What follows belongs to an exercise in optimizing a design on an open flow for small area, a short achievable clock period and few clock cycles per item; a production flow would make more cautious choices. Function was checked by simulation only, so behaviour that the tests miss may differ from the original. The series may have gaps, and a smaller design here may also do less where the tests do not look.

### Register map, names as in the netlist, run 1

Bar = 100 um. Other sequential cells in the stronger gray, the rest of the logic in the fainter gray.
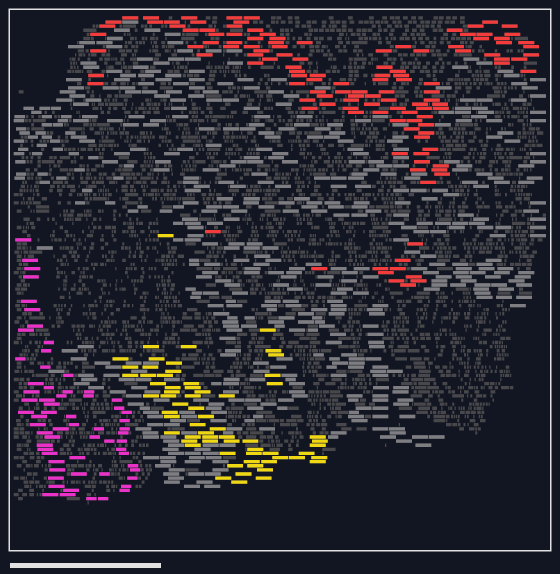
### Critical path on the layout, run 1

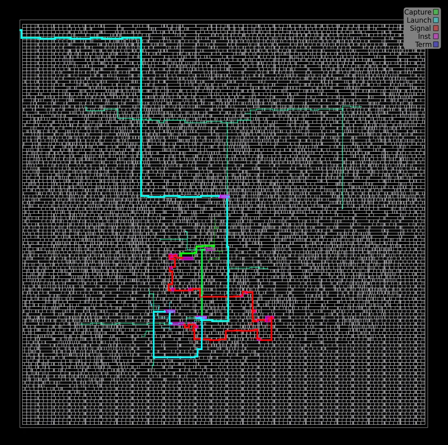
### Floorplan with the power grid, run 1

Pins as bars on the die edge.
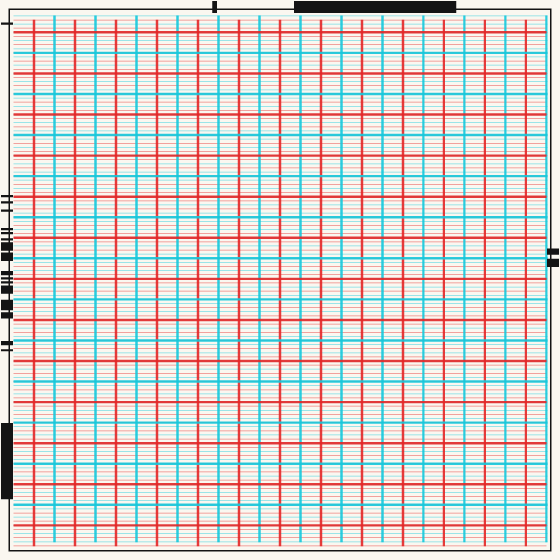
`flow/run.sh`:
```
#!/bin/bash
# synth_recipe.tcl (not shown) runs the flow's synth.tcl, then flattens the netlist and writes it again
# the make line also repeats each setting of config.mk as NAME=value (left out here)
make -C /OpenROAD-flow-scripts/flow DESIGN_CONFIG=/design/flow/config.mk WORK_HOME=/design/flow/orfs CLKGATE_MAP_FILE= SYNTH_SCRIPT=/design/flow/synth_recipe.tcl finish
```
`flow/design.v`:
```
`timescale 1ns / 1ps
module md5_crack(
  input clk,
  input reset_n,
  input start,               
  input [31:0] first,        
  input [127:0] target,      
  output done,               
  output found,              
  output [31:0] password     
    );
wire [0:127] passwd_hash = target;
localparam [3:0] S_MAIN_INIT = 0,     S_MAIN_WAIT = 1,     S_MAIN_IDLE = 2,     S_MAIN_RESET = 3,
				 S_MAIN_MEMSET = 4,   S_MAIN_MEMCPY = 5,   S_MAIN_BREAK = 6,    S_MAIN_IF_ELSE = 7,
				 S_MAIN_ASSIGN1 = 8,  S_MAIN_ROTATE = 9,   S_MAIN_ASSIGN2 = 10, S_MAIN_ADD_CHUNK = 11,
				 S_MAIN_STORE = 12,   S_MAIN_COMPARE = 13, S_MAIN_BUF = 14,     S_MAIN_SHOW = 15;
reg [31:0]  h0;
reg [31:0]  h1;
reg [31:0]  h2;
reg [31:0]  h3;
reg [31:0]  a;
reg [31:0]  b;
reg [31:0]  c;
reg [31:0]  d;
reg [31:0]  f;
reg [31:0]  g;
reg [31:0]  temp;
reg [31:0]  x;
reg [31:0]  y;
reg [31:0]  z;
reg done_r;
reg [7:0]msg[0:119];
reg [7:0]index[0:7];
reg [31:0]w[0:15];
reg [7:0]hash[0:15];
reg [3:0]    P,P_next;
reg [31:0]   i;
reg finish;
wire last_index = (index[0] == 8'h39) && (index[1] == 8'h39) && (index[2] == 8'h39) && (index[3] == 8'h39) &&
                  (index[4] == 8'h39) && (index[5] == 8'h39) && (index[6] == 8'h39) && (index[7] == 8'h39);
assign done = (P == S_MAIN_SHOW);
assign found = finish;
assign password = { index[0][3:0], index[1][3:0], index[2][3:0], index[3][3:0],
                    index[4][3:0], index[5][3:0], index[6][3:0], index[7][3:0] };
function [31:0] r_rom(input [5:0] n);
  case (n[5:4])
    2'd0: case (n[1:0]) 2'd0: r_rom = 32'd7; 2'd1: r_rom = 32'd12; 2'd2: r_rom = 32'd17; default: r_rom = 32'd22; endcase
    2'd1: case (n[1:0]) 2'd0: r_rom = 32'd5; 2'd1: r_rom = 32'd9;  2'd2: r_rom = 32'd14; default: r_rom = 32'd20; endcase
    2'd2: case (n[1:0]) 2'd0: r_rom = 32'd4; 2'd1: r_rom = 32'd11; 2'd2: r_rom = 32'd16; default: r_rom = 32'd23; endcase
    default: case (n[1:0]) 2'd0: r_rom = 32'd6; 2'd1: r_rom = 32'd10; 2'd2: r_rom = 32'd15; default: r_rom = 32'd21; endcase
  endcase
endfunction
function [31:0] k_rom(input [5:0] n);
  case (n)
    6'd0 : k_rom = 32'hd76aa478; 6'd1 : k_rom = 32'he8c7b756; 6'd2 : k_rom = 32'h242070db; 6'd3 : k_rom = 32'hc1bdceee;
    6'd4 : k_rom = 32'hf57c0faf; 6'd5 : k_rom = 32'h4787c62a; 6'd6 : k_rom = 32'ha8304613; 6'd7 : k_rom = 32'hfd469501;
    6'd8 : k_rom = 32'h698098d8; 6'd9 : k_rom = 32'h8b44f7af; 6'd10: k_rom = 32'hffff5bb1; 6'd11: k_rom = 32'h895cd7be;
    6'd12: k_rom = 32'h6b901122; 6'd13: k_rom = 32'hfd987193; 6'd14: k_rom = 32'ha679438e; 6'd15: k_rom = 32'h49b40821;
    6'd16: k_rom = 32'hf61e2562; 6'd17: k_rom = 32'hc040b340; 6'd18: k_rom = 32'h265e5a51; 6'd19: k_rom = 32'he9b6c7aa;
    6'd20: k_rom = 32'hd62f105d; 6'd21: k_rom = 32'h02441453; 6'd22: k_rom = 32'hd8a1e681; 6'd23: k_rom = 32'he7d3fbc8;
    6'd24: k_rom = 32'h21e1cde6; 6'd25: k_rom = 32'hc33707d6; 6'd26: k_rom = 32'hf4d50d87; 6'd27: k_rom = 32'h455a14ed;
    6'd28: k_rom = 32'ha9e3e905; 6'd29: k_rom = 32'hfcefa3f8; 6'd30: k_rom = 32'h676f02d9; 6'd31: k_rom = 32'h8d2a4c8a;
    6'd32: k_rom = 32'hfffa3942; 6'd33: k_rom = 32'h8771f681; 6'd34: k_rom = 32'h6d9d6122; 6'd35: k_rom = 32'hfde5380c;
    6'd36: k_rom = 32'ha4beea44; 6'd37: k_rom = 32'h4bdecfa9; 6'd38: k_rom = 32'hf6bb4b60; 6'd39: k_rom = 32'hbebfbc70;
    6'd40: k_rom = 32'h289b7ec6; 6'd41: k_rom = 32'heaa127fa; 6'd42: k_rom = 32'hd4ef3085; 6'd43: k_rom = 32'h04881d05;
    6'd44: k_rom = 32'hd9d4d039; 6'd45: k_rom = 32'he6db99e5; 6'd46: k_rom = 32'h1fa27cf8; 6'd47: k_rom = 32'hc4ac5665;
    6'd48: k_rom = 32'hf4292244; 6'd49: k_rom = 32'h432aff97; 6'd50: k_rom = 32'hab9423a7; 6'd51: k_rom = 32'hfc93a039;
    6'd52: k_rom = 32'h655b59c3; 6'd53: k_rom = 32'h8f0ccc92; 6'd54: k_rom = 32'hffeff47d; 6'd55: k_rom = 32'h85845dd1;
    6'd56: k_rom = 32'h6fa87e4f; 6'd57: k_rom = 32'hfe2ce6e0; 6'd58: k_rom = 32'ha3014314; 6'd59: k_rom = 32'h4e0811a1;
    6'd60: k_rom = 32'hf7537e82; 6'd61: k_rom = 32'hbd3af235; 6'd62: k_rom = 32'h2ad7d2bb; default: k_rom = 32'heb86d391;
  endcase
endfunction
always@(posedge clk)begin
    if(~reset_n) begin
        P <= S_MAIN_WAIT;
		end
    else begin
		P <= P_next;
		end
end
always@(*)begin
    case (P)
        S_MAIN_INIT:
            P_next = S_MAIN_WAIT;
		S_MAIN_WAIT:
			if (start == 1) P_next = S_MAIN_IDLE;
			else P_next = S_MAIN_WAIT;
		S_MAIN_IDLE:
			P_next = S_MAIN_RESET;
		S_MAIN_RESET:
			P_next = S_MAIN_MEMSET;
		S_MAIN_MEMSET:
			P_next = S_MAIN_MEMCPY;
		S_MAIN_MEMCPY:
			P_next = S_MAIN_BREAK;
		S_MAIN_BREAK:
			P_next = S_MAIN_IF_ELSE;
		S_MAIN_IF_ELSE:
			P_next = S_MAIN_ASSIGN1;
		S_MAIN_ASSIGN1:
			P_next = S_MAIN_ROTATE;
		S_MAIN_ROTATE:
			P_next = S_MAIN_ASSIGN2;
		S_MAIN_ASSIGN2:
			if (done_r == 1) P_next = S_MAIN_ADD_CHUNK;
			else P_next = S_MAIN_IF_ELSE;
		S_MAIN_ADD_CHUNK:
			P_next = S_MAIN_STORE;
		S_MAIN_STORE:
			P_next = S_MAIN_COMPARE;
		S_MAIN_COMPARE:
			P_next = S_MAIN_BUF;
		S_MAIN_BUF:
			if (finish == 1 || last_index) P_next = S_MAIN_SHOW;
			else P_next = S_MAIN_IDLE;
		S_MAIN_SHOW:
			if (start == 1) P_next = S_MAIN_IDLE;
			else P_next = S_MAIN_SHOW;
    endcase
end
always @(posedge clk) begin
	if ((P == S_MAIN_WAIT || P == S_MAIN_SHOW) && P_next == S_MAIN_IDLE) begin
		{ index[0], index[1], index[2], index[3], index[4], index[5], index[6], index[7] } <=
		{ 4'h3, first[31:28], 4'h3, first[27:24], 4'h3, first[23:20], 4'h3, first[19:16],
		  4'h3, first[15:12], 4'h3, first[11:8],  4'h3, first[7:4],   4'h3, first[3:0] };
		end else if (P == S_MAIN_BUF && P_next == S_MAIN_IDLE) begin
			if (index[7] != 8'h39) index[7] <= index[7] + 1;
			else if (index[6] != 8'h39) begin index[6] <= index[6] + 1; index[7] <= 8'h30; end
			else if (index[5] != 8'h39) begin index[5] <= index[5] + 1; index[7] <= 8'h30; index[6] <= 8'h30; end
			else if (index[4] != 8'h39) begin index[4] <= index[4] + 1; index[7] <= 8'h30; index[6] <= 8'h30; index[5] <= 8'h30; end
			else if (index[3] != 8'h39) begin index[3] <= index[3] + 1; index[7] <= 8'h30; index[6] <= 8'h30; index[5] <= 8'h30; index[4] <= 8'h30; end
			else if (index[2] != 8'h39) begin index[2] <= index[2] + 1; index[7] <= 8'h30; index[6] <= 8'h30; index[5] <= 8'h30; index[4] <= 8'h30; index[3] <= 8'h30; end
			else if (index[1] != 8'h39) begin index[1] <= index[1] + 1; index[7] <= 8'h30; index[6] <= 8'h30; index[5] <= 8'h30; index[4] <= 8'h30; index[3] <= 8'h30; index[2] <= 8'h30; end
			else if (index[0] != 8'h39) begin index[0] <= index[0] + 1; index[7] <= 8'h30; index[6] <= 8'h30; index[5] <= 8'h30; index[4] <= 8'h30; index[3] <= 8'h30; index[2] <= 8'h30; index[1] <= 8'h30; end
			end
end
integer m;
always @(posedge clk) begin
	if (P == S_MAIN_MEMSET) begin
		for (m = 0; m < 120; m = m + 1) msg[m] <= 8'h0;
		end
    if (P == S_MAIN_MEMCPY) begin
        { msg[0], msg[1], msg[2], msg[3], msg[4], msg[5], msg[6], msg[7], msg[8]} <=
        { index[0], index[1], index[2], index[3], index[4], index[5], index[6], index[7], 8'd128} ;
        msg[56] <= {8'd64};
        end
end
always @(posedge clk) begin
	if (P == S_MAIN_BREAK) begin
		w[0 ] <= { msg[3 ], msg[2 ], msg[1 ], msg[0 ]};
		w[1 ] <= { msg[7 ], msg[6 ], msg[5 ], msg[4 ]};
		w[2 ] <= { msg[11], msg[10], msg[9 ], msg[8 ]};
		w[3 ] <= { msg[15], msg[14], msg[13], msg[12]};
		w[4 ] <= { msg[19], msg[18], msg[17], msg[16]};
		w[5 ] <= { msg[23], msg[22], msg[21], msg[20]};
		w[6 ] <= { msg[27], msg[26], msg[25], msg[24]};
		w[7 ] <= { msg[31], msg[30], msg[29], msg[28]};
		w[8 ] <= { msg[35], msg[34], msg[33], msg[32]};
		w[9 ] <= { msg[39], msg[38], msg[37], msg[36]};
		w[10] <= { msg[43], msg[42], msg[41], msg[40]};
		w[11] <= { msg[47], msg[46], msg[45], msg[44]};
		w[12] <= { msg[51], msg[50], msg[49], msg[48]};
		w[13] <= { msg[55], msg[54], msg[53], msg[52]};
		w[14] <= { msg[59], msg[58], msg[57], msg[56]};
		w[15] <= { msg[63], msg[62], msg[61], msg[60]};
		end
end
always @(posedge clk) begin
	if (P == S_MAIN_IF_ELSE) begin
		if (i < 16) begin
			f <= (b & c) | ((~b) & d);
			g <= i;
		end else if (i < 32) begin
			f <= (d & b) | ((~d) & c);
			g <= (5*i + 1) % 16;
		end else if (i < 48) begin
			f <= b ^ c ^ d;
			g <= (3*i + 5) % 16;
		end else begin
			f <= c ^ (b | (~d));
			g <= (7*i) % 16;
		end
	end
end
always @(posedge clk) begin
    if (P == S_MAIN_BREAK) begin c <= h2; d <= h3; end
	if (P == S_MAIN_ASSIGN1) begin
		temp <= d;
		d <= c;
		c <= b;
		x <= a + f + k_rom(i[5:0]) + w[g[3:0]];
		y <= r_rom(i[5:0]);
		end
end
always @(posedge clk) begin
	if (P == S_MAIN_ROTATE) begin
		z <= (((x) << (y)) | ((x) >> (32 - (y))));
		end
end
always @(posedge clk) begin
    if (P == S_MAIN_RESET) begin  i <= 32'd0; done_r <= 0; end
    if (P == S_MAIN_ADD_CHUNK)  done_r <= 0;
    if (P == S_MAIN_BREAK) begin a <= h0; b <= h1; end
	if (P == S_MAIN_ASSIGN2) begin
		b <= b + z;
		a <= temp;
		if (i < 32'd64) begin
			i <= i + 32'd1;
			done_r <= (i >= 32'd62);
			end
		end
end
always @(posedge clk) begin
    if (P == S_MAIN_RESET) begin
		h0 <= 32'h67452301;
		h1 <= 32'hefcdab89;
		h2 <= 32'h98badcfe;
		h3 <= 32'h10325476;
		end
	if (P == S_MAIN_ADD_CHUNK) begin
		h0 <= h0 + a;
        h1 <= h1 + b;
        h2 <= h2 + c;
        h3 <= h3 + d;
		end
end
always @(posedge clk) begin
	if (P == S_MAIN_RESET) begin
        { hash[0 ], hash[1 ], hash[2 ], hash[3 ], hash[4 ], hash[5 ], hash[6 ], hash[7 ],
           hash[8 ], hash[9 ], hash[10], hash[11], hash[12], hash[13], hash[14], hash[15]} <=
        { 8'd0, 8'd0, 8'd0, 8'd0, 8'd0, 8'd0, 8'd0, 8'd0,
          8'd0, 8'd0, 8'd0, 8'd0, 8'd0, 8'd0, 8'd0, 8'd0};
        end
	if (P == S_MAIN_STORE) begin
		hash[0 ] <= h0[7 :0 ];
		hash[1 ] <= h0[15:8 ];
		hash[2 ] <= h0[23:16];
		hash[3 ] <= h0[31:24];
		hash[4 ] <= h1[7 :0 ];
		hash[5 ] <= h1[15:8 ];
		hash[6 ] <= h1[23:16];
		hash[7 ] <= h1[31:24];
		hash[8 ] <= h2[7 :0 ];
		hash[9 ] <= h2[15:8 ];
		hash[10] <= h2[23:16];
		hash[11] <= h2[31:24];
		hash[12] <= h3[7 :0 ];
		hash[13] <= h3[15:8 ];
		hash[14] <= h3[23:16];
		hash[15] <= h3[31:24];
		end
end
always @(posedge clk) begin
    if (P == S_MAIN_RESET) finish <= 0;
	if (P == S_MAIN_COMPARE) begin
		if ( hash[0 ] == passwd_hash[0  :7  ] && hash[1 ] == passwd_hash[8  :15 ] && hash[2 ] == passwd_hash[16 :23 ] && hash[3 ] == passwd_hash[24 :31 ] &&
			 hash[4 ] == passwd_hash[32 :39 ] && hash[5 ] == passwd_hash[40 :47 ] && hash[6 ] == passwd_hash[48 :55 ] && hash[7 ] == passwd_hash[56 :63 ] &&
			 hash[8 ] == passwd_hash[64 :71 ] && hash[9 ] == passwd_hash[72 :79 ] && hash[10] == passwd_hash[80 :87 ] && hash[11] == passwd_hash[88 :95 ] &&
		     hash[12] == passwd_hash[96 :103] && hash[13] == passwd_hash[104:111] && hash[14] == passwd_hash[112:119] && hash[15] == passwd_hash[120:127] )
			 finish <= 1;
			 else finish <= 0;
		end
end
endmodule
```
`flow/config.mk`:
```
export PLATFORM = sky130hd
export DESIGN_NAME = md5_crack
export DESIGN_NICKNAME = md5_crack
export VERILOG_FILES = /design/flow/design.v
export SDC_FILE = /design/flow/constraint.sdc
export NUM_CORES = 4
export LEC_CHECK = 0
export CAP_MARGIN = 20
export CORE_MARGIN = 2
export CORE_UTILIZATION = 40
export SLEW_MARGIN = 20
```
`flow/constraint.sdc`:
```
create_clock -name core_clock -period 5.0 [get_ports {clk}]
set_input_delay 1.0000 -clock core_clock [delete_from_list [all_inputs] [get_ports {clk}]]
set_output_delay 1.0000 -clock core_clock [all_outputs]
set_load 0.01 [all_outputs]
```
==> flow_summary.ini, run 1 <==
[outcome]
run_status = no timing/DRC/antenna violations

[worst_hold_path]
whs_path_depth = 0
hold_end = w[0][31]

[logic_synthesis]
synth_async_sr_flop_share_pct = 0
synth-xor-area-share_pct = 5.747
synth_top_family_by_area = compound AO/OA/AOI/OAI gates
ys_warn_count = 5
synth_cells = 4962
synth_ff_type = edfxtp_1

[critical_path]
cp_max_fo = 12
cp-startpoint = g[3]
crit_chain = nor3_1 -> and2_1 -> buf_4 -> a22o_1 -> fa_1 -> ha_1 -> a21oi_1 -> o21ai_1 -> nor4_1 -> a21oi_1 -> o311a_1 -> a41o_1 -> or4_1 -> a31o_1 -> a21oi_2 -> xnor2_1
worstSetupEndpoint = x[30]
reg2reg_from = g[3]
path_depth = 16
worstPathRequired_ns = 5.45

[global_routing]
grt_usage_pct = 27.31
use_met1_pct = 39.02
use_met3_pct = 4.061
grt_max_degree = 136

[floorplan]
die_y_um = 357.5
tap_cells = 1637
fp-row-count = 129

[finish]
clkCellAreaFrac_pct = 5.253
inverters_excl_clock = 114
largest_class = multi-input combinational cells
fillers = 11607
seq_cell_count = 785

[placed_design]
preCtsSetupSlack_ns = 0.3875
dp.cells = 6585
dpl_cell_area_um2 = 53720

[drt]
wire_per_inst_um = 26.32
wl_met1_mm = 78.40
wl_mm = 177.7

[cts]
clock_latency_ns = 0.70
tritoncts = built
hold_buffers = 0
numCtsBuffers = 89

[sta]
hold_viol = 0
setup_viol = 0
timing.fmax_mhz = 215.2
Testbench counts for the RTL of run 1, summed over its fixed seeds: cycles 2,120,329, candidates 8,001.
Notes on 'Register map, names as in the netlist' above:
[yellow] `w` | placed flops: 65
[red] `hash` | placed flops: 128
[magenta] `index` | placed flops: 64 | where: bottom left
not colored: 528

Notes on 'Critical path on the layout' above:
Setup TNS: 0 ns
final worst setup slack: 0.3539 ns
final core occ: 45.81%
Post-Layout Cell Count: 6753
crit path time final: 4.646 ns

Notes on 'Floorplan with the power grid' above:
[cyan] VDD
[red] VSS
met1 rails: 130
met4 straps: 26
rows: 129
met5 straps: 25
signal pins: 197

[run 1: layout by cell type (no fill, tap or decap), types with 33 or more instances in the layout]
master and count:
nand2b_1 58, xnor2_1 146, dfxtp_1 100, and2_1 75, fa_1 69, nand2_1 549
a21o_1 67, a221o_1 35, nand3_1 78, nor3_1 124, o211ai_1 44, a31oi_1 71
clkbuf_16 91, ha_1 232, nor2_1 367, clkdlybuf4s50_1 196, nand4_1 41, buf_4 116
and3_1 158, inv_1 103, nor2b_1 45, o31ai_1 47, xor2_1 180, o21ai_0 371
mux2_2 103, nor4_1 41, a21oi_1 277, a211oi_1 43, a22o_1 33, mux2i_1 64
edfxtp_1 683
[run 1: registers in the layout, indices dropped and copies added, names as in the netlist, 64 cells and up, named ones only]
name	flops
msg	65
w	65
index	64
hash	128
==> run 2: a larger rewrite; changed files in full <==
==> flow/design.v <==
`timescale 1ns / 1ps
module md5_crack(
  input clk,
  input reset_n,
  input start,               
  input [31:0] first,        
  input [127:0] target,      
  output done,               
  output found,              
  output [31:0] password     
    );
localparam [31:0] IV_A = 32'h67452301, IV_B = 32'hefcdab89,
                  IV_C = 32'h98badcfe, IV_D = 32'h10325476;
reg        busy;        
reg        pre;         
reg        done_r;
reg        found_r;
reg        win;         
reg [7:0]  t;           
reg [31:1] base;        
reg        valid0;      
reg        m0, m1;      
assign done     = done_r;
assign found    = found_r;
assign password = {base, win};
function [31:0] kw_rom(input [5:0] r);    
  case (r)
      6'd0: kw_rom = 32'h079ad4a8;
      6'd1: kw_rom = 32'h18f7e786;
      6'd2: kw_rom = 32'h2420715b;
      6'd3: kw_rom = 32'hc1bdceee;
      6'd4: kw_rom = 32'hf57c0faf;
      6'd5: kw_rom = 32'h4787c62a;
      6'd6: kw_rom = 32'ha8304613;
      6'd7: kw_rom = 32'hfd469501;
      6'd8: kw_rom = 32'h698098d8;
      6'd9: kw_rom = 32'h8b44f7af;
      6'd10: kw_rom = 32'hffff5bb1;
      6'd11: kw_rom = 32'h895cd7be;
      6'd12: kw_rom = 32'h6b901122;
      6'd13: kw_rom = 32'hfd987193;
      6'd14: kw_rom = 32'ha67943ce;
      6'd15: kw_rom = 32'h49b40821;
      6'd16: kw_rom = 32'h264e5592;
      6'd17: kw_rom = 32'hc040b340;
      6'd18: kw_rom = 32'h265e5a51;
      6'd19: kw_rom = 32'h19e6f7da;
      6'd20: kw_rom = 32'hd62f105d;
      6'd21: kw_rom = 32'h02441453;
      6'd22: kw_rom = 32'hd8a1e681;
      6'd23: kw_rom = 32'he7d3fbc8;
      6'd24: kw_rom = 32'h21e1cde6;
      6'd25: kw_rom = 32'hc3370816;
      6'd26: kw_rom = 32'hf4d50d87;
      6'd27: kw_rom = 32'h455a14ed;
      6'd28: kw_rom = 32'ha9e3e905;
      6'd29: kw_rom = 32'hfcefa478;
      6'd30: kw_rom = 32'h676f02d9;
      6'd31: kw_rom = 32'h8d2a4c8a;
      6'd32: kw_rom = 32'hfffa3942;
      6'd33: kw_rom = 32'h8771f681;
      6'd34: kw_rom = 32'h6d9d6122;
      6'd35: kw_rom = 32'hfde5384c;
      6'd36: kw_rom = 32'hd4ef1a74;
      6'd37: kw_rom = 32'h4bdecfa9;
      6'd38: kw_rom = 32'hf6bb4b60;
      6'd39: kw_rom = 32'hbebfbc70;
      6'd40: kw_rom = 32'h289b7ec6;
      6'd41: kw_rom = 32'h1ad1582a;
      6'd42: kw_rom = 32'hd4ef3085;
      6'd43: kw_rom = 32'h04881d05;
      6'd44: kw_rom = 32'hd9d4d039;
      6'd45: kw_rom = 32'he6db99e5;
      6'd46: kw_rom = 32'h1fa27cf8;
      6'd47: kw_rom = 32'hc4ac56e5;
      6'd48: kw_rom = 32'h24595274;
      6'd49: kw_rom = 32'h432aff97;
      6'd50: kw_rom = 32'hab9423e7;
      6'd51: kw_rom = 32'hfc93a039;
      6'd52: kw_rom = 32'h655b59c3;
      6'd53: kw_rom = 32'h8f0ccc92;
      6'd54: kw_rom = 32'hffeff47d;
      6'd55: kw_rom = 32'hb5b48e01;
      6'd56: kw_rom = 32'h6fa87e4f;
      6'd57: kw_rom = 32'hfe2ce6e0;
      6'd58: kw_rom = 32'ha3014314;
      6'd59: kw_rom = 32'h4e0811a1;
      6'd60: kw_rom = 32'hf7537e82;
      6'd61: kw_rom = 32'hbd3af235;
      6'd62: kw_rom = 32'h2ad7d33b;
      6'd63: kw_rom = 32'heb86d391;
  endcase
endfunction
function [4:0] s_of(input [5:0] r);
  case ({r[5:4], r[1:0]})
    4'd0:  s_of = 5'd7;   4'd1:  s_of = 5'd12;  4'd2:  s_of = 5'd17;  4'd3:  s_of = 5'd22;
    4'd4:  s_of = 5'd5;   4'd5:  s_of = 5'd9;   4'd6:  s_of = 5'd14;  4'd7:  s_of = 5'd20;
    4'd8:  s_of = 5'd4;   4'd9:  s_of = 5'd11;  4'd10: s_of = 5'd16;  4'd11: s_of = 5'd23;
    4'd12: s_of = 5'd6;   4'd13: s_of = 5'd10;  4'd14: s_of = 5'd15;  default: s_of = 5'd21;
  endcase
endfunction
function [31:0] add32(input [31:0] x, input [31:0] y);
  reg [31:0] g, p, p0;
  integer i, l;
  begin
    g = x & y; p = x ^ y; p0 = p;
    for (l = 0; l < 5; l = l + 1)
      for (i = 0; i < 32; i = i + 1)
        if (((i >> l) & 1) == 1) begin
          g[i] = g[i] | (p[i] & g[((i >> l) << l) - 1]);
          p[i] = p[i] & p[((i >> l) << l) - 1];
        end
    add32 = p0 ^ {g[30:0], 1'b0};
  end
endfunction
reg [31:0] a1, b1, c1, d1;    
reg [31:0] kw1;               
reg [31:0] x2, b2, c2, d2;    
reg [4:0]  s2;                
wire [5:0] r1 = t[6:1];       
reg [31:0] f1;
always @(*) begin
  case (r1[5:4])
    2'd0: f1 = (b1 & c1) | (~b1 & d1);
    2'd1: f1 = (d1 & b1) | (~d1 & c1);
    2'd2: f1 = b1 ^ c1 ^ d1;
    default: f1 = c1 ^ (b1 | ~d1);
  endcase
end
wire [31:0] s_a = f1 ^ a1 ^ kw1;
wire [31:0] c_a = (f1 & a1) | (f1 & kw1) | (a1 & kw1);
wire [31:0] x1  = add32(s_a, {c_a[30:0], 1'b0});
wire [31:0] l0 = s2[0] ? {x2[30:0], x2[31]}    : x2;
wire [31:0] l1 = s2[1] ? {l0[29:0], l0[31:30]} : l0;
wire [31:0] l2 = s2[2] ? {l1[27:0], l1[31:28]} : l1;
wire [31:0] l3 = s2[3] ? {l2[23:0], l2[31:24]} : l2;
wire [31:0] l4 = s2[4] ? {l3[15:0], l3[31:16]} : l3;
wire [31:0] bn = add32(b2, l4);
wire [1:0] widx = t[2:1] - 2'd1;
function [31:0] bswap(input [31:0] v);
  bswap = {v[7:0], v[15:8], v[23:16], v[31:24]};
endfunction
reg [31:0] ivw, tw;
always @(*) begin
  case (widx)
    2'd0: begin ivw = IV_A; tw = bswap(target[127:96]); end
    2'd1: begin ivw = IV_D; tw = bswap(target[31:0]);   end
    2'd2: begin ivw = IV_C; tw = bswap(target[63:32]);  end
    default: begin ivw = IV_B; tw = bswap(target[95:64]); end
  endcase
end
wire [31:0] creq = b1 ^ ivw ^ tw;
wire [31:0] cgen = (b1 & ivw) | (b1 & creq) | (ivw & creq);
wire [31:0] bitok = ~({creq[31:1], 1'b0} ^ {cgen[30:0], creq[0]}) ;
reg  [3:0]  pc;
wire        ok = &pc;
reg  [31:0] inc;
reg         cy;
integer     k;
always @(*) begin
  inc = {base, 1'b0};
  if (inc[3:0] == 4'd8) begin inc[3:0] = 4'd0; cy = 1'b1; end
  else begin inc[3:0] = inc[3:0] + 4'd2; cy = 1'b0; end
  for (k = 1; k < 8; k = k + 1) begin
    if (cy) begin
      if (inc[4*k +: 4] == 4'd9) inc[4*k +: 4] = 4'd0;
      else begin inc[4*k +: 4] = inc[4*k +: 4] + 4'd1; cy = 1'b0; end
    end
  end
end
wire at_end = ({base, 1'b0} == 32'h99999998);
wire grp_end = busy & (((t == 8'd124) & ~m0 & ~ok) | ((t == 8'd130) & ~(m1 & ok)));
wire hit0    = busy & (t == 8'd129) & m0 & ok;
wire hit1    = busy & (t == 8'd130) & m1 & ok;
wire restart = pre | (grp_end & ~at_end);
wire ld      = restart | (busy & (t == 8'd0));
wire [7:0] tn  = t + 8'd1;
wire [5:0] rn  = restart ? 6'd0 : tn[6:1];
wire       jn  = restart ? 1'b0 : tn[0];
wire use_w0 = (rn == 6'd0) | (rn == 6'd19) | (rn == 6'd41) | (rn == 6'd48);
wire use_w1 = (rn == 6'd1) | (rn == 6'd16) | (rn == 6'd36) | (rn == 6'd55);
wire [31:1] bn_ = grp_end ? inc[31:1] : base;    
wire [31:0] v_w0 = {4'h0, bn_[19:16], 4'h0, bn_[23:20], 4'h0, bn_[27:24], 4'h0, bn_[31:28]};
wire [31:0] v_w1 = {4'h0, bn_[3:1], jn, 4'h0, bn_[7:4], 4'h0, bn_[11:8], 4'h0, bn_[15:12]};
wire [31:0] vn = (use_w0 ? v_w0 : 32'd0) | (use_w1 ? v_w1 : 32'd0);
always @(posedge clk) begin
  if (~reset_n) begin
    busy   <= 1'b0;
    pre    <= 1'b0;
    done_r <= 1'b0;
  end else if (start & ~busy & ~pre) begin
    pre     <= 1'b1;
    done_r  <= 1'b0;
    found_r <= 1'b0;
    win     <= 1'b0;
    base    <= first[31:1];
    valid0  <= ~first[0];
  end else if (pre) begin
    pre  <= 1'b0;
    busy <= 1'b1;
    t    <= 8'd0;
  end else if (busy) begin
    t <= tn;
    if (t == 8'd123) m0 <= ok & valid0;
    if (t == 8'd124) m1 <= ok;
    if (t == 8'd125 || t == 8'd127) m0 <= m0 & ok;
    if (t == 8'd126 || t == 8'd128) m1 <= m1 & ok;
    if (hit0 | hit1) begin
      busy    <= 1'b0;
      done_r  <= 1'b1;
      found_r <= 1'b1;
      win     <= hit1 & ~hit0;
    end else if (grp_end) begin
      if (at_end) begin
        busy   <= 1'b0;
        done_r <= 1'b1;
      end else begin
        t      <= 8'd0;
        base   <= inc[31:1];
        valid0 <= 1'b1;
      end
    end
  end
end
always @(posedge clk) begin
  pc <= {&bitok[31:24], &bitok[23:16], &bitok[15:8], &bitok[7:0]};
  if (ld) begin
    b1 <= IV_B; c1 <= IV_C; d1 <= IV_D;
  end else begin
    b1 <= bn; c1 <= b2; d1 <= c2;
  end
  a1  <= add32(ld ? IV_A : d2, vn);
  kw1 <= kw_rom(rn);
  x2  <= x1;
  b2  <= b1;
  c2  <= c1;
  d2  <= d1;
  s2  <= s_of(r1);
end
endmodule
### Pin placement, run 2

Bar = 50 um. Pins as bars across the die edge, other pins in gray.
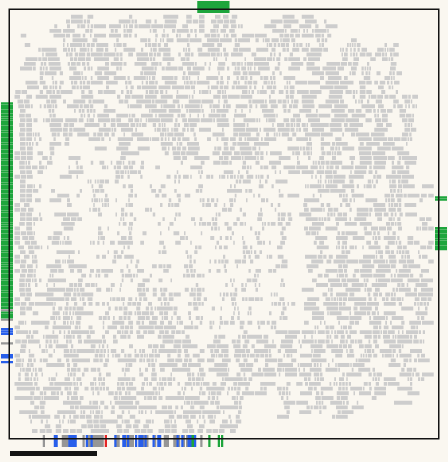
[red] `reset_n` | pins: 1 | direction: input | edge: bottom
[blue] `first` | pins: 32 | direction: input | edge: 26 bottom, 6 left
[green] `target` | pins: 128 | direction: input | edge: 91 left, 20 top, 12 right, 5 bottom
all pins by edge: 100 left, 65 bottom, 20 top, 12 right

### Local utilization, run 2

Bar = 50 um. The die is cut into 25 by 25 equal tiles; black is low, pale yellow is high, 0 to 100% covered.
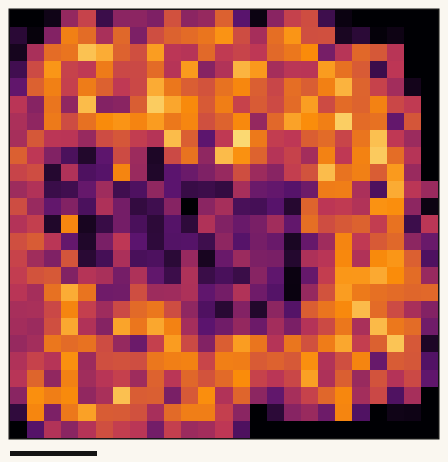
mean over tiles: 46%
tiles over 75% full: 8.6%
fullest tile: 92%
densest ninth of the die: top middle
nearly empty tiles: 6.1%
emptiest ninth of the die: middle

==> flow_summary.ini, run 2 <==
[cts]
hold_buffers = 0
tritoncts = built
clock_latency_ns = 0.60

[floorplan]
fp-row-count = 89
die_y_um = 247.4

[global_routing]
grt_max_degree = 82
grt_usage_pct = 32.19

[critical_path]
worstSetupEndpoint = a1[19]
worstPathRequired_ns = 5.46
cp_max_fo = 6
cp-startpoint = base[1]

[placed_design]
dpl_cell_area_um2 = 27580

[sta]
layout_min_cycle_time_ns = 5.009
worst_slack_ns = -0.008659
timing.fmax_mhz = 199.7
setup_viol = 1
hold_viol = 0

[worst_hold_path]
hold_end = d2[28]
whs_path_depth = 0

[finish]
inverters_excl_clock = 207
layout_commonest_cell = dfxtp_1
final_cell_mix = dfxtp_1, nand2_1, o21ai_0

[logic_synthesis]
ys_warn_count = 1
synth-xor-area-share_pct = 5.842
synth_top_family_by_area = compound AO/OA/AOI/OAI gates
synth_async_sr_flop_share_pct = 0
synth_ff_type = dfxtp_1

[drt]
wl_mm = 100.2
wl_met1_mm = 42.92

[outcome]
so_faults = negative setup slack
run_status = complete, but fails checks
Testbench counts for the RTL of run 2, summed over its fixed seeds: cycles 504,483, candidates 8,001.
### Critical path on the layout, run 2

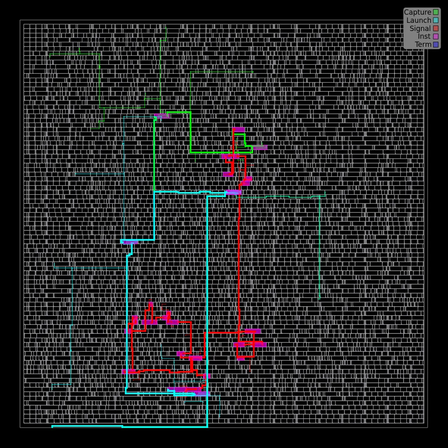
final worst setup slack: -0.008659 ns
Setup TNS: -0.008659 ns
final core occ: 49.83%
Post-Layout Cell Count: 3845

### Sizing map, run 2

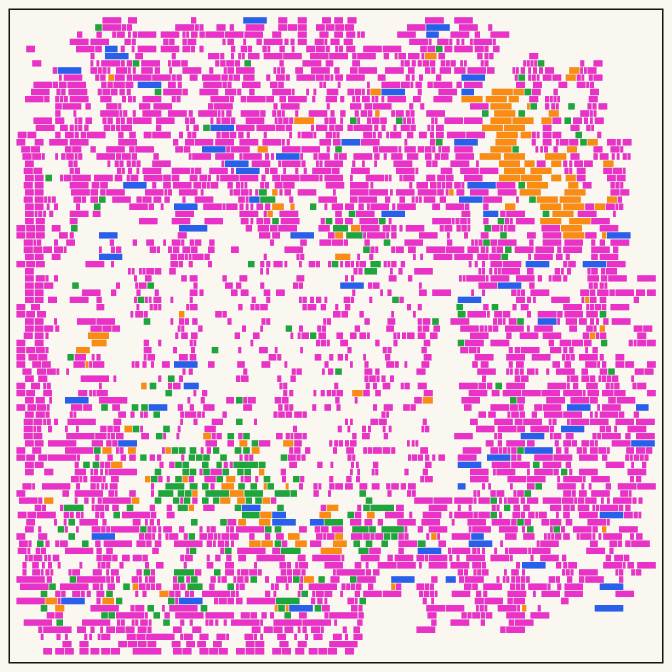
[orange] drive 2 | cells: 126
[blue] drive 6 and up | cells: 66
[green] drive 3 to 4 | cells: 219
[magenta] drive 1 or less | cells: 2661

## run 2: cell types whose count changed after synthesis, moves of 99 or more
cell	before	now
nand2_1	551	261
nor2_1	378	152
dfxtp_1	102	300
clkbuf_1	227	119
o21ai_0	371	217
ha_1	232	101
a21oi_1	278	147
inv_1	103	202
edfxtp_1	683	44
and3_1	158	14
## run 2: critical path, stage by stage, from the launching register on
cell and delay (ns):
edfxtp_1 0.39, inv_2 0.10, ha_4 0.13, and4b_2 0.27, nand4_4 0.18, nor4_4 0.36, and2_4 0.19, nor2_2 0.05
nor2_4 0.19, inv_4 0.05, ha_4 0.15, buf_4 0.15, o21a_1 0.13, o22ai_4 0.29, o22ai_2 0.19, ha_4 0.32
and3_4 0.20, nand3_4 0.08, nor4b_4 0.52, nand2b_4 0.23, and4_4 0.23, nand3_2 0.09, o21ba_4 0.22, xnor2_2 0.13
## run 2: per-stage QoR
stage / setup slack, ns / hold WS, ns / std cells
final: -0.008659 / 0.3841 / 3845
after global routing: -0.1895 / 0.3981 / 3845
after CTS: 0.002537 / 0.3796 / 3833
after detailed placement: 0.05702 / 0.3789 / 3757
after global placement: 0.1998 / 0.3712 / 3757
after floorplan: 0.008201 / 0.3602 / 2766
==> run 3, diff against run 2 <==
--- a/flow/design.v
+++ b/flow/design.v
@@ -137,20 +137,23 @@
 wire [31:0] l4 = s2[4] ? {l3[15:0], l3[31:16]} : l3;
 wire [31:0] bn = add32(b2, l4);
-wire [1:0] widx = t[2:1] - 2'd1;
 function [31:0] bswap(input [31:0] v);
   bswap = {v[7:0], v[15:8], v[23:16], v[31:24]};
 endfunction
-reg [31:0] ivw, tw;
+wire [1:0] widx  = t[2:1] - 2'd1;      
+wire [7:0] t1    = t + 8'd1;
+wire [1:0] widxn = t1[2:1] - 2'd1;     
+reg  [31:0] tw;
+reg  [31:0] ivw;
 always @(*) begin
   case (widx)
-    2'd0: begin ivw = IV_A; tw = bswap(target[127:96]); end
-    2'd1: begin ivw = IV_D; tw = bswap(target[31:0]);   end
-    2'd2: begin ivw = IV_C; tw = bswap(target[63:32]);  end
-    default: begin ivw = IV_B; tw = bswap(target[95:64]); end
+    2'd0: ivw = IV_A;
+    2'd1: ivw = IV_D;
+    2'd2: ivw = IV_C;
+    default: ivw = IV_B;
   endcase
 end
 wire [31:0] creq = b1 ^ ivw ^ tw;
 wire [31:0] cgen = (b1 & ivw) | (b1 & creq) | (ivw & creq);
-wire [31:0] bitok = ~({creq[31:1], 1'b0} ^ {cgen[30:0], creq[0]}) ;
+wire [31:0] bitok = ~({creq[31:1], 1'b0} ^ {cgen[30:0], creq[0]});
 reg  [3:0]  pc;
 wire        ok = &pc;
@@ -169,19 +172,19 @@
   end
 end
-wire at_end = ({base, 1'b0} == 32'h99999998);
+reg at_end;             
 wire grp_end = busy & (((t == 8'd124) & ~m0 & ~ok) | ((t == 8'd130) & ~(m1 & ok)));
 wire hit0    = busy & (t == 8'd129) & m0 & ok;
 wire hit1    = busy & (t == 8'd130) & m1 & ok;
-wire restart = pre | (grp_end & ~at_end);
-wire ld      = restart | (busy & (t == 8'd0));
-wire [7:0] tn  = t + 8'd1;
-wire [5:0] rn  = restart ? 6'd0 : tn[6:1];
-wire       jn  = restart ? 1'b0 : tn[0];
-wire use_w0 = (rn == 6'd0) | (rn == 6'd19) | (rn == 6'd41) | (rn == 6'd48);
-wire use_w1 = (rn == 6'd1) | (rn == 6'd16) | (rn == 6'd36) | (rn == 6'd55);
-wire [31:1] bn_ = grp_end ? inc[31:1] : base;    
-wire [31:0] v_w0 = {4'h0, bn_[19:16], 4'h0, bn_[23:20], 4'h0, bn_[27:24], 4'h0, bn_[31:28]};
-wire [31:0] v_w1 = {4'h0, bn_[3:1], jn, 4'h0, bn_[7:4], 4'h0, bn_[11:8], 4'h0, bn_[15:12]};
-wire [31:0] vn = (use_w0 ? v_w0 : 32'd0) | (use_w1 ? v_w1 : 32'd0);
+wire ld      = (t == 8'd255) | (t == 8'd0);
+wire       rst_nx = pre | (grp_end & ~at_end);
+wire [7:0] t2   = t + 8'd2;
+wire [5:0] r2   = t2[6:1];
+wire       j2   = t2[0];
+wire       u0   = rst_nx | (r2 == 6'd0) | (r2 == 6'd19) | (r2 == 6'd41) | (r2 == 6'd48);
+wire       u1   = ~rst_nx & ((r2 == 6'd1) | (r2 == 6'd16) | (r2 == 6'd36) | (r2 == 6'd55));
+wire [31:1] bv  = (grp_end & ~pre) ? inc[31:1] : base;
+wire [31:0] v_w0 = {4'h0, bv[19:16], 4'h0, bv[23:20], 4'h0, bv[27:24], 4'h0, bv[31:28]};
+wire [31:0] v_w1 = {4'h0, bv[3:1], j2 & ~rst_nx, 4'h0, bv[7:4], 4'h0, bv[11:8], 4'h0, bv[15:12]};
+reg  [31:0] vn;         
 always @(posedge clk) begin
   if (~reset_n) begin
@@ -199,7 +202,7 @@
     pre  <= 1'b0;
     busy <= 1'b1;
-    t    <= 8'd0;
+    t    <= 8'd255;
   end else if (busy) begin
-    t <= tn;
+    t <= t1;
     if (t == 8'd123) m0 <= ok & valid0;
     if (t == 8'd124) m1 <= ok;
@@ -216,5 +219,5 @@
         done_r <= 1'b1;
       end else begin
-        t      <= 8'd0;
+        t      <= 8'd255;
         base   <= inc[31:1];
         valid0 <= 1'b1;
@@ -224,4 +227,12 @@
 end
 always @(posedge clk) begin
+  at_end <= ({base, 1'b0} == 32'h99999998);
+  vn  <= (u0 ? v_w0 : 32'd0) | (u1 ? v_w1 : 32'd0);
+  case (widxn)
+    2'd0: tw <= bswap(target[127:96]);
+    2'd1: tw <= bswap(target[31:0]);
+    2'd2: tw <= bswap(target[63:32]);
+    default: tw <= bswap(target[95:64]);
+  endcase
   pc <= {&bitok[31:24], &bitok[23:16], &bitok[15:8], &bitok[7:0]};
   if (ld) begin
@@ -231,5 +242,5 @@
   end
   a1  <= add32(ld ? IV_A : d2, vn);
-  kw1 <= kw_rom(rn);
+  kw1 <= kw_rom(t1[6:1]);
   x2  <= x1;
   b2  <= b1;
--- a/flow/config.mk
+++ b/flow/config.mk
@@ -9,3 +9,4 @@
 export CORE_MARGIN = 2
 export CORE_UTILIZATION = 40
+export SETUP_SLACK_MARGIN = 1.0
 export SLEW_MARGIN = 20
### Local utilization, run 3

Bar = 100 um. The die is cut into 25 by 25 equal tiles; black is low, pale yellow is high, 0 to 100% covered.
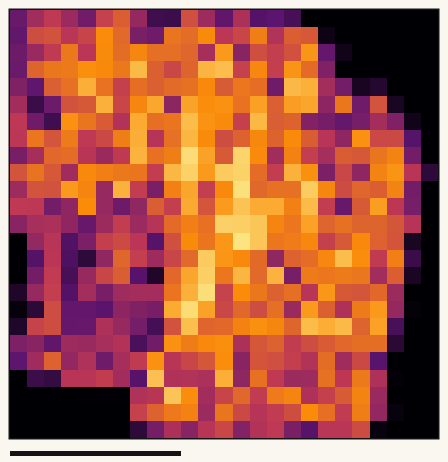
core area: 60250 um2
final core occ: 51.35%

### Sizing map, run 3

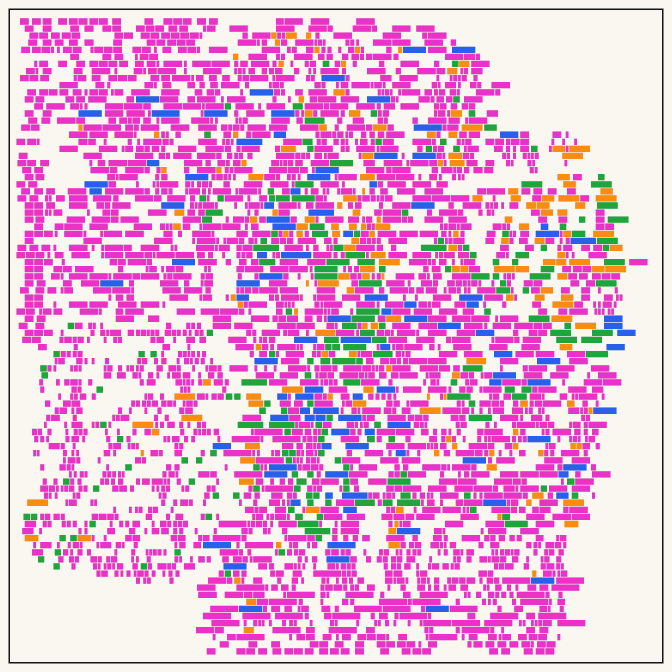
[blue] drive 6 and up | cells: 103
[magenta] drive 1 or less | cells: 2595
[green] drive 3 to 4 | cells: 193
[orange] drive 2 | cells: 172

==> flow_summary.ini, run 3 <==
[placed_design]
preCtsSetupSlack_ns = 0.3257

[logic_synthesis]
synth_top_family_by_area = compound AO/OA/AOI/OAI gates
synth_cells = 2793
synth_async_sr_flop_share_pct = 0
synth_ff_type = dfxtp_1

[worst_hold_path]
hold_end = d2[13]
whs_path_depth = 0

[sta]
fin_tns_setup_ns = 0
timing.fmax_mhz = 227.8

[critical_path]
cp.buffers_inverters = 4
worstPathRequired_ns = 5.41
crit_chain = buf_6 -> buf_12 -> or2_2 -> o21ai_0 -> a21oi_1 -> o211ai_1 -> fa_1 -> inv_1 -> ha_4 -> nand4_1 -> inv_1 -> a21oi_2 -> o21ai_2 -> a22oi_2 -> nand3_4 -> a2111o_1 -> o211ai_1
crit_family = compound AO/OA/AOI/OAI gates
cp_max_fo = 14
cp_slowest_cell = fa_1

[global_routing]
grt_max_degree = 62

[finish]
layout_commonest_cell = dfxtp_1
final_cell_mix = dfxtp_1, nand2_1, inv_1, o21ai_0, clkdlybuf4s50_1

[outcome]
run_status = no timing/DRC/antenna violations

[cts]
tritoncts = built

[drt]
wl_met1_mm = 38.26
Testbench counts for the RTL of run 3, summed over its fixed seeds: cycles 508,515, candidates 8,001.
### Critical path on the layout, run 3

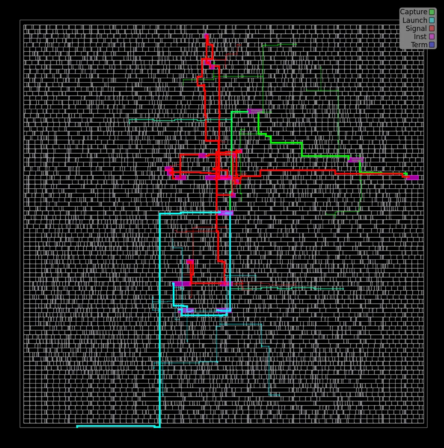
crit path time final: 4.390 ns
final worst setup slack: 0.6101 ns

### Floorplan with the power grid, run 3

Pins as bars on the die edge.
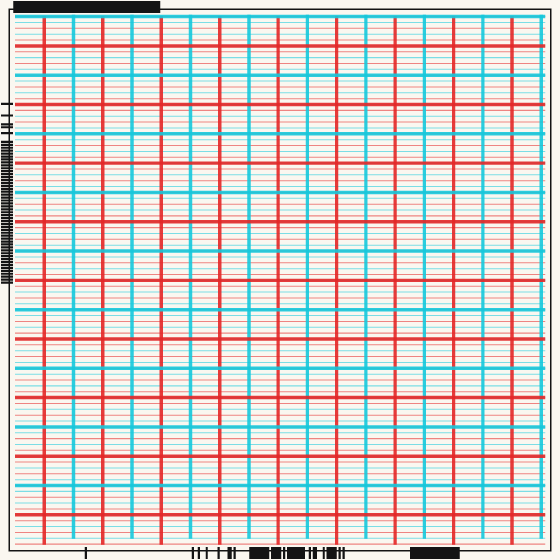
die height: 250.6 um

## run 3: cell types whose count changed in the layout (fill, tap and decap cells not counted), sizes merged, moves of 18 or more
| cell | delta |
|---|---|
| o22ai | -26 |
| o311a | -27 |
| buf | -52 |
| mux4 | -18 |
| nor3b | -26 |
| mux2i | +85 |
| nor3 | -60 |
| or2 | +24 |
| dfxtp | +49 |
| o211ai | +44 |
| xnor2 | +44 |
| a21o | -24 |
| xor2 | -37 |
## run 3: worst max path at each step
stage	endpoint	cells after the start	from
finish	x2[31]	17	t[6]
global route	x2[31]	17	t[6]
CTS	b1[17]	20	s2[1]
detailed placement	b1[30]	17	s2[1]
global placement	b1[17]	18	s2[1]
floorplan	b1[17]	20	s2[1]
## run 3: layout make-up
class / count / area [um2]
tap: 782 / 978.4
sequential: 393 / 8314
inverter: 213 / 799.5
timing repair buffer: 351 / 3593
fill: 5495 / 29310
clock buffer: 58 / 1255
multi-input combinational: 2024 / 15730
clock inverter: 24 / 265.3
antenna: 2 / 5.005
--- run 4 (changed files replaced; the others as in run 3) ---
==> flow/design.v <==
`timescale 1ns / 1ps
module md5_crack(
  input clk,
  input reset_n,
  input start,               
  input [31:0] first,        
  input [127:0] target,      
  output done,               
  output found,              
  output [31:0] password     
    );
localparam [31:0] IV_A = 32'h67452301, IV_B = 32'hefcdab89,
                  IV_C = 32'h98badcfe, IV_D = 32'h10325476;
function [31:0] kw_rom(input [5:0] r);    
  case (r)
      6'd0: kw_rom = 32'h079ad4a8;
      6'd1: kw_rom = 32'h18f7e786;
      6'd2: kw_rom = 32'h2420715b;
      6'd3: kw_rom = 32'hc1bdceee;
      6'd4: kw_rom = 32'hf57c0faf;
      6'd5: kw_rom = 32'h4787c62a;
      6'd6: kw_rom = 32'ha8304613;
      6'd7: kw_rom = 32'hfd469501;
      6'd8: kw_rom = 32'h698098d8;
      6'd9: kw_rom = 32'h8b44f7af;
      6'd10: kw_rom = 32'hffff5bb1;
      6'd11: kw_rom = 32'h895cd7be;
      6'd12: kw_rom = 32'h6b901122;
      6'd13: kw_rom = 32'hfd987193;
      6'd14: kw_rom = 32'ha67943ce;
      6'd15: kw_rom = 32'h49b40821;
      6'd16: kw_rom = 32'h264e5592;
      6'd17: kw_rom = 32'hc040b340;
      6'd18: kw_rom = 32'h265e5a51;
      6'd19: kw_rom = 32'h19e6f7da;
      6'd20: kw_rom = 32'hd62f105d;
      6'd21: kw_rom = 32'h02441453;
      6'd22: kw_rom = 32'hd8a1e681;
      6'd23: kw_rom = 32'he7d3fbc8;
      6'd24: kw_rom = 32'h21e1cde6;
      6'd25: kw_rom = 32'hc3370816;
      6'd26: kw_rom = 32'hf4d50d87;
      6'd27: kw_rom = 32'h455a14ed;
      6'd28: kw_rom = 32'ha9e3e905;
      6'd29: kw_rom = 32'hfcefa478;
      6'd30: kw_rom = 32'h676f02d9;
      6'd31: kw_rom = 32'h8d2a4c8a;
      6'd32: kw_rom = 32'hfffa3942;
      6'd33: kw_rom = 32'h8771f681;
      6'd34: kw_rom = 32'h6d9d6122;
      6'd35: kw_rom = 32'hfde5384c;
      6'd36: kw_rom = 32'hd4ef1a74;
      6'd37: kw_rom = 32'h4bdecfa9;
      6'd38: kw_rom = 32'hf6bb4b60;
      6'd39: kw_rom = 32'hbebfbc70;
      6'd40: kw_rom = 32'h289b7ec6;
      6'd41: kw_rom = 32'h1ad1582a;
      6'd42: kw_rom = 32'hd4ef3085;
      6'd43: kw_rom = 32'h04881d05;
      6'd44: kw_rom = 32'hd9d4d039;
      6'd45: kw_rom = 32'he6db99e5;
      6'd46: kw_rom = 32'h1fa27cf8;
      6'd47: kw_rom = 32'hc4ac56e5;
      6'd48: kw_rom = 32'h24595274;
      6'd49: kw_rom = 32'h432aff97;
      6'd50: kw_rom = 32'hab9423e7;
      6'd51: kw_rom = 32'hfc93a039;
      6'd52: kw_rom = 32'h655b59c3;
      6'd53: kw_rom = 32'h8f0ccc92;
      6'd54: kw_rom = 32'hffeff47d;
      6'd55: kw_rom = 32'hb5b48e01;
      6'd56: kw_rom = 32'h6fa87e4f;
      6'd57: kw_rom = 32'hfe2ce6e0;
      6'd58: kw_rom = 32'ha3014314;
      6'd59: kw_rom = 32'h4e0811a1;
      6'd60: kw_rom = 32'hf7537e82;
      6'd61: kw_rom = 32'hbd3af235;
      6'd62: kw_rom = 32'h2ad7d33b;
      6'd63: kw_rom = 32'heb86d391;
  endcase
endfunction
function [4:0] s_of(input [5:0] r);
  case ({r[5:4], r[1:0]})
    4'd0:  s_of = 5'd7;   4'd1:  s_of = 5'd12;  4'd2:  s_of = 5'd17;  4'd3:  s_of = 5'd22;
    4'd4:  s_of = 5'd5;   4'd5:  s_of = 5'd9;   4'd6:  s_of = 5'd14;  4'd7:  s_of = 5'd20;
    4'd8:  s_of = 5'd4;   4'd9:  s_of = 5'd11;  4'd10: s_of = 5'd16;  4'd11: s_of = 5'd23;
    4'd12: s_of = 5'd6;   4'd13: s_of = 5'd10;  4'd14: s_of = 5'd15;  default: s_of = 5'd21;
  endcase
endfunction
function [31:0] pg_sum(input [31:0] p0, input [31:0] g0);
  reg [31:0] g, p;
  integer i, l;
  begin
    g = g0; p = p0;
    for (l = 0; l < 5; l = l + 1)
      for (i = 0; i < 32; i = i + 1)
        if (((i >> l) & 1) == 1) begin
          g[i] = g[i] | (p[i] & g[((i >> l) << l) - 1]);
          p[i] = p[i] & p[((i >> l) << l) - 1];
        end
    pg_sum = p0 ^ {g[30:0], 1'b0};
  end
endfunction
function [31:0] bswap(input [31:0] v);
  bswap = {v[7:0], v[15:8], v[23:16], v[31:24]};
endfunction
reg        busy;        
reg        pre;         
reg        done_r;
reg        found_r;
reg [8:0]  t;           
reg [31:8] base;        
reg [7:0]  lo;          
reg [7:0]  plo;         
reg [3:0]  valid;       
reg [3:0]  m;           
reg        at_end;      
reg [31:8] nbase;       
reg [7:0]  nlo;         
reg        u0r, u1r;    
assign done     = done_r;
assign found    = found_r;
assign password = {base, plo};
function [7:0] lo_plus(input [7:0] l, input [1:0] j);
  reg [4:0] u;
  begin
    u = {1'b0, l[3:0]} + {3'b0, j};
    if (u >= 5'd10) lo_plus = {l[7:4] + 4'd1, u[3:0] - 4'd10};
    else            lo_plus = {l[7:4], u[3:0]};
  end
endfunction
reg [31:0] aA, bA, cA, dA;            
reg [31:0] kwA;                       
reg [31:0] vA;                        
reg [1:0]  fA;                        
reg [31:0] uB, wB, bB, cB, dB;        
reg [31:0] xC, bC, cC, dC;            
reg [31:0] pD, gD, bD, cD, dD;        
reg [4:0]  sB, sC;                    
reg [5:0]  rr;                        
reg [31:0] fa;
always @(*) begin
  case (fA)
    2'd0: fa = (bA & cA) | (~bA & dA);
    2'd1: fa = (dA & bA) | (~dA & cA);
    2'd2: fa = bA ^ cA ^ dA;
    default: fa = cA ^ (bA | ~dA);
  endcase
end
wire [31:0] u1 = fa ^ aA ^ kwA;
wire [31:0] w1 = (fa & aA) | (fa & kwA) | (aA & kwA);
wire [31:0] w1s = {w1[30:0], 1'b0};
wire [31:0] u2 = u1 ^ w1s ^ vA;
wire [31:0] w2 = (u1 & w1s) | (u1 & vA) | (w1s & vA);
wire [31:0] xB = pg_sum(uB ^ wB, uB & wB);
wire [31:0] l0 = sC[0] ? {xC[30:0], xC[31]}    : xC;
wire [31:0] l1 = sC[1] ? {l0[29:0], l0[31:30]} : l0;
wire [31:0] l2 = sC[2] ? {l1[27:0], l1[31:28]} : l1;
wire [31:0] l3 = sC[3] ? {l2[23:0], l2[31:24]} : l2;
wire [31:0] l4 = sC[4] ? {l3[15:0], l3[31:16]} : l3;
wire [31:0] bnD = pg_sum(pD, gD);
wire [8:0] t1   = t + 9'd1;
wire [1:0] widx  = t[3:2] - 2'd1;      
wire [1:0] widxn = t1[3:2] - 2'd1;
reg  [31:0] tw;
reg  [31:0] ivw;
always @(*) begin
  case (widx)
    2'd0: ivw = IV_A;
    2'd1: ivw = IV_D;
    2'd2: ivw = IV_C;
    default: ivw = IV_B;
  endcase
end
wire [31:0] creq  = bA ^ ivw ^ tw;
wire [31:0] cgen  = (bA & ivw) | (bA & creq) | (ivw & creq);
wire [31:0] bitok = ~({creq[31:1], 1'b0} ^ {cgen[30:0], creq[0]});
reg  [3:0]  pc;
wire        ok = &pc;                  
wire [7:0] lo4 = (lo[3:0] >= 4'd6) ? {lo[7:4] + 4'd1, lo[3:0] - 4'd6} : {lo[7:4], lo[3:0] + 4'd4};
wire       lo_wrap = (lo == 8'h96);
reg  [31:8] inc6;
reg         cy;
integer     k;
always @(*) begin
  inc6 = base;
  cy = 1'b1;
  for (k = 2; k < 8; k = k + 1) begin
    if (cy) begin
      if (inc6[4*k +: 4] == 4'd9) inc6[4*k +: 4] = 4'd0;
      else begin inc6[4*k +: 4] = inc6[4*k +: 4] + 4'd1; cy = 1'b0; end
    end
  end
end
wire [1:0] foff = {first[4], 1'b0} + first[1:0];            
wire [3:0] fd7  = first[3:0];
wire [7:0] flo  = (fd7 >= {2'b0, foff}) ? {first[7:4], fd7 - {2'b0, foff}}
                                        : {first[7:4] - 4'd1, fd7 + 4'd10 - {2'b0, foff}};
wire cont    = m[0] | m[1] | m[2] | (ok & valid[3]);
wire grp_end = busy & (((t == 9'd248) & ~cont) | ((t == 9'd260) & ~(m[3] & ok)));
wire hit0    = busy & (t == 9'd257) & m[0] & ok;
wire hit1    = busy & (t == 9'd258) & m[1] & ok;
wire hit2    = busy & (t == 9'd259) & m[2] & ok;
wire hit3    = busy & (t == 9'd260) & m[3] & ok;
wire hit     = hit0 | hit1 | hit2 | hit3;
wire [1:0] hj = hit0 ? 2'd0 : hit1 ? 2'd1 : hit2 ? 2'd2 : 2'd3;
wire restart = grp_end & ~at_end;
wire ldD     = (t == 9'd510) | (t == 9'd511) | (t == 9'd0) | (t == 9'd1);
wire [8:0] t2 = t + 9'd2;
wire [5:0] rn2 = t2[7:2];
wire [1:0] jn = t1[1:0];
wire use_w0 = (rn2 == 6'd0) | (rn2 == 6'd19) | (rn2 == 6'd41) | (rn2 == 6'd48);
wire use_w1 = (rn2 == 6'd1) | (rn2 == 6'd16) | (rn2 == 6'd36) | (rn2 == 6'd55);
wire [7:0] lon = lo_plus(lo, jn);
wire [31:0] v_w0 = {4'h0, base[19:16], 4'h0, base[23:20], 4'h0, base[27:24], 4'h0, base[31:28]};
wire [31:0] v_w1 = {4'h0, lon[3:0], 4'h0, lon[7:4], 4'h0, base[11:8], 4'h0, base[15:12]};
always @(posedge clk) begin
  if (~reset_n) begin
    busy   <= 1'b0;
    pre    <= 1'b0;
    done_r <= 1'b0;
  end else if (start & ~busy & ~pre) begin
    pre     <= 1'b1;
    done_r  <= 1'b0;
    found_r <= 1'b0;
    base    <= first[31:8];
    lo      <= flo;
    valid   <= (foff == 2'd0) ? 4'b1111 : (foff == 2'd1) ? 4'b1110 : (foff == 2'd2) ? 4'b1100 : 4'b1000;
  end else if (pre) begin
    pre  <= 1'b0;
    busy <= 1'b1;
    t    <= 9'd510;
  end else if (busy) begin
    t <= t1;
    if (t == 9'd245) m[0] <= ok & valid[0];
    if (t == 9'd246) m[1] <= ok & valid[1];
    if (t == 9'd247) m[2] <= ok & valid[2];
    if (t == 9'd248) m[3] <= ok & valid[3];
    if (t == 9'd249 || t == 9'd253) m[0] <= m[0] & ok;
    if (t == 9'd250 || t == 9'd254) m[1] <= m[1] & ok;
    if (t == 9'd251 || t == 9'd255) m[2] <= m[2] & ok;
    if (t == 9'd252 || t == 9'd256) m[3] <= m[3] & ok;
    if (hit) begin
      busy    <= 1'b0;
      done_r  <= 1'b1;
      found_r <= 1'b1;
      plo     <= lo_plus(lo, t[1:0] - 2'd1);    
    end else if (grp_end) begin
      if (at_end) begin
        busy   <= 1'b0;
        done_r <= 1'b1;
      end else begin
        t     <= 9'd510;
        lo    <= nlo;
        base  <= nbase;
        valid <= 4'b1111;
      end
    end
  end
end
always @(posedge clk) begin
  at_end <= (base == 24'h999999) & (lo == 8'h96);
  nlo    <= lo_wrap ? 8'h00 : lo4;
  nbase  <= lo_wrap ? inc6 : base;
  u0r    <= use_w0;
  u1r    <= use_w1;
  rr  <= t1[7:2] + {5'd0, (t1[1:0] == 2'd3)};
  kwA <= kw_rom(rr);
  fA  <= rr[5:4];
  vA  <= (u0r ? v_w0 : 32'd0) | (u1r ? v_w1 : 32'd0);
  case (widxn)
    2'd0: tw <= bswap(target[127:96]);
    2'd1: tw <= bswap(target[31:0]);
    2'd2: tw <= bswap(target[63:32]);
    default: tw <= bswap(target[95:64]);
  endcase
  pc <= {&bitok[31:24], &bitok[23:16], &bitok[15:8], &bitok[7:0]};
  aA <= dD; bA <= bnD; cA <= bD; dA <= cD;
  uB <= u2;  wB <= {w2[30:0], 1'b0};
  bB <= bA;  cB <= cA;  dB <= dA;
  sB <= s_of(t[7:2]);
  xC <= xB;  bC <= bB;  cC <= cB;  dC <= dB;
  sC <= sB;
  if (ldD) begin
    pD <= IV_B;  gD <= 32'd0;
    bD <= IV_C;  cD <= IV_D;  dD <= IV_A;
  end else begin
    pD <= bC ^ l4;  gD <= bC & l4;
    bD <= bC;  cD <= cC;  dD <= dC;
  end
end
endmodule
==> flow/config.mk <==
export PLATFORM = sky130hd
export DESIGN_NAME = md5_crack
export DESIGN_NICKNAME = md5_crack
export VERILOG_FILES = /design/flow/design.v
export SDC_FILE = /design/flow/constraint.sdc
export NUM_CORES = 4
export LEC_CHECK = 0
export CAP_MARGIN = 20
export CORE_MARGIN = 2
export CORE_UTILIZATION = 40
export SETUP_SLACK_MARGIN = 2.7
export SLEW_MARGIN = 20
### Local utilization, run 4

Bar = 100 um. The die is cut into 29 by 29 equal tiles; black is low, pale yellow is high, 0 to 100% covered.
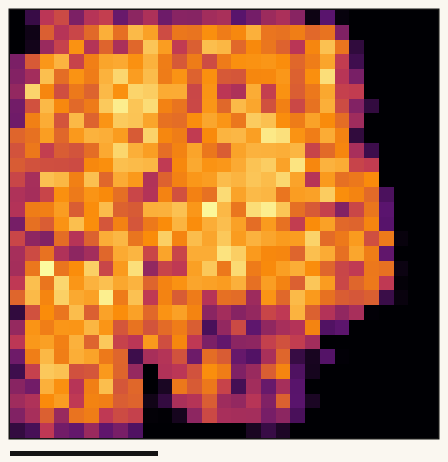
mean over tiles: 51%
emptiest ninth of the die: bottom right
fullest tile: 99%

### Pin placement, run 4

Bar = 100 um. Pins as bars across the die edge, other pins in gray.
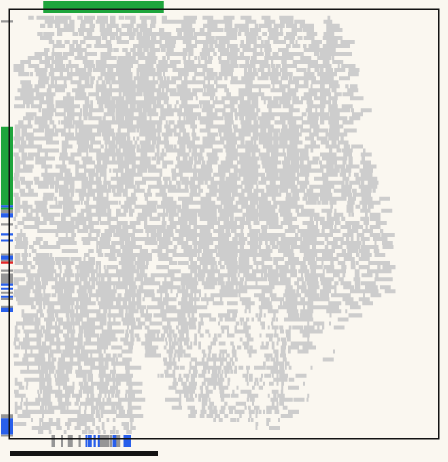
[green] `target` | pins: 128 | direction: input | edge: 88 top, 40 left
[red] `reset_n` | pins: 1 | direction: input | edge: left
[blue] `first` | pins: 32 | direction: input | edge: 20 left, 12 bottom

==> flow_summary.ini, run 4 <==
[critical_path]
cp_max_fo = 6
cp.buffers_inverters = 2
cp-startpoint = t[0]
reg2reg_from = t[0]
cp_slowest_cell = edfxtp_1
worstSetupEndpoint = plo[7]
crit_top_cell = ha_4
slowest_delay_ns = 0.40
crit_chain = inv_2 -> ha_4 -> buf_4 -> fa_2 -> xor2_4 -> ha_4 -> a21boi_4 -> o21ai_4 -> nand4_1 -> xnor2_1
crit_family = adder cells
worstPathRequired_ns = 5.37
path_depth = 10

[drt]
detail_route.iter0.violations = 2103
wl_mm = 101.8
wire_per_inst_um = 21.89
wl_met1_mm = 42.67

[sta]
timing.fmax_mhz = 383.6
setup_viol = 0
layout_min_cycle_time_ns = 2.607
fin_tns_setup_ns = 0
hold_viol = 0

[worst_hold_path]
hold_start = bB[19]
hold_end = bC[19]
whs_path_depth = 0
hold_path_class = reg -> reg

[logic_synthesis]
ys_warn_count = 1
synth_commonest_cells = dfxtp_1, nand2_1, inv_1
synth_cells = 3145
synth-xor-area-share_pct = 4.565
syn-mean-instance-area_um2 = 10.37
synth_top_family_by_area = simple AND/OR/NAND/NOR gates
synth_ff_type = dfxtp_1
synth_async_sr_flop_share_pct = 0

[global_routing]
grt_usage_pct = 23.20
grt_max_degree = 81

[finish]
final_cell_mix = dfxtp_1, nand2_1, inv_1
fin_cells = 4652
layout_commonest_cell = dfxtp_1
fin_area_um2 = 43960

[floorplan]
core-area_um2 = 80680
fp-row-count = 104
die_y_um = 289.5

[cts]
numCtsBuffers = 80
hold_buffers = 0
tritoncts = built
clock_latency_ns = 0.64

[placed_design]
gp_congestion = 0.9797
dp.cells = 4267
dpl_cell_area_um2 = 35920

[outcome]
run_status = no timing/DRC/antenna violations
Testbench counts for the RTL of run 4, summed over its fixed seeds: cycles 515,351, candidates 8,001.
### Sizing map, run 4

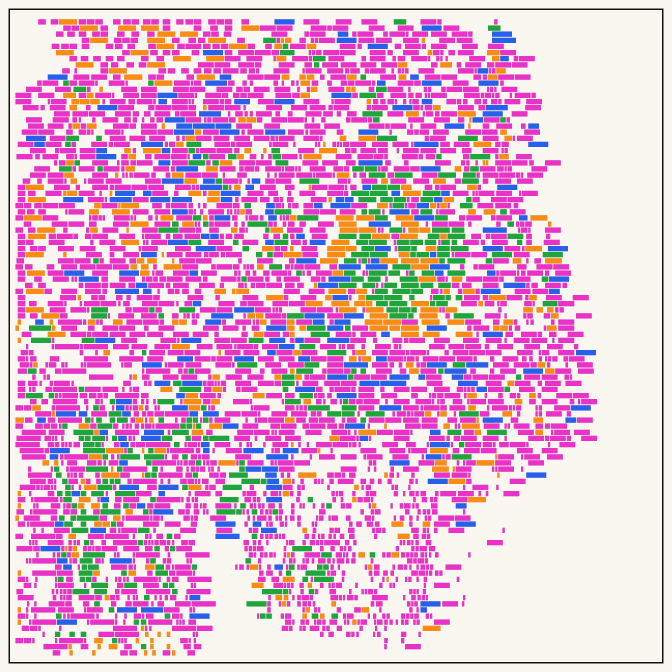
[orange] drive 2 | cells: 393
[magenta] drive 1 or less | cells: 2613
[blue] drive 6 and up | cells: 231
[green] drive 3 to 4 | cells: 353

### Floorplan with the power grid, run 4

Pins as bars on the die edge.
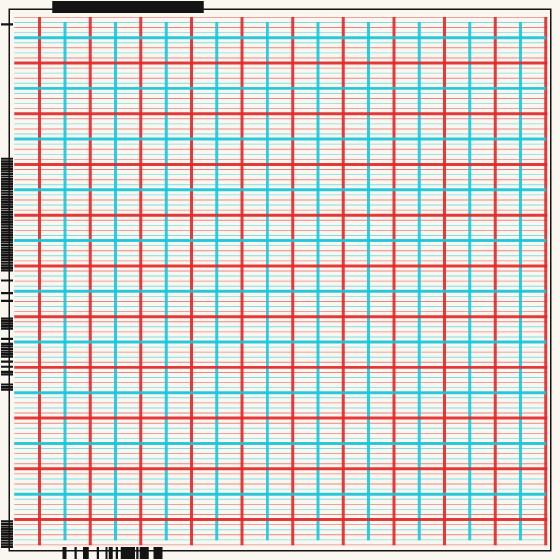
[cyan] VDD
[red] VSS
rows: 104
met1 rails: 105
signal pins: 197
met5 straps: 20

==> run 4: repair_timing <==
action / CTS / global route
buffers inserted: 144 / 64
cloned: 20 / 6
gates resized for setup: 475 / 345
pin swaps: 181 / 198
setup endpoints to repair: 431 / 321
endpoints found under the hold margin: 0 / 0
==> run 4: through the flow <==
stage,setup WS [ns],util [%],hold WS (ns)
4_1_cts,2.422,51.76,0.3199
3_5_place_dp,1.640,44.52,0.3121
3_3_place_gp,1.718,44.52,0.3095
5_1_grt,2.307,54.48,0.3260
2_1_floorplan,2.295,-,0.3095
6_report,2.393,54.48,0.3208
==> run 4: routing by layer <==
metal  global-route usage, %  vias up
li1                        -    11663
met4                   8.718        0
met2                   37.48     1003
met3                   3.807      227
met5                       0        -
met1                   31.31    12246
==> run 4: area by class of cell <==
class,instances,area [um2]
Fill cell,6814,36720
Multi-Input combinational cell,1976,17940
Sequential cell,771,16050
Timing Repair Buffer,456,4941
Clock buffer,112,2336
Tap cell,1060,1326
Inverter,237,922.1
Clock inverter,36,419.2
Timing Repair inverter,2,12.51
Antenna cell,2,5.005
--- run 5 (changed files replaced; the others as in run 4) ---
==> flow/design.v <==
`timescale 1ns / 1ps
module md5_dp(
  input clk,
  input [31:0] kwA,         
  input [31:0] vA,          
  input [1:0]  fA,          
  input [4:0]  sC,          
  input        ldD,         
  output reg [31:0] bA      
);
localparam [31:0] IV_A = 32'h67452301, IV_B = 32'hefcdab89,
                  IV_C = 32'h98badcfe, IV_D = 32'h10325476;
function [31:0] pg_sum(input [31:0] p0, input [31:0] g0);
  reg [31:0] g, p;
  integer i, l;
  begin
    g = g0; p = p0;
    for (l = 0; l < 5; l = l + 1)
      for (i = 0; i < 32; i = i + 1)
        if (((i >> l) & 1) == 1) begin
          g[i] = g[i] | (p[i] & g[((i >> l) << l) - 1]);
          p[i] = p[i] & p[((i >> l) << l) - 1];
        end
    pg_sum = p0 ^ {g[30:0], 1'b0};
  end
endfunction
reg [31:0] aA, cA, dA;                
reg [31:0] uB, wB, bB, cB, dB;        
reg [31:0] xC, bC, cC, dC;            
reg [31:0] pD, gD, bD, cD, dD;        
reg [31:0] fa;
always @(*) begin
  case (fA)
    2'd0: fa = (bA & cA) | (~bA & dA);
    2'd1: fa = (dA & bA) | (~dA & cA);
    2'd2: fa = bA ^ cA ^ dA;
    default: fa = cA ^ (bA | ~dA);
  endcase
end
wire [31:0] u1  = fa ^ aA ^ kwA;
wire [31:0] w1  = (fa & aA) | (fa & kwA) | (aA & kwA);
wire [31:0] w1s = {w1[30:0], 1'b0};
wire [31:0] u2  = u1 ^ w1s ^ vA;
wire [31:0] w2  = (u1 & w1s) | (u1 & vA) | (w1s & vA);
wire [31:0] xB = pg_sum(uB ^ wB, uB & wB);
wire [31:0] l0 = sC[0] ? {xC[30:0], xC[31]}    : xC;
wire [31:0] l1 = sC[1] ? {l0[29:0], l0[31:30]} : l0;
wire [31:0] l2 = sC[2] ? {l1[27:0], l1[31:28]} : l1;
wire [31:0] l3 = sC[3] ? {l2[23:0], l2[31:24]} : l2;
wire [31:0] l4 = sC[4] ? {l3[15:0], l3[31:16]} : l3;
wire [31:0] bnD = pg_sum(pD, gD);
always @(posedge clk) begin
  aA <= dD; bA <= bnD; cA <= bD; dA <= cD;
  uB <= u2;  wB <= {w2[30:0], 1'b0};
  bB <= bA;  cB <= cA;  dB <= dA;
  xC <= xB;  bC <= bB;  cC <= cB;  dC <= dB;
  if (ldD) begin
    pD <= IV_B;  gD <= 32'd0;
    bD <= IV_C;  cD <= IV_D;  dD <= IV_A;
  end else begin
    pD <= bC ^ l4;  gD <= bC & l4;
    bD <= bC;  cD <= cC;  dD <= dC;
  end
end
endmodule
module md5_crack(
  input clk,
  input reset_n,
  input start,               
  input [31:0] first,        
  input [127:0] target,      
  output done,               
  output found,              
  output [31:0] password     
    );
localparam [31:0] IV_A = 32'h67452301, IV_B = 32'hefcdab89,
                  IV_C = 32'h98badcfe, IV_D = 32'h10325476;
function [31:0] kw_rom(input [5:0] r);    
  case (r)
      6'd0: kw_rom = 32'h079ad4a8;
      6'd1: kw_rom = 32'h18f7e786;
      6'd2: kw_rom = 32'h2420715b;
      6'd3: kw_rom = 32'hc1bdceee;
      6'd4: kw_rom = 32'hf57c0faf;
      6'd5: kw_rom = 32'h4787c62a;
      6'd6: kw_rom = 32'ha8304613;
      6'd7: kw_rom = 32'hfd469501;
      6'd8: kw_rom = 32'h698098d8;
      6'd9: kw_rom = 32'h8b44f7af;
      6'd10: kw_rom = 32'hffff5bb1;
      6'd11: kw_rom = 32'h895cd7be;
      6'd12: kw_rom = 32'h6b901122;
      6'd13: kw_rom = 32'hfd987193;
      6'd14: kw_rom = 32'ha67943ce;
      6'd15: kw_rom = 32'h49b40821;
      6'd16: kw_rom = 32'h264e5592;
      6'd17: kw_rom = 32'hc040b340;
      6'd18: kw_rom = 32'h265e5a51;
      6'd19: kw_rom = 32'h19e6f7da;
      6'd20: kw_rom = 32'hd62f105d;
      6'd21: kw_rom = 32'h02441453;
      6'd22: kw_rom = 32'hd8a1e681;
      6'd23: kw_rom = 32'he7d3fbc8;
      6'd24: kw_rom = 32'h21e1cde6;
      6'd25: kw_rom = 32'hc3370816;
      6'd26: kw_rom = 32'hf4d50d87;
      6'd27: kw_rom = 32'h455a14ed;
      6'd28: kw_rom = 32'ha9e3e905;
      6'd29: kw_rom = 32'hfcefa478;
      6'd30: kw_rom = 32'h676f02d9;
      6'd31: kw_rom = 32'h8d2a4c8a;
      6'd32: kw_rom = 32'hfffa3942;
      6'd33: kw_rom = 32'h8771f681;
      6'd34: kw_rom = 32'h6d9d6122;
      6'd35: kw_rom = 32'hfde5384c;
      6'd36: kw_rom = 32'hd4ef1a74;
      6'd37: kw_rom = 32'h4bdecfa9;
      6'd38: kw_rom = 32'hf6bb4b60;
      6'd39: kw_rom = 32'hbebfbc70;
      6'd40: kw_rom = 32'h289b7ec6;
      6'd41: kw_rom = 32'h1ad1582a;
      6'd42: kw_rom = 32'hd4ef3085;
      6'd43: kw_rom = 32'h04881d05;
      6'd44: kw_rom = 32'hd9d4d039;
      6'd45: kw_rom = 32'he6db99e5;
      6'd46: kw_rom = 32'h1fa27cf8;
      6'd47: kw_rom = 32'hc4ac56e5;
      6'd48: kw_rom = 32'h24595274;
      6'd49: kw_rom = 32'h432aff97;
      6'd50: kw_rom = 32'hab9423e7;
      6'd51: kw_rom = 32'hfc93a039;
      6'd52: kw_rom = 32'h655b59c3;
      6'd53: kw_rom = 32'h8f0ccc92;
      6'd54: kw_rom = 32'hffeff47d;
      6'd55: kw_rom = 32'hb5b48e01;
      6'd56: kw_rom = 32'h6fa87e4f;
      6'd57: kw_rom = 32'hfe2ce6e0;
      6'd58: kw_rom = 32'ha3014314;
      6'd59: kw_rom = 32'h4e0811a1;
      6'd60: kw_rom = 32'hf7537e82;
      6'd61: kw_rom = 32'hbd3af235;
      6'd62: kw_rom = 32'h2ad7d33b;
      6'd63: kw_rom = 32'heb86d391;
  endcase
endfunction
function [4:0] s_of(input [5:0] r);
  case ({r[5:4], r[1:0]})
    4'd0:  s_of = 5'd7;   4'd1:  s_of = 5'd12;  4'd2:  s_of = 5'd17;  4'd3:  s_of = 5'd22;
    4'd4:  s_of = 5'd5;   4'd5:  s_of = 5'd9;   4'd6:  s_of = 5'd14;  4'd7:  s_of = 5'd20;
    4'd8:  s_of = 5'd4;   4'd9:  s_of = 5'd11;  4'd10: s_of = 5'd16;  4'd11: s_of = 5'd23;
    4'd12: s_of = 5'd6;   4'd13: s_of = 5'd10;  4'd14: s_of = 5'd15;  default: s_of = 5'd21;
  endcase
endfunction
function [31:0] bswap(input [31:0] v);
  bswap = {v[7:0], v[15:8], v[23:16], v[31:24]};
endfunction
reg        busy;        
reg        pre;         
reg        done_r;
reg        found_r;
reg [8:0]  t;           
reg [31:8] base;        
reg [7:0]  lo;          
reg [31:8] base1;       
reg [7:0]  lo1;         
reg [7:0]  plo;         
reg [3:0]  valid;       
reg        valid1;      
reg [3:0]  m0, m1;      
reg        at_end;      
reg        u0r, u1r;    
reg [5:0]  rr;          
reg [31:0] kwA;
reg [1:0]  fA;
reg [4:0]  sB, sC;
reg [31:0] vA0, vA1;    
reg [31:0] tw;
reg [3:0]  pc0, pc1;
assign done     = done_r;
assign found    = found_r;
assign password = {base, plo};
function [7:0] lo_plus(input [7:0] l, input [1:0] j);
  reg [4:0] u;
  begin
    u = {1'b0, l[3:0]} + {3'b0, j};
    if (u >= 5'd10) lo_plus = {l[7:4] + 4'd1, u[3:0] - 4'd10};
    else            lo_plus = {l[7:4], u[3:0]};
  end
endfunction
function [7:0] lo_p4(input [7:0] l);
  if (l == 8'h96) lo_p4 = 8'h00;
  else if (l[3:0] >= 4'd6) lo_p4 = {l[7:4] + 4'd1, l[3:0] - 4'd6};
  else lo_p4 = {l[7:4], l[3:0] + 4'd4};
endfunction
wire        ldD = (t == 9'd510) | (t == 9'd511) | (t == 9'd0) | (t == 9'd1);
wire [31:0] bA0, bA1;
md5_dp dp0 (.clk(clk), .kwA(kwA), .vA(vA0), .fA(fA), .sC(sC), .ldD(ldD), .bA(bA0));
md5_dp dp1 (.clk(clk), .kwA(kwA), .vA(vA1), .fA(fA), .sC(sC), .ldD(ldD), .bA(bA1));
wire [8:0] t1    = t + 9'd1;
wire [1:0] widx  = t[3:2] - 2'd1;      
wire [1:0] widxn = t1[3:2] - 2'd1;
reg  [31:0] ivw;
always @(*) begin
  case (widx)
    2'd0: ivw = IV_A;
    2'd1: ivw = IV_D;
    2'd2: ivw = IV_C;
    default: ivw = IV_B;
  endcase
end
function [3:0] check(input [31:0] b, input [31:0] iv, input [31:0] tg);
  reg [31:0] creq, cgen, bitok;
  begin
    creq  = b ^ iv ^ tg;
    cgen  = (b & iv) | (b & creq) | (iv & creq);
    bitok = ~({creq[31:1], 1'b0} ^ {cgen[30:0], creq[0]});
    check = {&bitok[31:24], &bitok[23:16], &bitok[15:8], &bitok[7:0]};
  end
endfunction
wire ok0 = &pc0;                       
wire ok1 = &pc1;
wire [1:0] foff = {first[4], 1'b0} + first[1:0];            
wire [3:0] fd7  = first[3:0];
wire [7:0] flo  = (fd7 >= {2'b0, foff}) ? {first[7:4], fd7 - {2'b0, foff}}
                                        : {first[7:4] - 4'd1, fd7 + 4'd10 - {2'b0, foff}};
reg  [31:8] inc6;
reg         cy;
integer     k;
always @(*) begin
  inc6 = base;
  cy = 1'b1;
  for (k = 2; k < 8; k = k + 1) begin
    if (cy) begin
      if (inc6[4*k +: 4] == 4'd9) inc6[4*k +: 4] = 4'd0;
      else begin inc6[4*k +: 4] = inc6[4*k +: 4] + 4'd1; cy = 1'b0; end
    end
  end
end
wire        wrap1  = (lo == 8'h96);                  
wire [31:8] b1sel  = wrap1 ? base1 : base;           
wire        wrap8  = (lo == 8'h92) | wrap1;          
wire [7:0]  lo8    = lo_p4(lo1);
wire cont    = (|m0[2:0]) | (|m1[2:0]) | (ok0 & valid[3]) | (ok1 & valid1);
wire fin     = busy & (t == 9'd261);
wire any0    = |m0;
wire any1    = |m1;
wire grp_end = busy & (((t == 9'd248) & ~cont) | (fin & ~any0 & ~any1));
wire hit     = fin & (any0 | any1);
wire [1:0] hj0 = m0[0] ? 2'd0 : m0[1] ? 2'd1 : m0[2] ? 2'd2 : 2'd3;
wire [1:0] hj1 = m1[0] ? 2'd0 : m1[1] ? 2'd1 : m1[2] ? 2'd2 : 2'd3;
wire [8:0] t2 = t + 9'd2;
wire [5:0] rn2 = t2[7:2];
wire [1:0] jn = t1[1:0];
wire use_w0 = (rn2 == 6'd0) | (rn2 == 6'd19) | (rn2 == 6'd41) | (rn2 == 6'd48);
wire use_w1 = (rn2 == 6'd1) | (rn2 == 6'd16) | (rn2 == 6'd36) | (rn2 == 6'd55);
wire [7:0] lon0 = lo_plus(lo, jn);
wire [7:0] lon1 = lo_plus(lo1, jn);
wire [31:0] v0_w0 = {4'h0, base[19:16], 4'h0, base[23:20], 4'h0, base[27:24], 4'h0, base[31:28]};
wire [31:0] v0_w1 = {4'h0, lon0[3:0], 4'h0, lon0[7:4], 4'h0, base[11:8], 4'h0, base[15:12]};
wire [31:0] v1_w0 = {4'h0, b1sel[19:16], 4'h0, b1sel[23:20], 4'h0, b1sel[27:24], 4'h0, b1sel[31:28]};
wire [31:0] v1_w1 = {4'h0, lon1[3:0], 4'h0, lon1[7:4], 4'h0, b1sel[11:8], 4'h0, b1sel[15:12]};
always @(posedge clk) begin
  if (~reset_n) begin
    busy   <= 1'b0;
    pre    <= 1'b0;
    done_r <= 1'b0;
  end else if (start & ~busy & ~pre) begin
    pre     <= 1'b1;
    done_r  <= 1'b0;
    found_r <= 1'b0;
    base    <= first[31:8];
    lo      <= flo;
    valid   <= (foff == 2'd0) ? 4'b1111 : (foff == 2'd1) ? 4'b1110 : (foff == 2'd2) ? 4'b1100 : 4'b1000;
  end else if (pre) begin
    pre  <= 1'b0;
    busy <= 1'b1;
    t    <= 9'd510;
  end else if (busy) begin
    t <= t1;
    if (t == 9'd245) begin m0[0] <= ok0 & valid[0]; m1[0] <= ok1 & valid1; end
    if (t == 9'd246) begin m0[1] <= ok0 & valid[1]; m1[1] <= ok1 & valid1; end
    if (t == 9'd247) begin m0[2] <= ok0 & valid[2]; m1[2] <= ok1 & valid1; end
    if (t == 9'd248) begin m0[3] <= ok0 & valid[3]; m1[3] <= ok1 & valid1; end
    if (t == 9'd249 || t == 9'd253 || t == 9'd257) begin m0[0] <= m0[0] & ok0; m1[0] <= m1[0] & ok1; end
    if (t == 9'd250 || t == 9'd254 || t == 9'd258) begin m0[1] <= m0[1] & ok0; m1[1] <= m1[1] & ok1; end
    if (t == 9'd251 || t == 9'd255 || t == 9'd259) begin m0[2] <= m0[2] & ok0; m1[2] <= m1[2] & ok1; end
    if (t == 9'd252 || t == 9'd256 || t == 9'd260) begin m0[3] <= m0[3] & ok0; m1[3] <= m1[3] & ok1; end
    if (hit) begin
      busy    <= 1'b0;
      done_r  <= 1'b1;
      found_r <= 1'b1;
      if (any0) plo <= lo_plus(lo, hj0);
      else begin
        plo  <= lo_plus(lo1, hj1);
        base <= b1sel;
      end
    end else if (grp_end) begin
      if (at_end) begin
        busy   <= 1'b0;
        done_r <= 1'b1;
      end else begin
        t     <= 9'd510;
        lo    <= lo8;
        if (wrap8) base <= base1;
        valid <= 4'b1111;
      end
    end
  end
end
always @(posedge clk) begin
  base1  <= inc6;
  lo1    <= lo_p4(lo);
  at_end <= (base == 24'h999999) & ((lo == 8'h92) | (lo == 8'h96));
  valid1 <= ~((base == 24'h999999) & (lo == 8'h96));
  u0r    <= use_w0;
  u1r    <= use_w1;
  rr  <= t1[7:2] + {5'd0, (t1[1:0] == 2'd3)};
  kwA <= kw_rom(rr);
  fA  <= rr[5:4];
  sB  <= s_of(t[7:2]);
  sC  <= sB;
  vA0 <= (u0r ? v0_w0 : 32'd0) | (u1r ? v0_w1 : 32'd0);
  vA1 <= (u0r ? v1_w0 : 32'd0) | (u1r ? v1_w1 : 32'd0);
  case (widxn)
    2'd0: tw <= bswap(target[127:96]);
    2'd1: tw <= bswap(target[31:0]);
    2'd2: tw <= bswap(target[63:32]);
    default: tw <= bswap(target[95:64]);
  endcase
  pc0 <= check(bA0, ivw, tw);
  pc1 <= check(bA1, ivw, tw);
end
endmodule
### Pin placement, run 5

Bar = 100 um. Pins as bars across the die edge, other pins in gray.
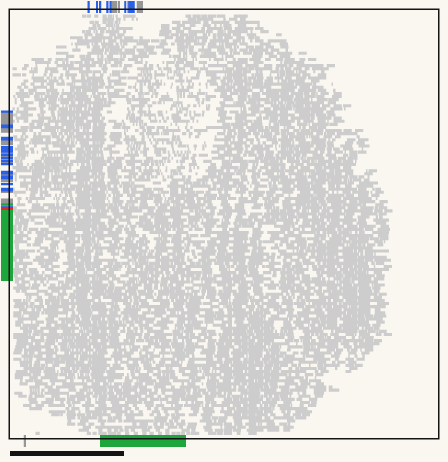
die height: 376.7 um
input/output buffers: 196
Die W: 376.7 um

### Critical path on the layout, run 5

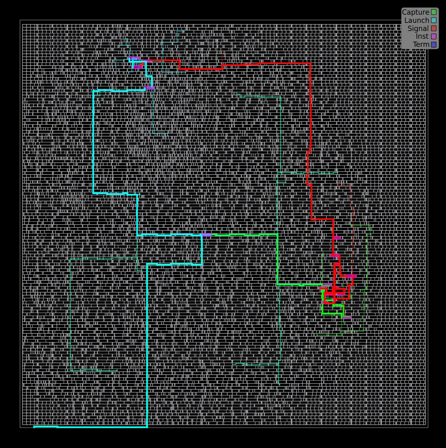
final worst setup slack: 2.276 ns
crit path time final: 2.724 ns
Post-Layout Cell Count: 7704
Setup TNS: 0 ns

==> flow_summary.ini, run 5 <==
[critical_path]
cp_slowest_cell = fa_1
path_depth = 10
crit_top_cell = buf_12
reg2reg_from = fA[0]
cp.buffers_inverters = 5
crit_chain = buf_12 -> buf_12 -> buf_12 -> buf_16 -> nor3b_1 -> a21oi_1 -> o22ai_2 -> fa_1 -> inv_2 -> fa_2
worstPathRequired_ns = 5.68
crit_family = adder cells
cp_max_fo = 6
slowest_delay_ns = 0.46
cp-startpoint = fA[0]

[finish]
fillers = 10694
final_cell_mix = dfxtp_1, inv_1, nand2_1

[logic_synthesis]
synth-xor-area-share_pct = 4.729
synth_top_family_by_area = simple AND/OR/NAND/NOR gates
synth_async_sr_flop_share_pct = 0
syn-mean-instance-area_um2 = 10.85
synth_commonest_cells = dfxtp_1, inv_1, nand2_1
synth_cells = 5123
ys_warn_count = 2

[sta]
timing.fmax_mhz = 367.1
setup_viol = 0
worst_hold_slack_ns = 0.3118

[floorplan]
fp-row-count = 136
core-area_um2 = 137700

[global_routing]
top_usage_layer = met2
grt_usage_pct = 26.62
use_met1_pct = 33.52
use_met2_pct = 43.31
use_met3_pct = 4.649

[worst_hold_path]
hold_start = dp1.bB[19]
whs_path_depth = 0
hold_end = dp1.bC[19]
hold_path_class = reg -> reg

[placed_design]
preCtsSetupSlack_ns = 1.669
gp_congestion = 0.9410

[drt]
wl_met1_mm = 78.99
wire_per_inst_um = 26.01
detail_route.iter0.violations = 3587
wl_mm = 200.4

[outcome]
run_status = no timing/DRC/antenna violations

[cts]
tritoncts = built
clock_latency_ns = 0.80
hold_buffers = 0
Testbench counts for the RTL of run 5, summed over its fixed seeds: cycles 263,255, candidates 8,001.
### Local utilization, run 5

Bar = 100 um. The die is cut into 38 by 38 equal tiles; black is low, pale yellow is high, 0 to 100% covered.
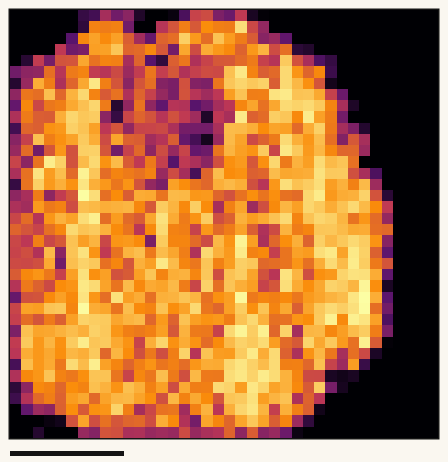
emptiest ninth of the die: top right
mean over tiles: 54%
fullest tile: 100%
nearly empty tiles: 21%

### Floorplan with the power grid, run 5

Pins as bars on the die edge.
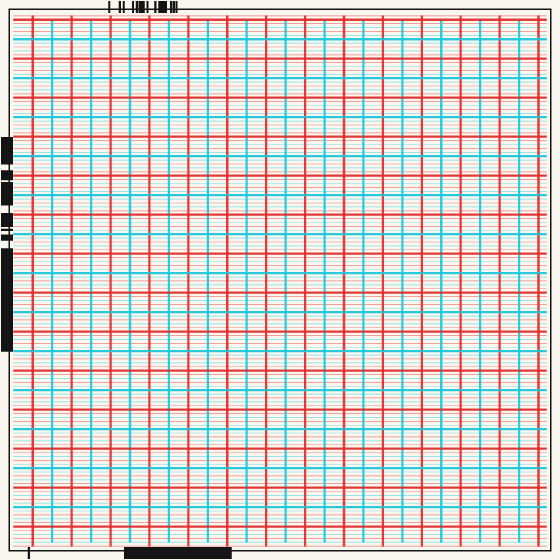
[red] VSS
[cyan] VDD
met1 rails: 137
met4 straps: 27
met5 straps: 27
rows: 136
signal pins: 197

==> run 5: changes by cell type in the layout (fill, tap and decap cells not counted), moves of 72 or more <==
cell	change
buf_16	+73
nand2b_4	+99
and2_4	+72
inv_1	+121
clkbuf_16	+75
dfxtp_1	+579
buf_4	+89
==> run 5: layout make-up <==
| class | instances | area (um2) | area share (%) |
|---|---|---|---|
| multi-input combinational | 3135 | 31920 | 40.57 |
| sequential | 1370 | 28110 | 35.74 |
| timing repair buffer | 750 | 10070 | 12.80 |
| clock buffer | 198 | 3985 | 5.066 |
| tap | 1794 | 2245 | 2.854 |
| inverter | 394 | 1519 | 1.931 |
| clock inverter | 58 | 803.3 | 1.021 |
| antenna | 4 | 10.01 | 0.01273 |
| timing repair inverter | 1 | 5.005 | 0.006363 |
==> run 5: what timing repair did <==
item / in CTS / in global routing
buffers inserted: 288 / 108
pin swaps: 259 / 330
endpoints found under the setup margin: 755 / 684
gates resized for setup: 1156 / 689
gates cloned: 95 / 24
==> run 5: stage by stage <==
step                area (um2)  instances  util [%]
floorplan                56150       5123         -
global placement         59690       6929     43.36
detailed placement       59700       6929     43.37
CTS                      73940       7568     53.71
global route             78650       7701     57.13
finish                   78660       7704     57.14
==> run 6, diff against run 5 <==
--- a/flow/config.mk
+++ b/flow/config.mk
@@ -8,5 +8,5 @@
 export CAP_MARGIN = 20
 export CORE_MARGIN = 2
-export CORE_UTILIZATION = 40
-export SETUP_SLACK_MARGIN = 2.7
+export CORE_UTILIZATION = 55
+export SETUP_SLACK_MARGIN = 2.4
 export SLEW_MARGIN = 20
### Local utilization, run 6

Bar = 100 um. The die is cut into 32 by 32 equal tiles; black is low, pale yellow is high, 0 to 100% covered.
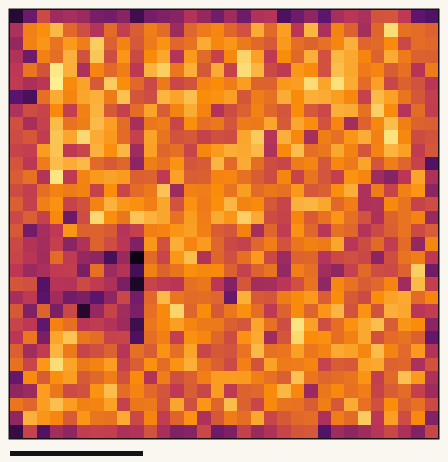
mean over tiles: 63%
tiles over 75% full: 24%
fullest tile: 97%

### Pin placement, run 6

Bar = 100 um. Pins as bars across the die edge, other pins in gray.
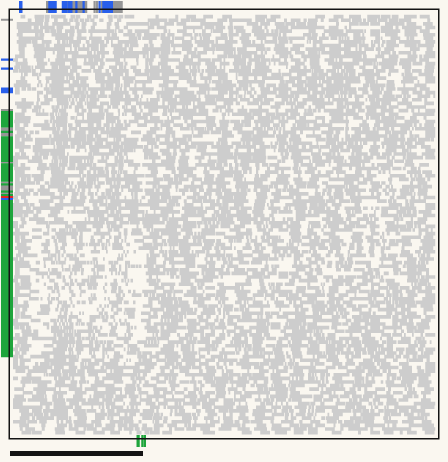
die height: 321.9 um
Die W: 321.9 um

==> flow_summary.ini, run 6 <==
[critical_path]
reg2reg_from = m1[1]
cp-startpoint = m1[1]
path_depth = 12
crit_family = adder cells
worstPathRequired_ns = 5.60
slowest_delay_ns = 0.39
worstSetupEndpoint = plo[2]
cp_slowest_cell = edfxtp_1
cp.buffers_inverters = 3

[global_routing]
use_met3_pct = 4.980
top_usage_layer = met2
use_met2_pct = 49.32
grt_max_degree = 82
grt_usage_pct = 30.77
use_met1_pct = 42.62

[cts]
numCtsBuffers = 142
tritoncts = built

[sta]
worst_hold_slack_ns = 0.3174
fin_tns_setup_ns = 0
worst_slack_ns = 2.316
timing.fmax_mhz = 372.6
setup_viol = 0
hold_viol = 0

[drt]
wire_per_inst_um = 24.12
detail_route.iter0.violations = 3846
wl_mm = 165.9

[worst_hold_path]
whs_path_depth = 0
hold_end = dp0.aA[15]
hold_path_class = reg -> reg

[outcome]
run_status = no timing/DRC/antenna violations

[placed_design]
numPortBuffers = 196
dp.cells = 6436
preCtsSetupSlack_ns = 1.385
gp_congestion = 0.9640

[finish]
fin_area_um2 = 67050
final_cell_mix = dfxtp_1, inv_1, nand2_1

[logic_synthesis]
synth_ff_type = dfxtp_1
synth_top_family_by_area = simple AND/OR/NAND/NOR gates
synth-xor-area-share_pct = 4.729

[floorplan]
core-area_um2 = 100100
fp-row-count = 116
### Critical path on the layout, run 6

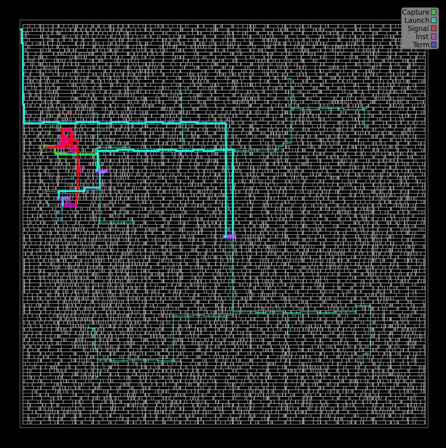
crit path time final: 2.684 ns
Post-Layout Cell Count: 6880
final core occ: 66.96%

### Sizing map, run 6

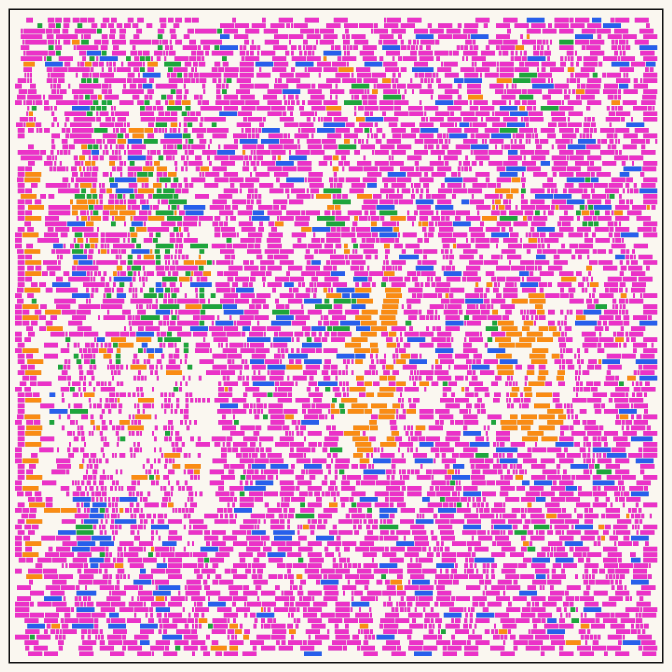
[blue] drive 6 and up | cells: 272
[magenta] drive 1 or less | cells: 4744
[orange] drive 2 | cells: 335
[green] drive 3 to 4 | cells: 230

[run 6: cell count changes in the layout (fill, tap and decap cells not counted), moves of 61 or more]
cell / before / now
nor3_2: 74 / 6
buf_12: 81 / 20
nand2b_4: 100 / 1
and2_4: 85 / 2
buf_6: 108 / 15
and2_1: 122 / 203
nand2b_1: 52 / 151
buf_4: 232 / 162
o21ai_4: 74 / 2
nor3_1: 79 / 154
buf_16: 95 / 15
o21ai_0: 102 / 215
mux2i_1: 51 / 123
[run 6: layout make-up]
| class | count | area (um2) |
|---|---|---|
| tap | 1298 | 1624 |
| fill | 7801 | 33090 |
| multi-input combinational | 3134 | 26270 |
| timing repair buffer | 426 | 4559 |
| clock inverter | 55 | 867.1 |
| clock buffer | 202 | 4156 |
| sequential | 1370 | 28080 |
| inverter | 394 | 1488 |
| antenna | 1 | 2.502 |
[run 6: what timing repair did]
action / in CTS / in global routing
gates resized for setup: 147 / 182
buffers inserted: 111 / 51
hold buffers: 0 / 0
pin swaps: 50 / 67
endpoints found under the setup margin: 664 / 414
cloned: 7 / 17
endpoints found under the hold margin: 0 / 0
==> run 7, diff against run 6 <==
--- a/flow/design.v
+++ b/flow/design.v
@@ -38,9 +38,9 @@
   endcase
 end
-wire [31:0] u1  = fa ^ aA ^ kwA;
-wire [31:0] w1  = (fa & aA) | (fa & kwA) | (aA & kwA);
+wire [31:0] u1  = aA ^ kwA ^ vA;               
+wire [31:0] w1  = (aA & kwA) | (aA & vA) | (kwA & vA);
 wire [31:0] w1s = {w1[30:0], 1'b0};
-wire [31:0] u2  = u1 ^ w1s ^ vA;
-wire [31:0] w2  = (u1 & w1s) | (u1 & vA) | (w1s & vA);
+wire [31:0] u2  = u1 ^ w1s ^ fa;
+wire [31:0] w2  = (u1 & w1s) | (u1 & fa) | (w1s & fa);
 wire [31:0] xB = pg_sum(uB ^ wB, uB & wB);
 wire [31:0] l0 = sC[0] ? {xC[30:0], xC[31]}    : xC;
@@ -181,9 +181,30 @@
 assign password = {base, plo};
 function [7:0] lo_plus(input [7:0] l, input [1:0] j);
-  reg [4:0] u;
+  reg [4:0] u;    
   begin
-    u = {1'b0, l[3:0]} + {3'b0, j};
-    if (u >= 5'd10) lo_plus = {l[7:4] + 4'd1, u[3:0] - 4'd10};
-    else            lo_plus = {l[7:4], u[3:0]};
+    case ({l[3:1], j})
+      5'd0: u = 5'h00;
+      5'd1: u = 5'h01;
+      5'd2: u = 5'h02;
+      5'd3: u = 5'h03;
+      5'd4: u = 5'h02;
+      5'd5: u = 5'h03;
+      5'd6: u = 5'h04;
+      5'd7: u = 5'h05;
+      5'd8: u = 5'h04;
+      5'd9: u = 5'h05;
+      5'd10: u = 5'h06;
+      5'd11: u = 5'h07;
+      5'd12: u = 5'h06;
+      5'd13: u = 5'h07;
+      5'd14: u = 5'h08;
+      5'd15: u = 5'h09;
+      5'd16: u = 5'h08;
+      5'd17: u = 5'h09;
+      5'd18: u = 5'h10;
+      5'd19: u = 5'h11;
+      default: u = 5'h00;
+    endcase
+    lo_plus = {u[4] ? l[7:4] + 4'd1 : l[7:4], u[3:0]};
   end
 endfunction
@@ -198,5 +219,5 @@
 md5_dp dp1 (.clk(clk), .kwA(kwA), .vA(vA1), .fA(fA), .sC(sC), .ldD(ldD), .bA(bA1));
 wire [8:0] t1    = t + 9'd1;
-wire [1:0] widx  = t[3:2] - 2'd1;      
+reg  [1:0] widx;                       
 wire [1:0] widxn = t1[3:2] - 2'd1;
 reg  [31:0] ivw;
@@ -328,4 +349,5 @@
     default: tw <= bswap(target[95:64]);
   endcase
+  widx <= widxn;
   pc0 <= check(bA0, ivw, tw);
   pc1 <= check(bA1, ivw, tw);
--- a/flow/config.mk
+++ b/flow/config.mk
@@ -9,4 +9,6 @@
 export CORE_MARGIN = 2
 export CORE_UTILIZATION = 55
+export CTS_CLUSTER_DIAMETER = 150
+export CTS_CLUSTER_SIZE = 22
 export SETUP_SLACK_MARGIN = 2.4
 export SLEW_MARGIN = 20
### Sizing map, run 7

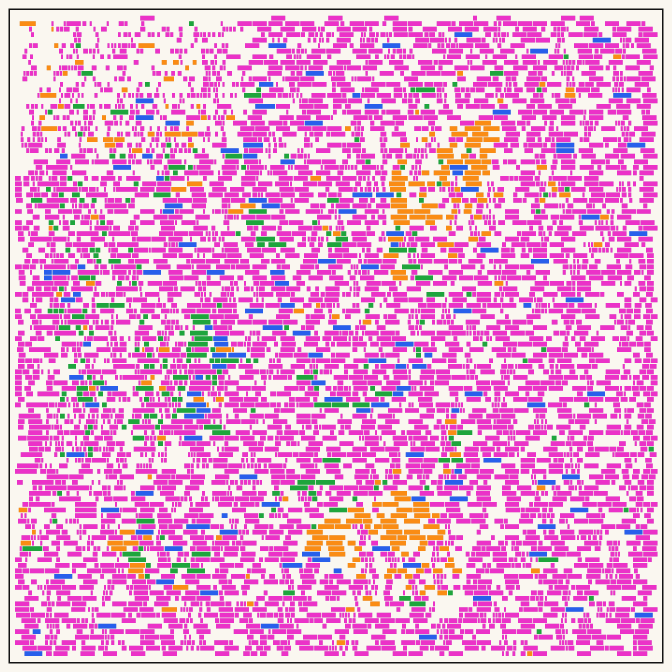
final worst setup slack: 2.294 ns
design area: 63280 um2
Signal buffers: 395
area overhead of the layout relative to synthesis: 14.62%

### Critical path on the layout, run 7

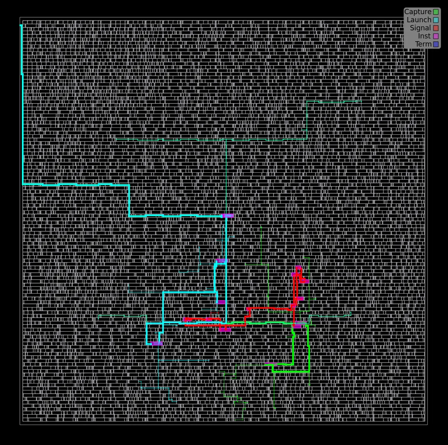
Post-Layout Cell Count: 6751
crit path time final: 2.706 ns
final core occ: 63.38%

==> flow_summary.ini, run 7 <==
[outcome]
run_status = no timing/DRC/antenna violations

[placed_design]
gp_congestion = 0.9434
dp.cells = 6498
preCtsSetupSlack_ns = 1.475
numPortBuffers = 196
dpl_cell_area_um2 = 58370

[critical_path]
cp.buffers_inverters = 1
worstSetupEndpoint = dp0.xC[30]
crit_family = compound AO/OA/AOI/OAI gates
path_depth = 10
slowest_delay_ns = 0.43
cp_max_fo = 5
cp_slowest_cell = or3b_4
reg2reg_from = dp0.wB[15]
worstPathRequired_ns = 5.59

[drt]
wl_met1_mm = 74.10
detail_route.iter0.violations = 3493
wire_per_inst_um = 23.80
wl_mm = 160.6

[logic_synthesis]
synth_top_family_by_area = simple AND/OR/NAND/NOR gates
synth_commonest_cells = dfxtp_1, nand2_1, nor2_1
syn-mean-instance-area_um2 = 10.61
ys_warn_count = 2
synth_cells = 5203

[cts]
post-cts-setup-buffers = 90
clock_latency_ns = 0.68
tritoncts = built
cts_resized = 180
hold_buffers = 0

[global_routing]
antenna_found_initial = 6
use_met3_pct = 4.703
grt_max_degree = 88
use_met1_pct = 43.82
top_usage_layer = met2
use_met2_pct = 46.01

[sta]
setup_viol = 0
timing.fmax_mhz = 369.6
hold_viol = 0
worst_hold_slack_ns = 0.3139
fin_tns_setup_ns = 0

[worst_hold_path]
hold_path_class = reg -> reg

[finish]
layout_commonest_cell = dfxtp_1
Testbench counts for the RTL of run 7, summed over its fixed seeds: cycles 263,255, candidates 8,001.
### Floorplan with the power grid, run 7

Pins as bars on the die edge.
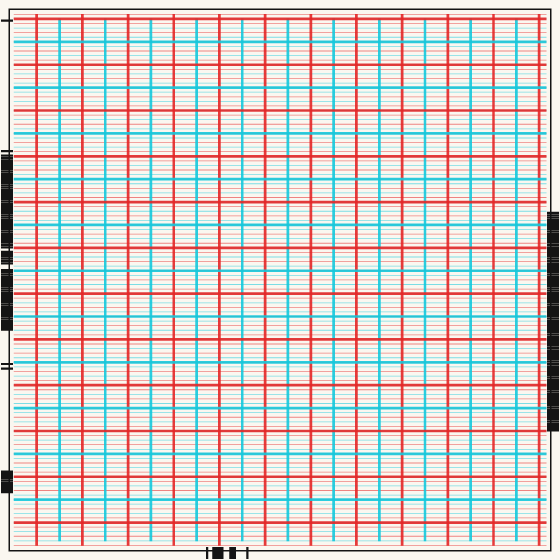
core area: 99860 um2
Die W: 320.8 um
die height: 320.8 um

### Pin placement, run 7

Bar = 100 um. Pins as bars across the die edge, other pins in gray.
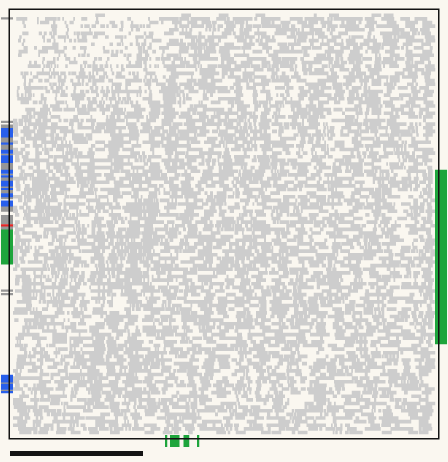

==> run 7: changes by cell type after synthesis, sizes merged, moves of 50 or more <==
cell and delta:
nand2 +92, o22ai -50, a31oi +53, o311a -59
nor3b -51, a21oi +53, nor2 +129, inv -104
==> run 7: final cells by class <==
type                       instances  area [um2]
multi-input combinational       3300       26340
tap                             1298        1624
fill                            8097       36570
timing repair buffer             395        4044
timing repair inverter             2       12.51
clock inverter                     3       36.28
sequential                      1372       28130
antenna                            1       2.502
clock buffer                      88        1968
inverter                         292        1125
==> run 7: worst min path at each step <==
stage                     startpoint         end  slack (ns)  cells past startpoint
after floorplan            dp0.dD[0]   dp0.aA[0]        0.31                      0
after detailed placement  dp0.bB[27]  dp0.bC[27]        0.31                      0
after global placement    dp1.cB[27]  dp1.cC[27]        0.31                      0
final                     dp1.bD[10]  dp1.cA[10]        0.31                      0
after global routing       dp0.cD[5]   dp0.dA[5]        0.32                      0
after CTS                  dp0.cD[5]   dp0.dA[5]        0.32                      0
## Run 8: large edit since run 7, in outline
flow/design.v: 355 -> 372 lines; modules unchanged: 1
  md5_crack: edited, 290 -> 307 lines
### Critical path on the layout, run 8

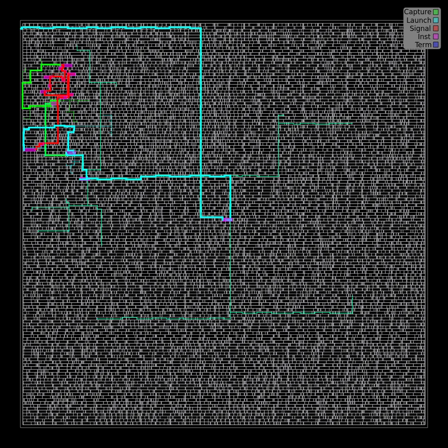
Post-Layout Cell Count: 9362
crit path time final: 2.710 ns
final core occ: 63.44%
final worst setup slack: 2.290 ns

### Pin placement, run 8

Bar = 100 um. Pins as bars across the die edge, other pins in gray.
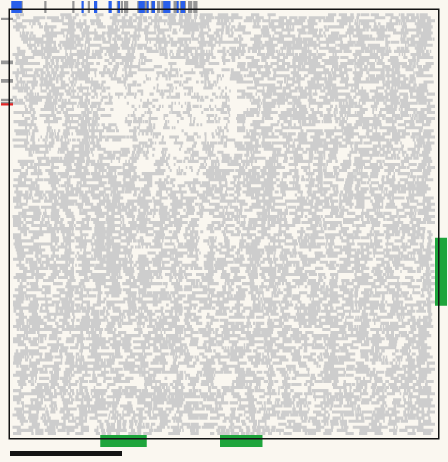
[green] `target` | pins: 128 | direction: input | edge: 84 bottom, 44 right
[blue] `first` | pins: 32 | direction: input | edge: top
[red] `reset_n` | pins: 1 | direction: input | edge: left

==> flow_summary.ini, run 8 <==
[logic_synthesis]
synth_cells = 7153
synth_ff_type = dfxtp_1
synth_async_sr_flop_share_pct = 0
synth_commonest_cells = dfxtp_1, nand2_1, nor2_1

[placed_design]
gp_congestion = 0.9208
dp.cells = 8992
numPortBuffers = 196

[floorplan]
die_y_um = 380.9
fp-row-count = 138
tap_cells = 1890
die_w_um = 380.9

[finish]
final_cell_mix = dfxtp_1, nand2_1, nor2_1
sh_seq_area_pct = 44.98
multi_input_area_share_pct = 41.73
seq_cell_count = 1978
clkbuf_count = 112
antenna_cells = 5
layout_commonest_cell = dfxtp_1
fillers = 11381
buffers = 501

[outcome]
run_status = no timing/DRC/antenna violations

[sta]
fin_tns_setup_ns = 0

[critical_path]
reg2reg_from = m[10]
cp-startpoint = m[10]
cp.buffers_inverters = 0
slowest_delay_ns = 0.60
cp_slowest_cell = or4_4

[cts]
hold_buffers = 0

[global_routing]
grt_usage_pct = 30.28

[worst_hold_path]
hold_end = g[0].dp.dA[19]

[drt]
wl_mm = 227.2
wire_per_inst_um = 24.26
Testbench counts for the RTL of run 8, summed over its fixed seeds: cycles 177,915, candidates 8,001.
### Local utilization, run 8

Bar = 100 um. The die is cut into 38 by 38 equal tiles; black is low, pale yellow is high, 0 to 100% covered.
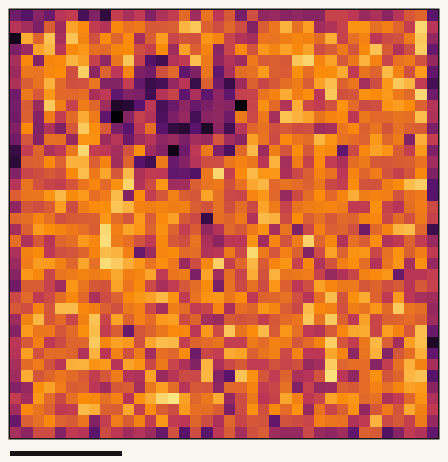
core area: 141200 um2
Initial Utilization: 55.31%

### Sizing map, run 8

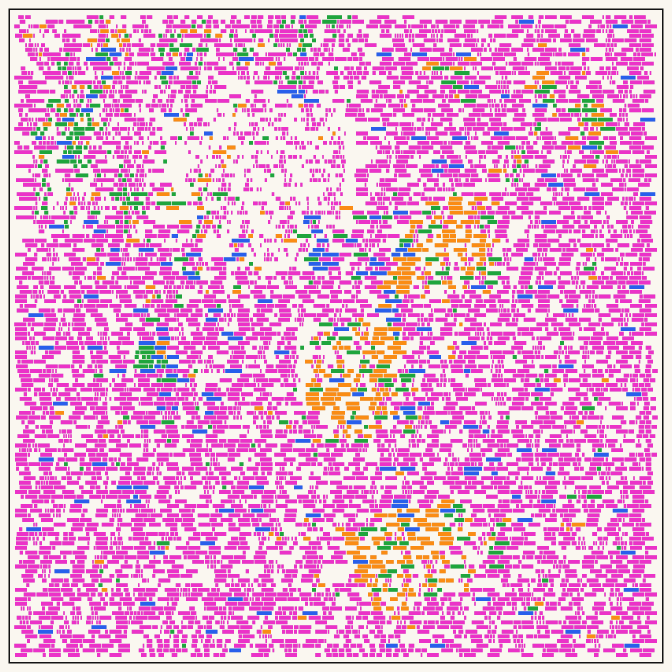
[green] drive 3 to 4 | cells: 373
[magenta] drive 1 or less | cells: 6481
[blue] drive 6 and up | cells: 202
[orange] drive 2 | cells: 411

[run 8: cell count changes after synthesis, sizes merged, moves of 93 or more]
cell / before / now
dfxtp: 1311 / 1913
xnor2: 157 / 260
nor2: 300 / 433
nand2: 409 / 545
inv: 288 / 391
and2: 207 / 304
ha: 229 / 322
[run 8: metrics by stage]
stage	util [%]	hold slack [ns]	cell area, um2
global route	63.43	0.3021	89590
floorplan	-	0.3096	78230
CTS	61.93	0.2835	87470
detailed placement	58.07	0.3121	82010
finish	63.44	0.2864	89600
global placement	58.04	0.3096	81980
[run 8: cells by family after synthesis]
logic type	synth area share [%]
and+or+nand+nor	11.52
AOI/OAI and AO/OA	9.956
adders and majority gates	11.41
muxes	6.813
xor gates and xnor gates	5.325
buffers and inverters	3.459
DFF	51.52
[run 8: metal layers]
| metal | vias up | part of all wire [%] | track usage (%) | wire (um) |
|---|---|---|---|---|
| met5 | - | 0.015 | 0 | 34 |
| met4 | 4 | 4.4 | 11.46 | 9927 |
| met3 | 299 | 6.8 | 5.052 | 15510 |
| met2 | 1603 | 43 | 45.01 | 98340 |
| met1 | 25831 | 45 | 44.23 | 103300 |
| li1 | 24752 | - | - | - |
==> run 9, diff against run 8 <==
--- a/flow/design.v
+++ b/flow/design.v
@@ -26,5 +26,5 @@
 endfunction
 reg [31:0] aA, cA, dA;                
-reg [31:0] uB, wB, bB, cB, dB;        
+reg [31:0] pB, gB, bB, cB, dB;        
 reg [31:0] xC, bC, cC, dC;            
 reg [31:0] pD, gD, bD, cD, dD;        
@@ -43,5 +43,6 @@
 wire [31:0] u2  = u1 ^ w1s ^ fa;
 wire [31:0] w2  = (u1 & w1s) | (u1 & fa) | (w1s & fa);
-wire [31:0] xB = pg_sum(uB ^ wB, uB & wB);
+wire [31:0] w2s = {w2[30:0], 1'b0};
+wire [31:0] xB  = pg_sum(pB, gB);
 wire [31:0] l0 = sC[0] ? {xC[30:0], xC[31]}    : xC;
 wire [31:0] l1 = sC[1] ? {l0[29:0], l0[31:30]} : l0;
@@ -52,5 +53,5 @@
 always @(posedge clk) begin
   aA <= dD; bA <= bnD; cA <= bD; dA <= cD;
-  uB <= u2;  wB <= {w2[30:0], 1'b0};
+  pB <= u2 ^ w2s;  gB <= u2 & w2s;
   bB <= bA;  cB <= cA;  dB <= dA;
   xC <= xB;  bC <= bB;  cC <= cB;  dC <= dB;
@@ -178,5 +179,6 @@
 reg [31:0] tw;
 reg [4*NDP-1:0] pc;
-reg [1:0]  widx;        
+reg [3:0]  wsel;        
+reg [3:0]  wseln;       
 assign done     = done_r;
 assign found    = found_r;
@@ -239,14 +241,8 @@
 end
 wire [8:0] t1    = t + 9'd1;
-wire [1:0] widxn = t1[3:2] - 2'd1;
-reg  [31:0] ivw;
-always @(*) begin
-  case (widx)
-    2'd0: ivw = IV_A;
-    2'd1: ivw = IV_D;
-    2'd2: ivw = IV_C;
-    default: ivw = IV_B;
-  endcase
-end
+wire [8:0] t2s   = t + 9'd2;
+wire [1:0] widx2 = t2s[3:2] - 2'd1;    
+wire [31:0] ivw  = ({32{wsel[0]}} & IV_A) | ({32{wsel[1]}} & IV_D) |
+                   ({32{wsel[2]}} & IV_C) | ({32{wsel[3]}} & IV_B);
 function [3:0] check(input [31:0] b, input [31:0] iv, input [31:0] tg);
   reg [31:0] creq, cgen, bitok;
@@ -360,11 +356,8 @@
   sC  <= sB;
   vA  <= vnext;
-  case (widxn)
-    2'd0: tw <= bswap(target[127:96]);
-    2'd1: tw <= bswap(target[31:0]);
-    2'd2: tw <= bswap(target[63:32]);
-    default: tw <= bswap(target[95:64]);
-  endcase
-  widx <= widxn;
+  tw <= ({32{wseln[0]}} & bswap(target[127:96])) | ({32{wseln[1]}} & bswap(target[31:0])) |
+        ({32{wseln[2]}} & bswap(target[63:32]))  | ({32{wseln[3]}} & bswap(target[95:64]));
+  wseln <= 4'b0001 << widx2;
+  wsel  <= wseln;
   for (q = 0; q < NDP; q = q + 1)
     pc[4*q +: 4] <= check(bA[32*q +: 32], ivw, tw);
### Critical path on the layout, run 9

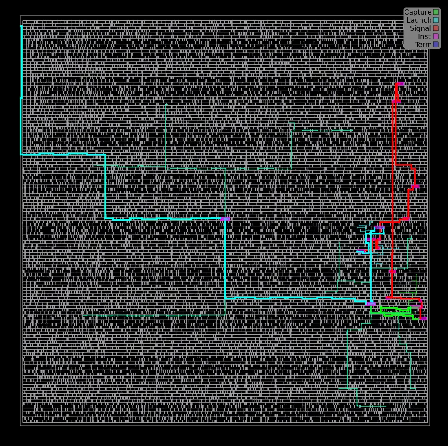
crit path time final: 2.721 ns
Post-Layout Cell Count: 9332
final core occ: 63.31%

### Sizing map, run 9

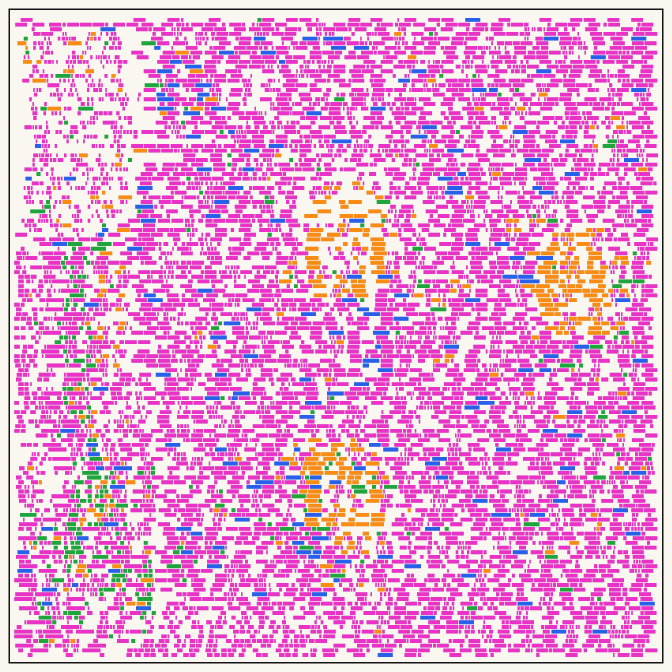
design area: 88560 um2
Signal buffers: 483
area overhead of the layout relative to synthesis: 14.03%
final worst setup slack: 2.279 ns

==> flow_summary.ini, run 9 <==
[cts]
numCtsBuffers = 100
hold_buffers = 0
tritoncts = built

[placed_design]
preCtsSetupSlack_ns = 1.641

[global_routing]
top_usage_layer = met2
grt_usage_pct = 31.21
use_met3_pct = 4.540
antenna_found_initial = 8

[floorplan]
fp-row-count = 137
die_y_um = 379.8
tap_cells = 1876

[logic_synthesis]
synthMuxAreaShare_pct = 6.394
synth_async_sr_flop_share_pct = 0
synth-compound-area-share_pct = 9.976
synth_top_family_by_area = simple AND/OR/NAND/NOR gates
synth_cells = 7163
synth_ff_type = dfxtp_1

[drt]
dr_wl_met3_mm = 14.05
wl_mm = 235.3

[critical_path]
crit_family = compound AO/OA/AOI/OAI gates
cp.buffers_inverters = 1
crit_chain = ha_4 -> o211ai_1 -> buf_4 -> a21oi_4 -> o221a_4 -> a32oi_2 -> a41o_4 -> o21ai_4 -> o41a_1 -> or4_1 -> nand4_1

[finish]
inverters_excl_clock = 342
final_cell_mix = dfxtp_1, nand2_1, nor2_1
nMultiInputCombCells = 4529
clkbuf_count = 110
sh_seq_area_pct = 45.56
regArea_um2 = 40350
multiInputGateArea_um2 = 36510

[sta]
worst_hold_slack_ns = 0.3030
fin_tns_setup_ns = 0

[outcome]
run_status = no timing/DRC/antenna violations
Testbench counts for the RTL of run 9, summed over its fixed seeds: cycles 177,915, candidates 8,001.
### Local utilization, run 9

Bar = 100 um. The die is cut into 38 by 38 equal tiles; black is low, pale yellow is high, 0 to 100% covered.
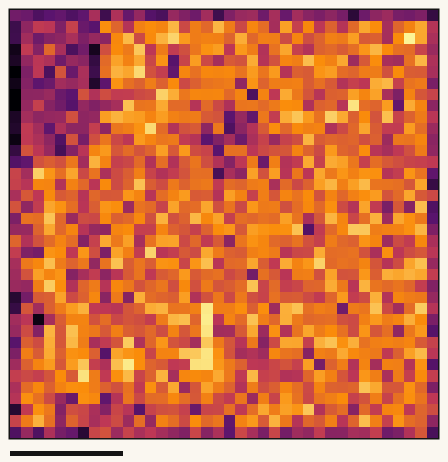
Initial Utilization: 55.52%
core area: 139900 um2

### Pin placement, run 9

Bar = 100 um. Pins as bars across the die edge, other pins in gray.
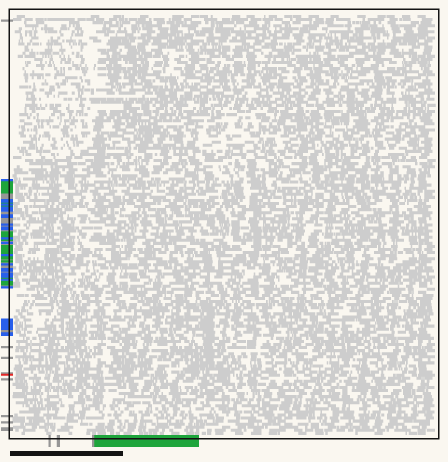
[blue] `first` | pins: 32 | direction: input | edge: left
[green] `target` | pins: 128 | direction: input | edge: 100 bottom, 28 left
[red] `reset_n` | pins: 1 | direction: input | edge: left

-- run 9: changes by cell type after synthesis, moves of 28 or more --
cell and delta:
nor3_1 +89, a22oi_1 +64, o21ai_0 +58, mux2i_1 -57
nor2_1 -57, inv_1 -51, nand2_1 +47, o22ai_1 -41
nand3_1 +37, a21oi_1 -36, a222oi_1 -32, xnor2_1 -28
-- run 9: worst paths after layout --
check | end | cells past startpoint | slack, ns | from
hold / removal | g[2].dp.cA[19] | 0 | 0.30 | g[2].dp.bD[19]
setup reg to reg | g[0].dp.bA[31] | 11 | 2.28 | g[0].dp.pD[1]
setup / recovery | g[0].dp.bA[31] | 11 | 2.28 | g[0].dp.pD[1]
hold reg to reg | g[2].dp.cA[19] | 0 | 0.30 | g[2].dp.bD[19]

==> screenshots <==
Floorplan with the power grid.
Pins as bars on the die edge.
(a)
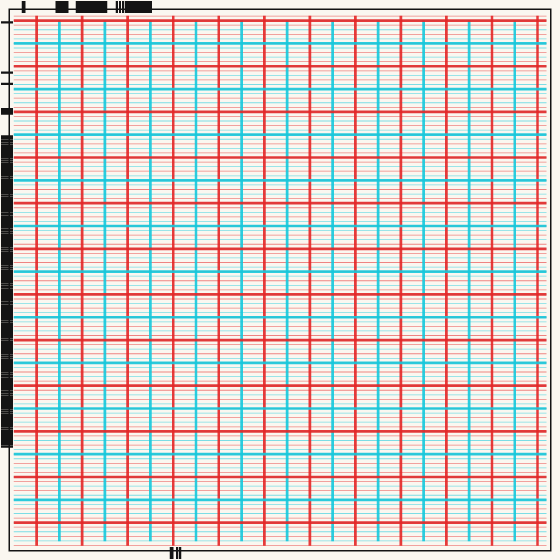
(b)
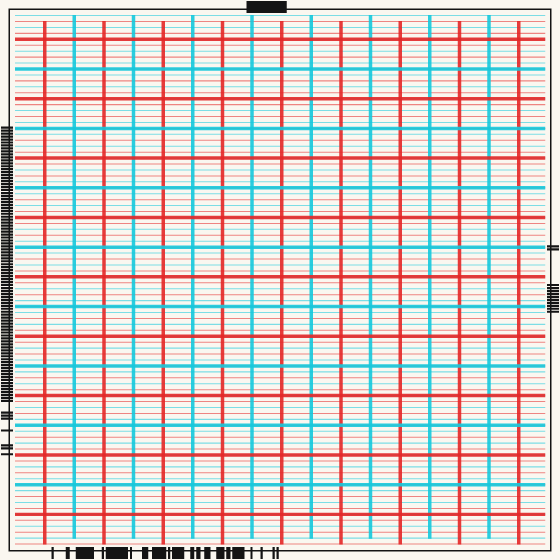
(c)
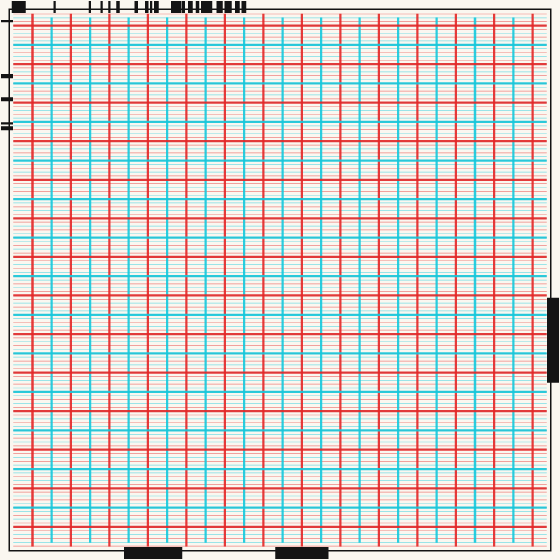
(d)
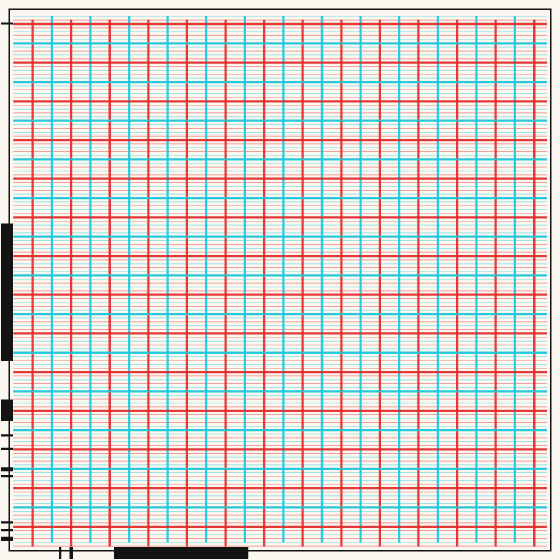
- smallest die: (b)
Run 2 is (b).
Run 9 is (d).
Run 6 is (a).
Run 8 is (c).

separate check: timing with driven ports:
Ports are ideal in the flow. The routed layouts listed here were re-timed in OpenROAD.
Step 1: set_driving_cell puts a clkbuf_16 on clk and a buf_2 on each other input, an assumption about the parent block.
Step 2 also shifts input and output timing later by t, the mid clock arrival at the registers, as if the neighbouring blocks saw the same clock.
Three values: ideal ports, drivers, drivers and shift; two values: the first two.
run | t, ns | slack for setup (ns) | worst hold slack (ns)
run 1 | 0.762 | 0.354 / 0.354 / 0.354 | 0.413 / 0.413 / 0.413
run 2 | 0.635 | -0.009 / -0.009 / -0.009 | 0.384 / 0.384 / 0.384
run 3 | 0.632 | 0.610 / 0.610 / 0.610 | 0.367 / 0.367 / 0.367
run 4 | 0.694 | 2.393 / 2.393 / 2.234 | 0.321 / 0.321 / 0.321
run 5 | 0.851 | 2.276 / 2.276 / 2.057 | 0.312 / 0.312 / 0.312
run 6 | 0.819 | 2.316 / 2.284 / 1.737 | 0.317 / 0.317 / 0.317
run 7 | 0.732 | 2.294 / 2.294 / 1.853 | 0.314 / 0.314 / 0.314
run 8 | 0.830 | 2.290 / 2.290 / 1.760 | 0.286 / 0.286 / 0.286
run 9 | 0.825 | 2.279 / 2.279 / 1.818 | 0.303 / 0.303 / 0.303
The setup slack of run 6, which loses most, moves by -0.032 ns with the drivers and by -0.579 ns with both steps.
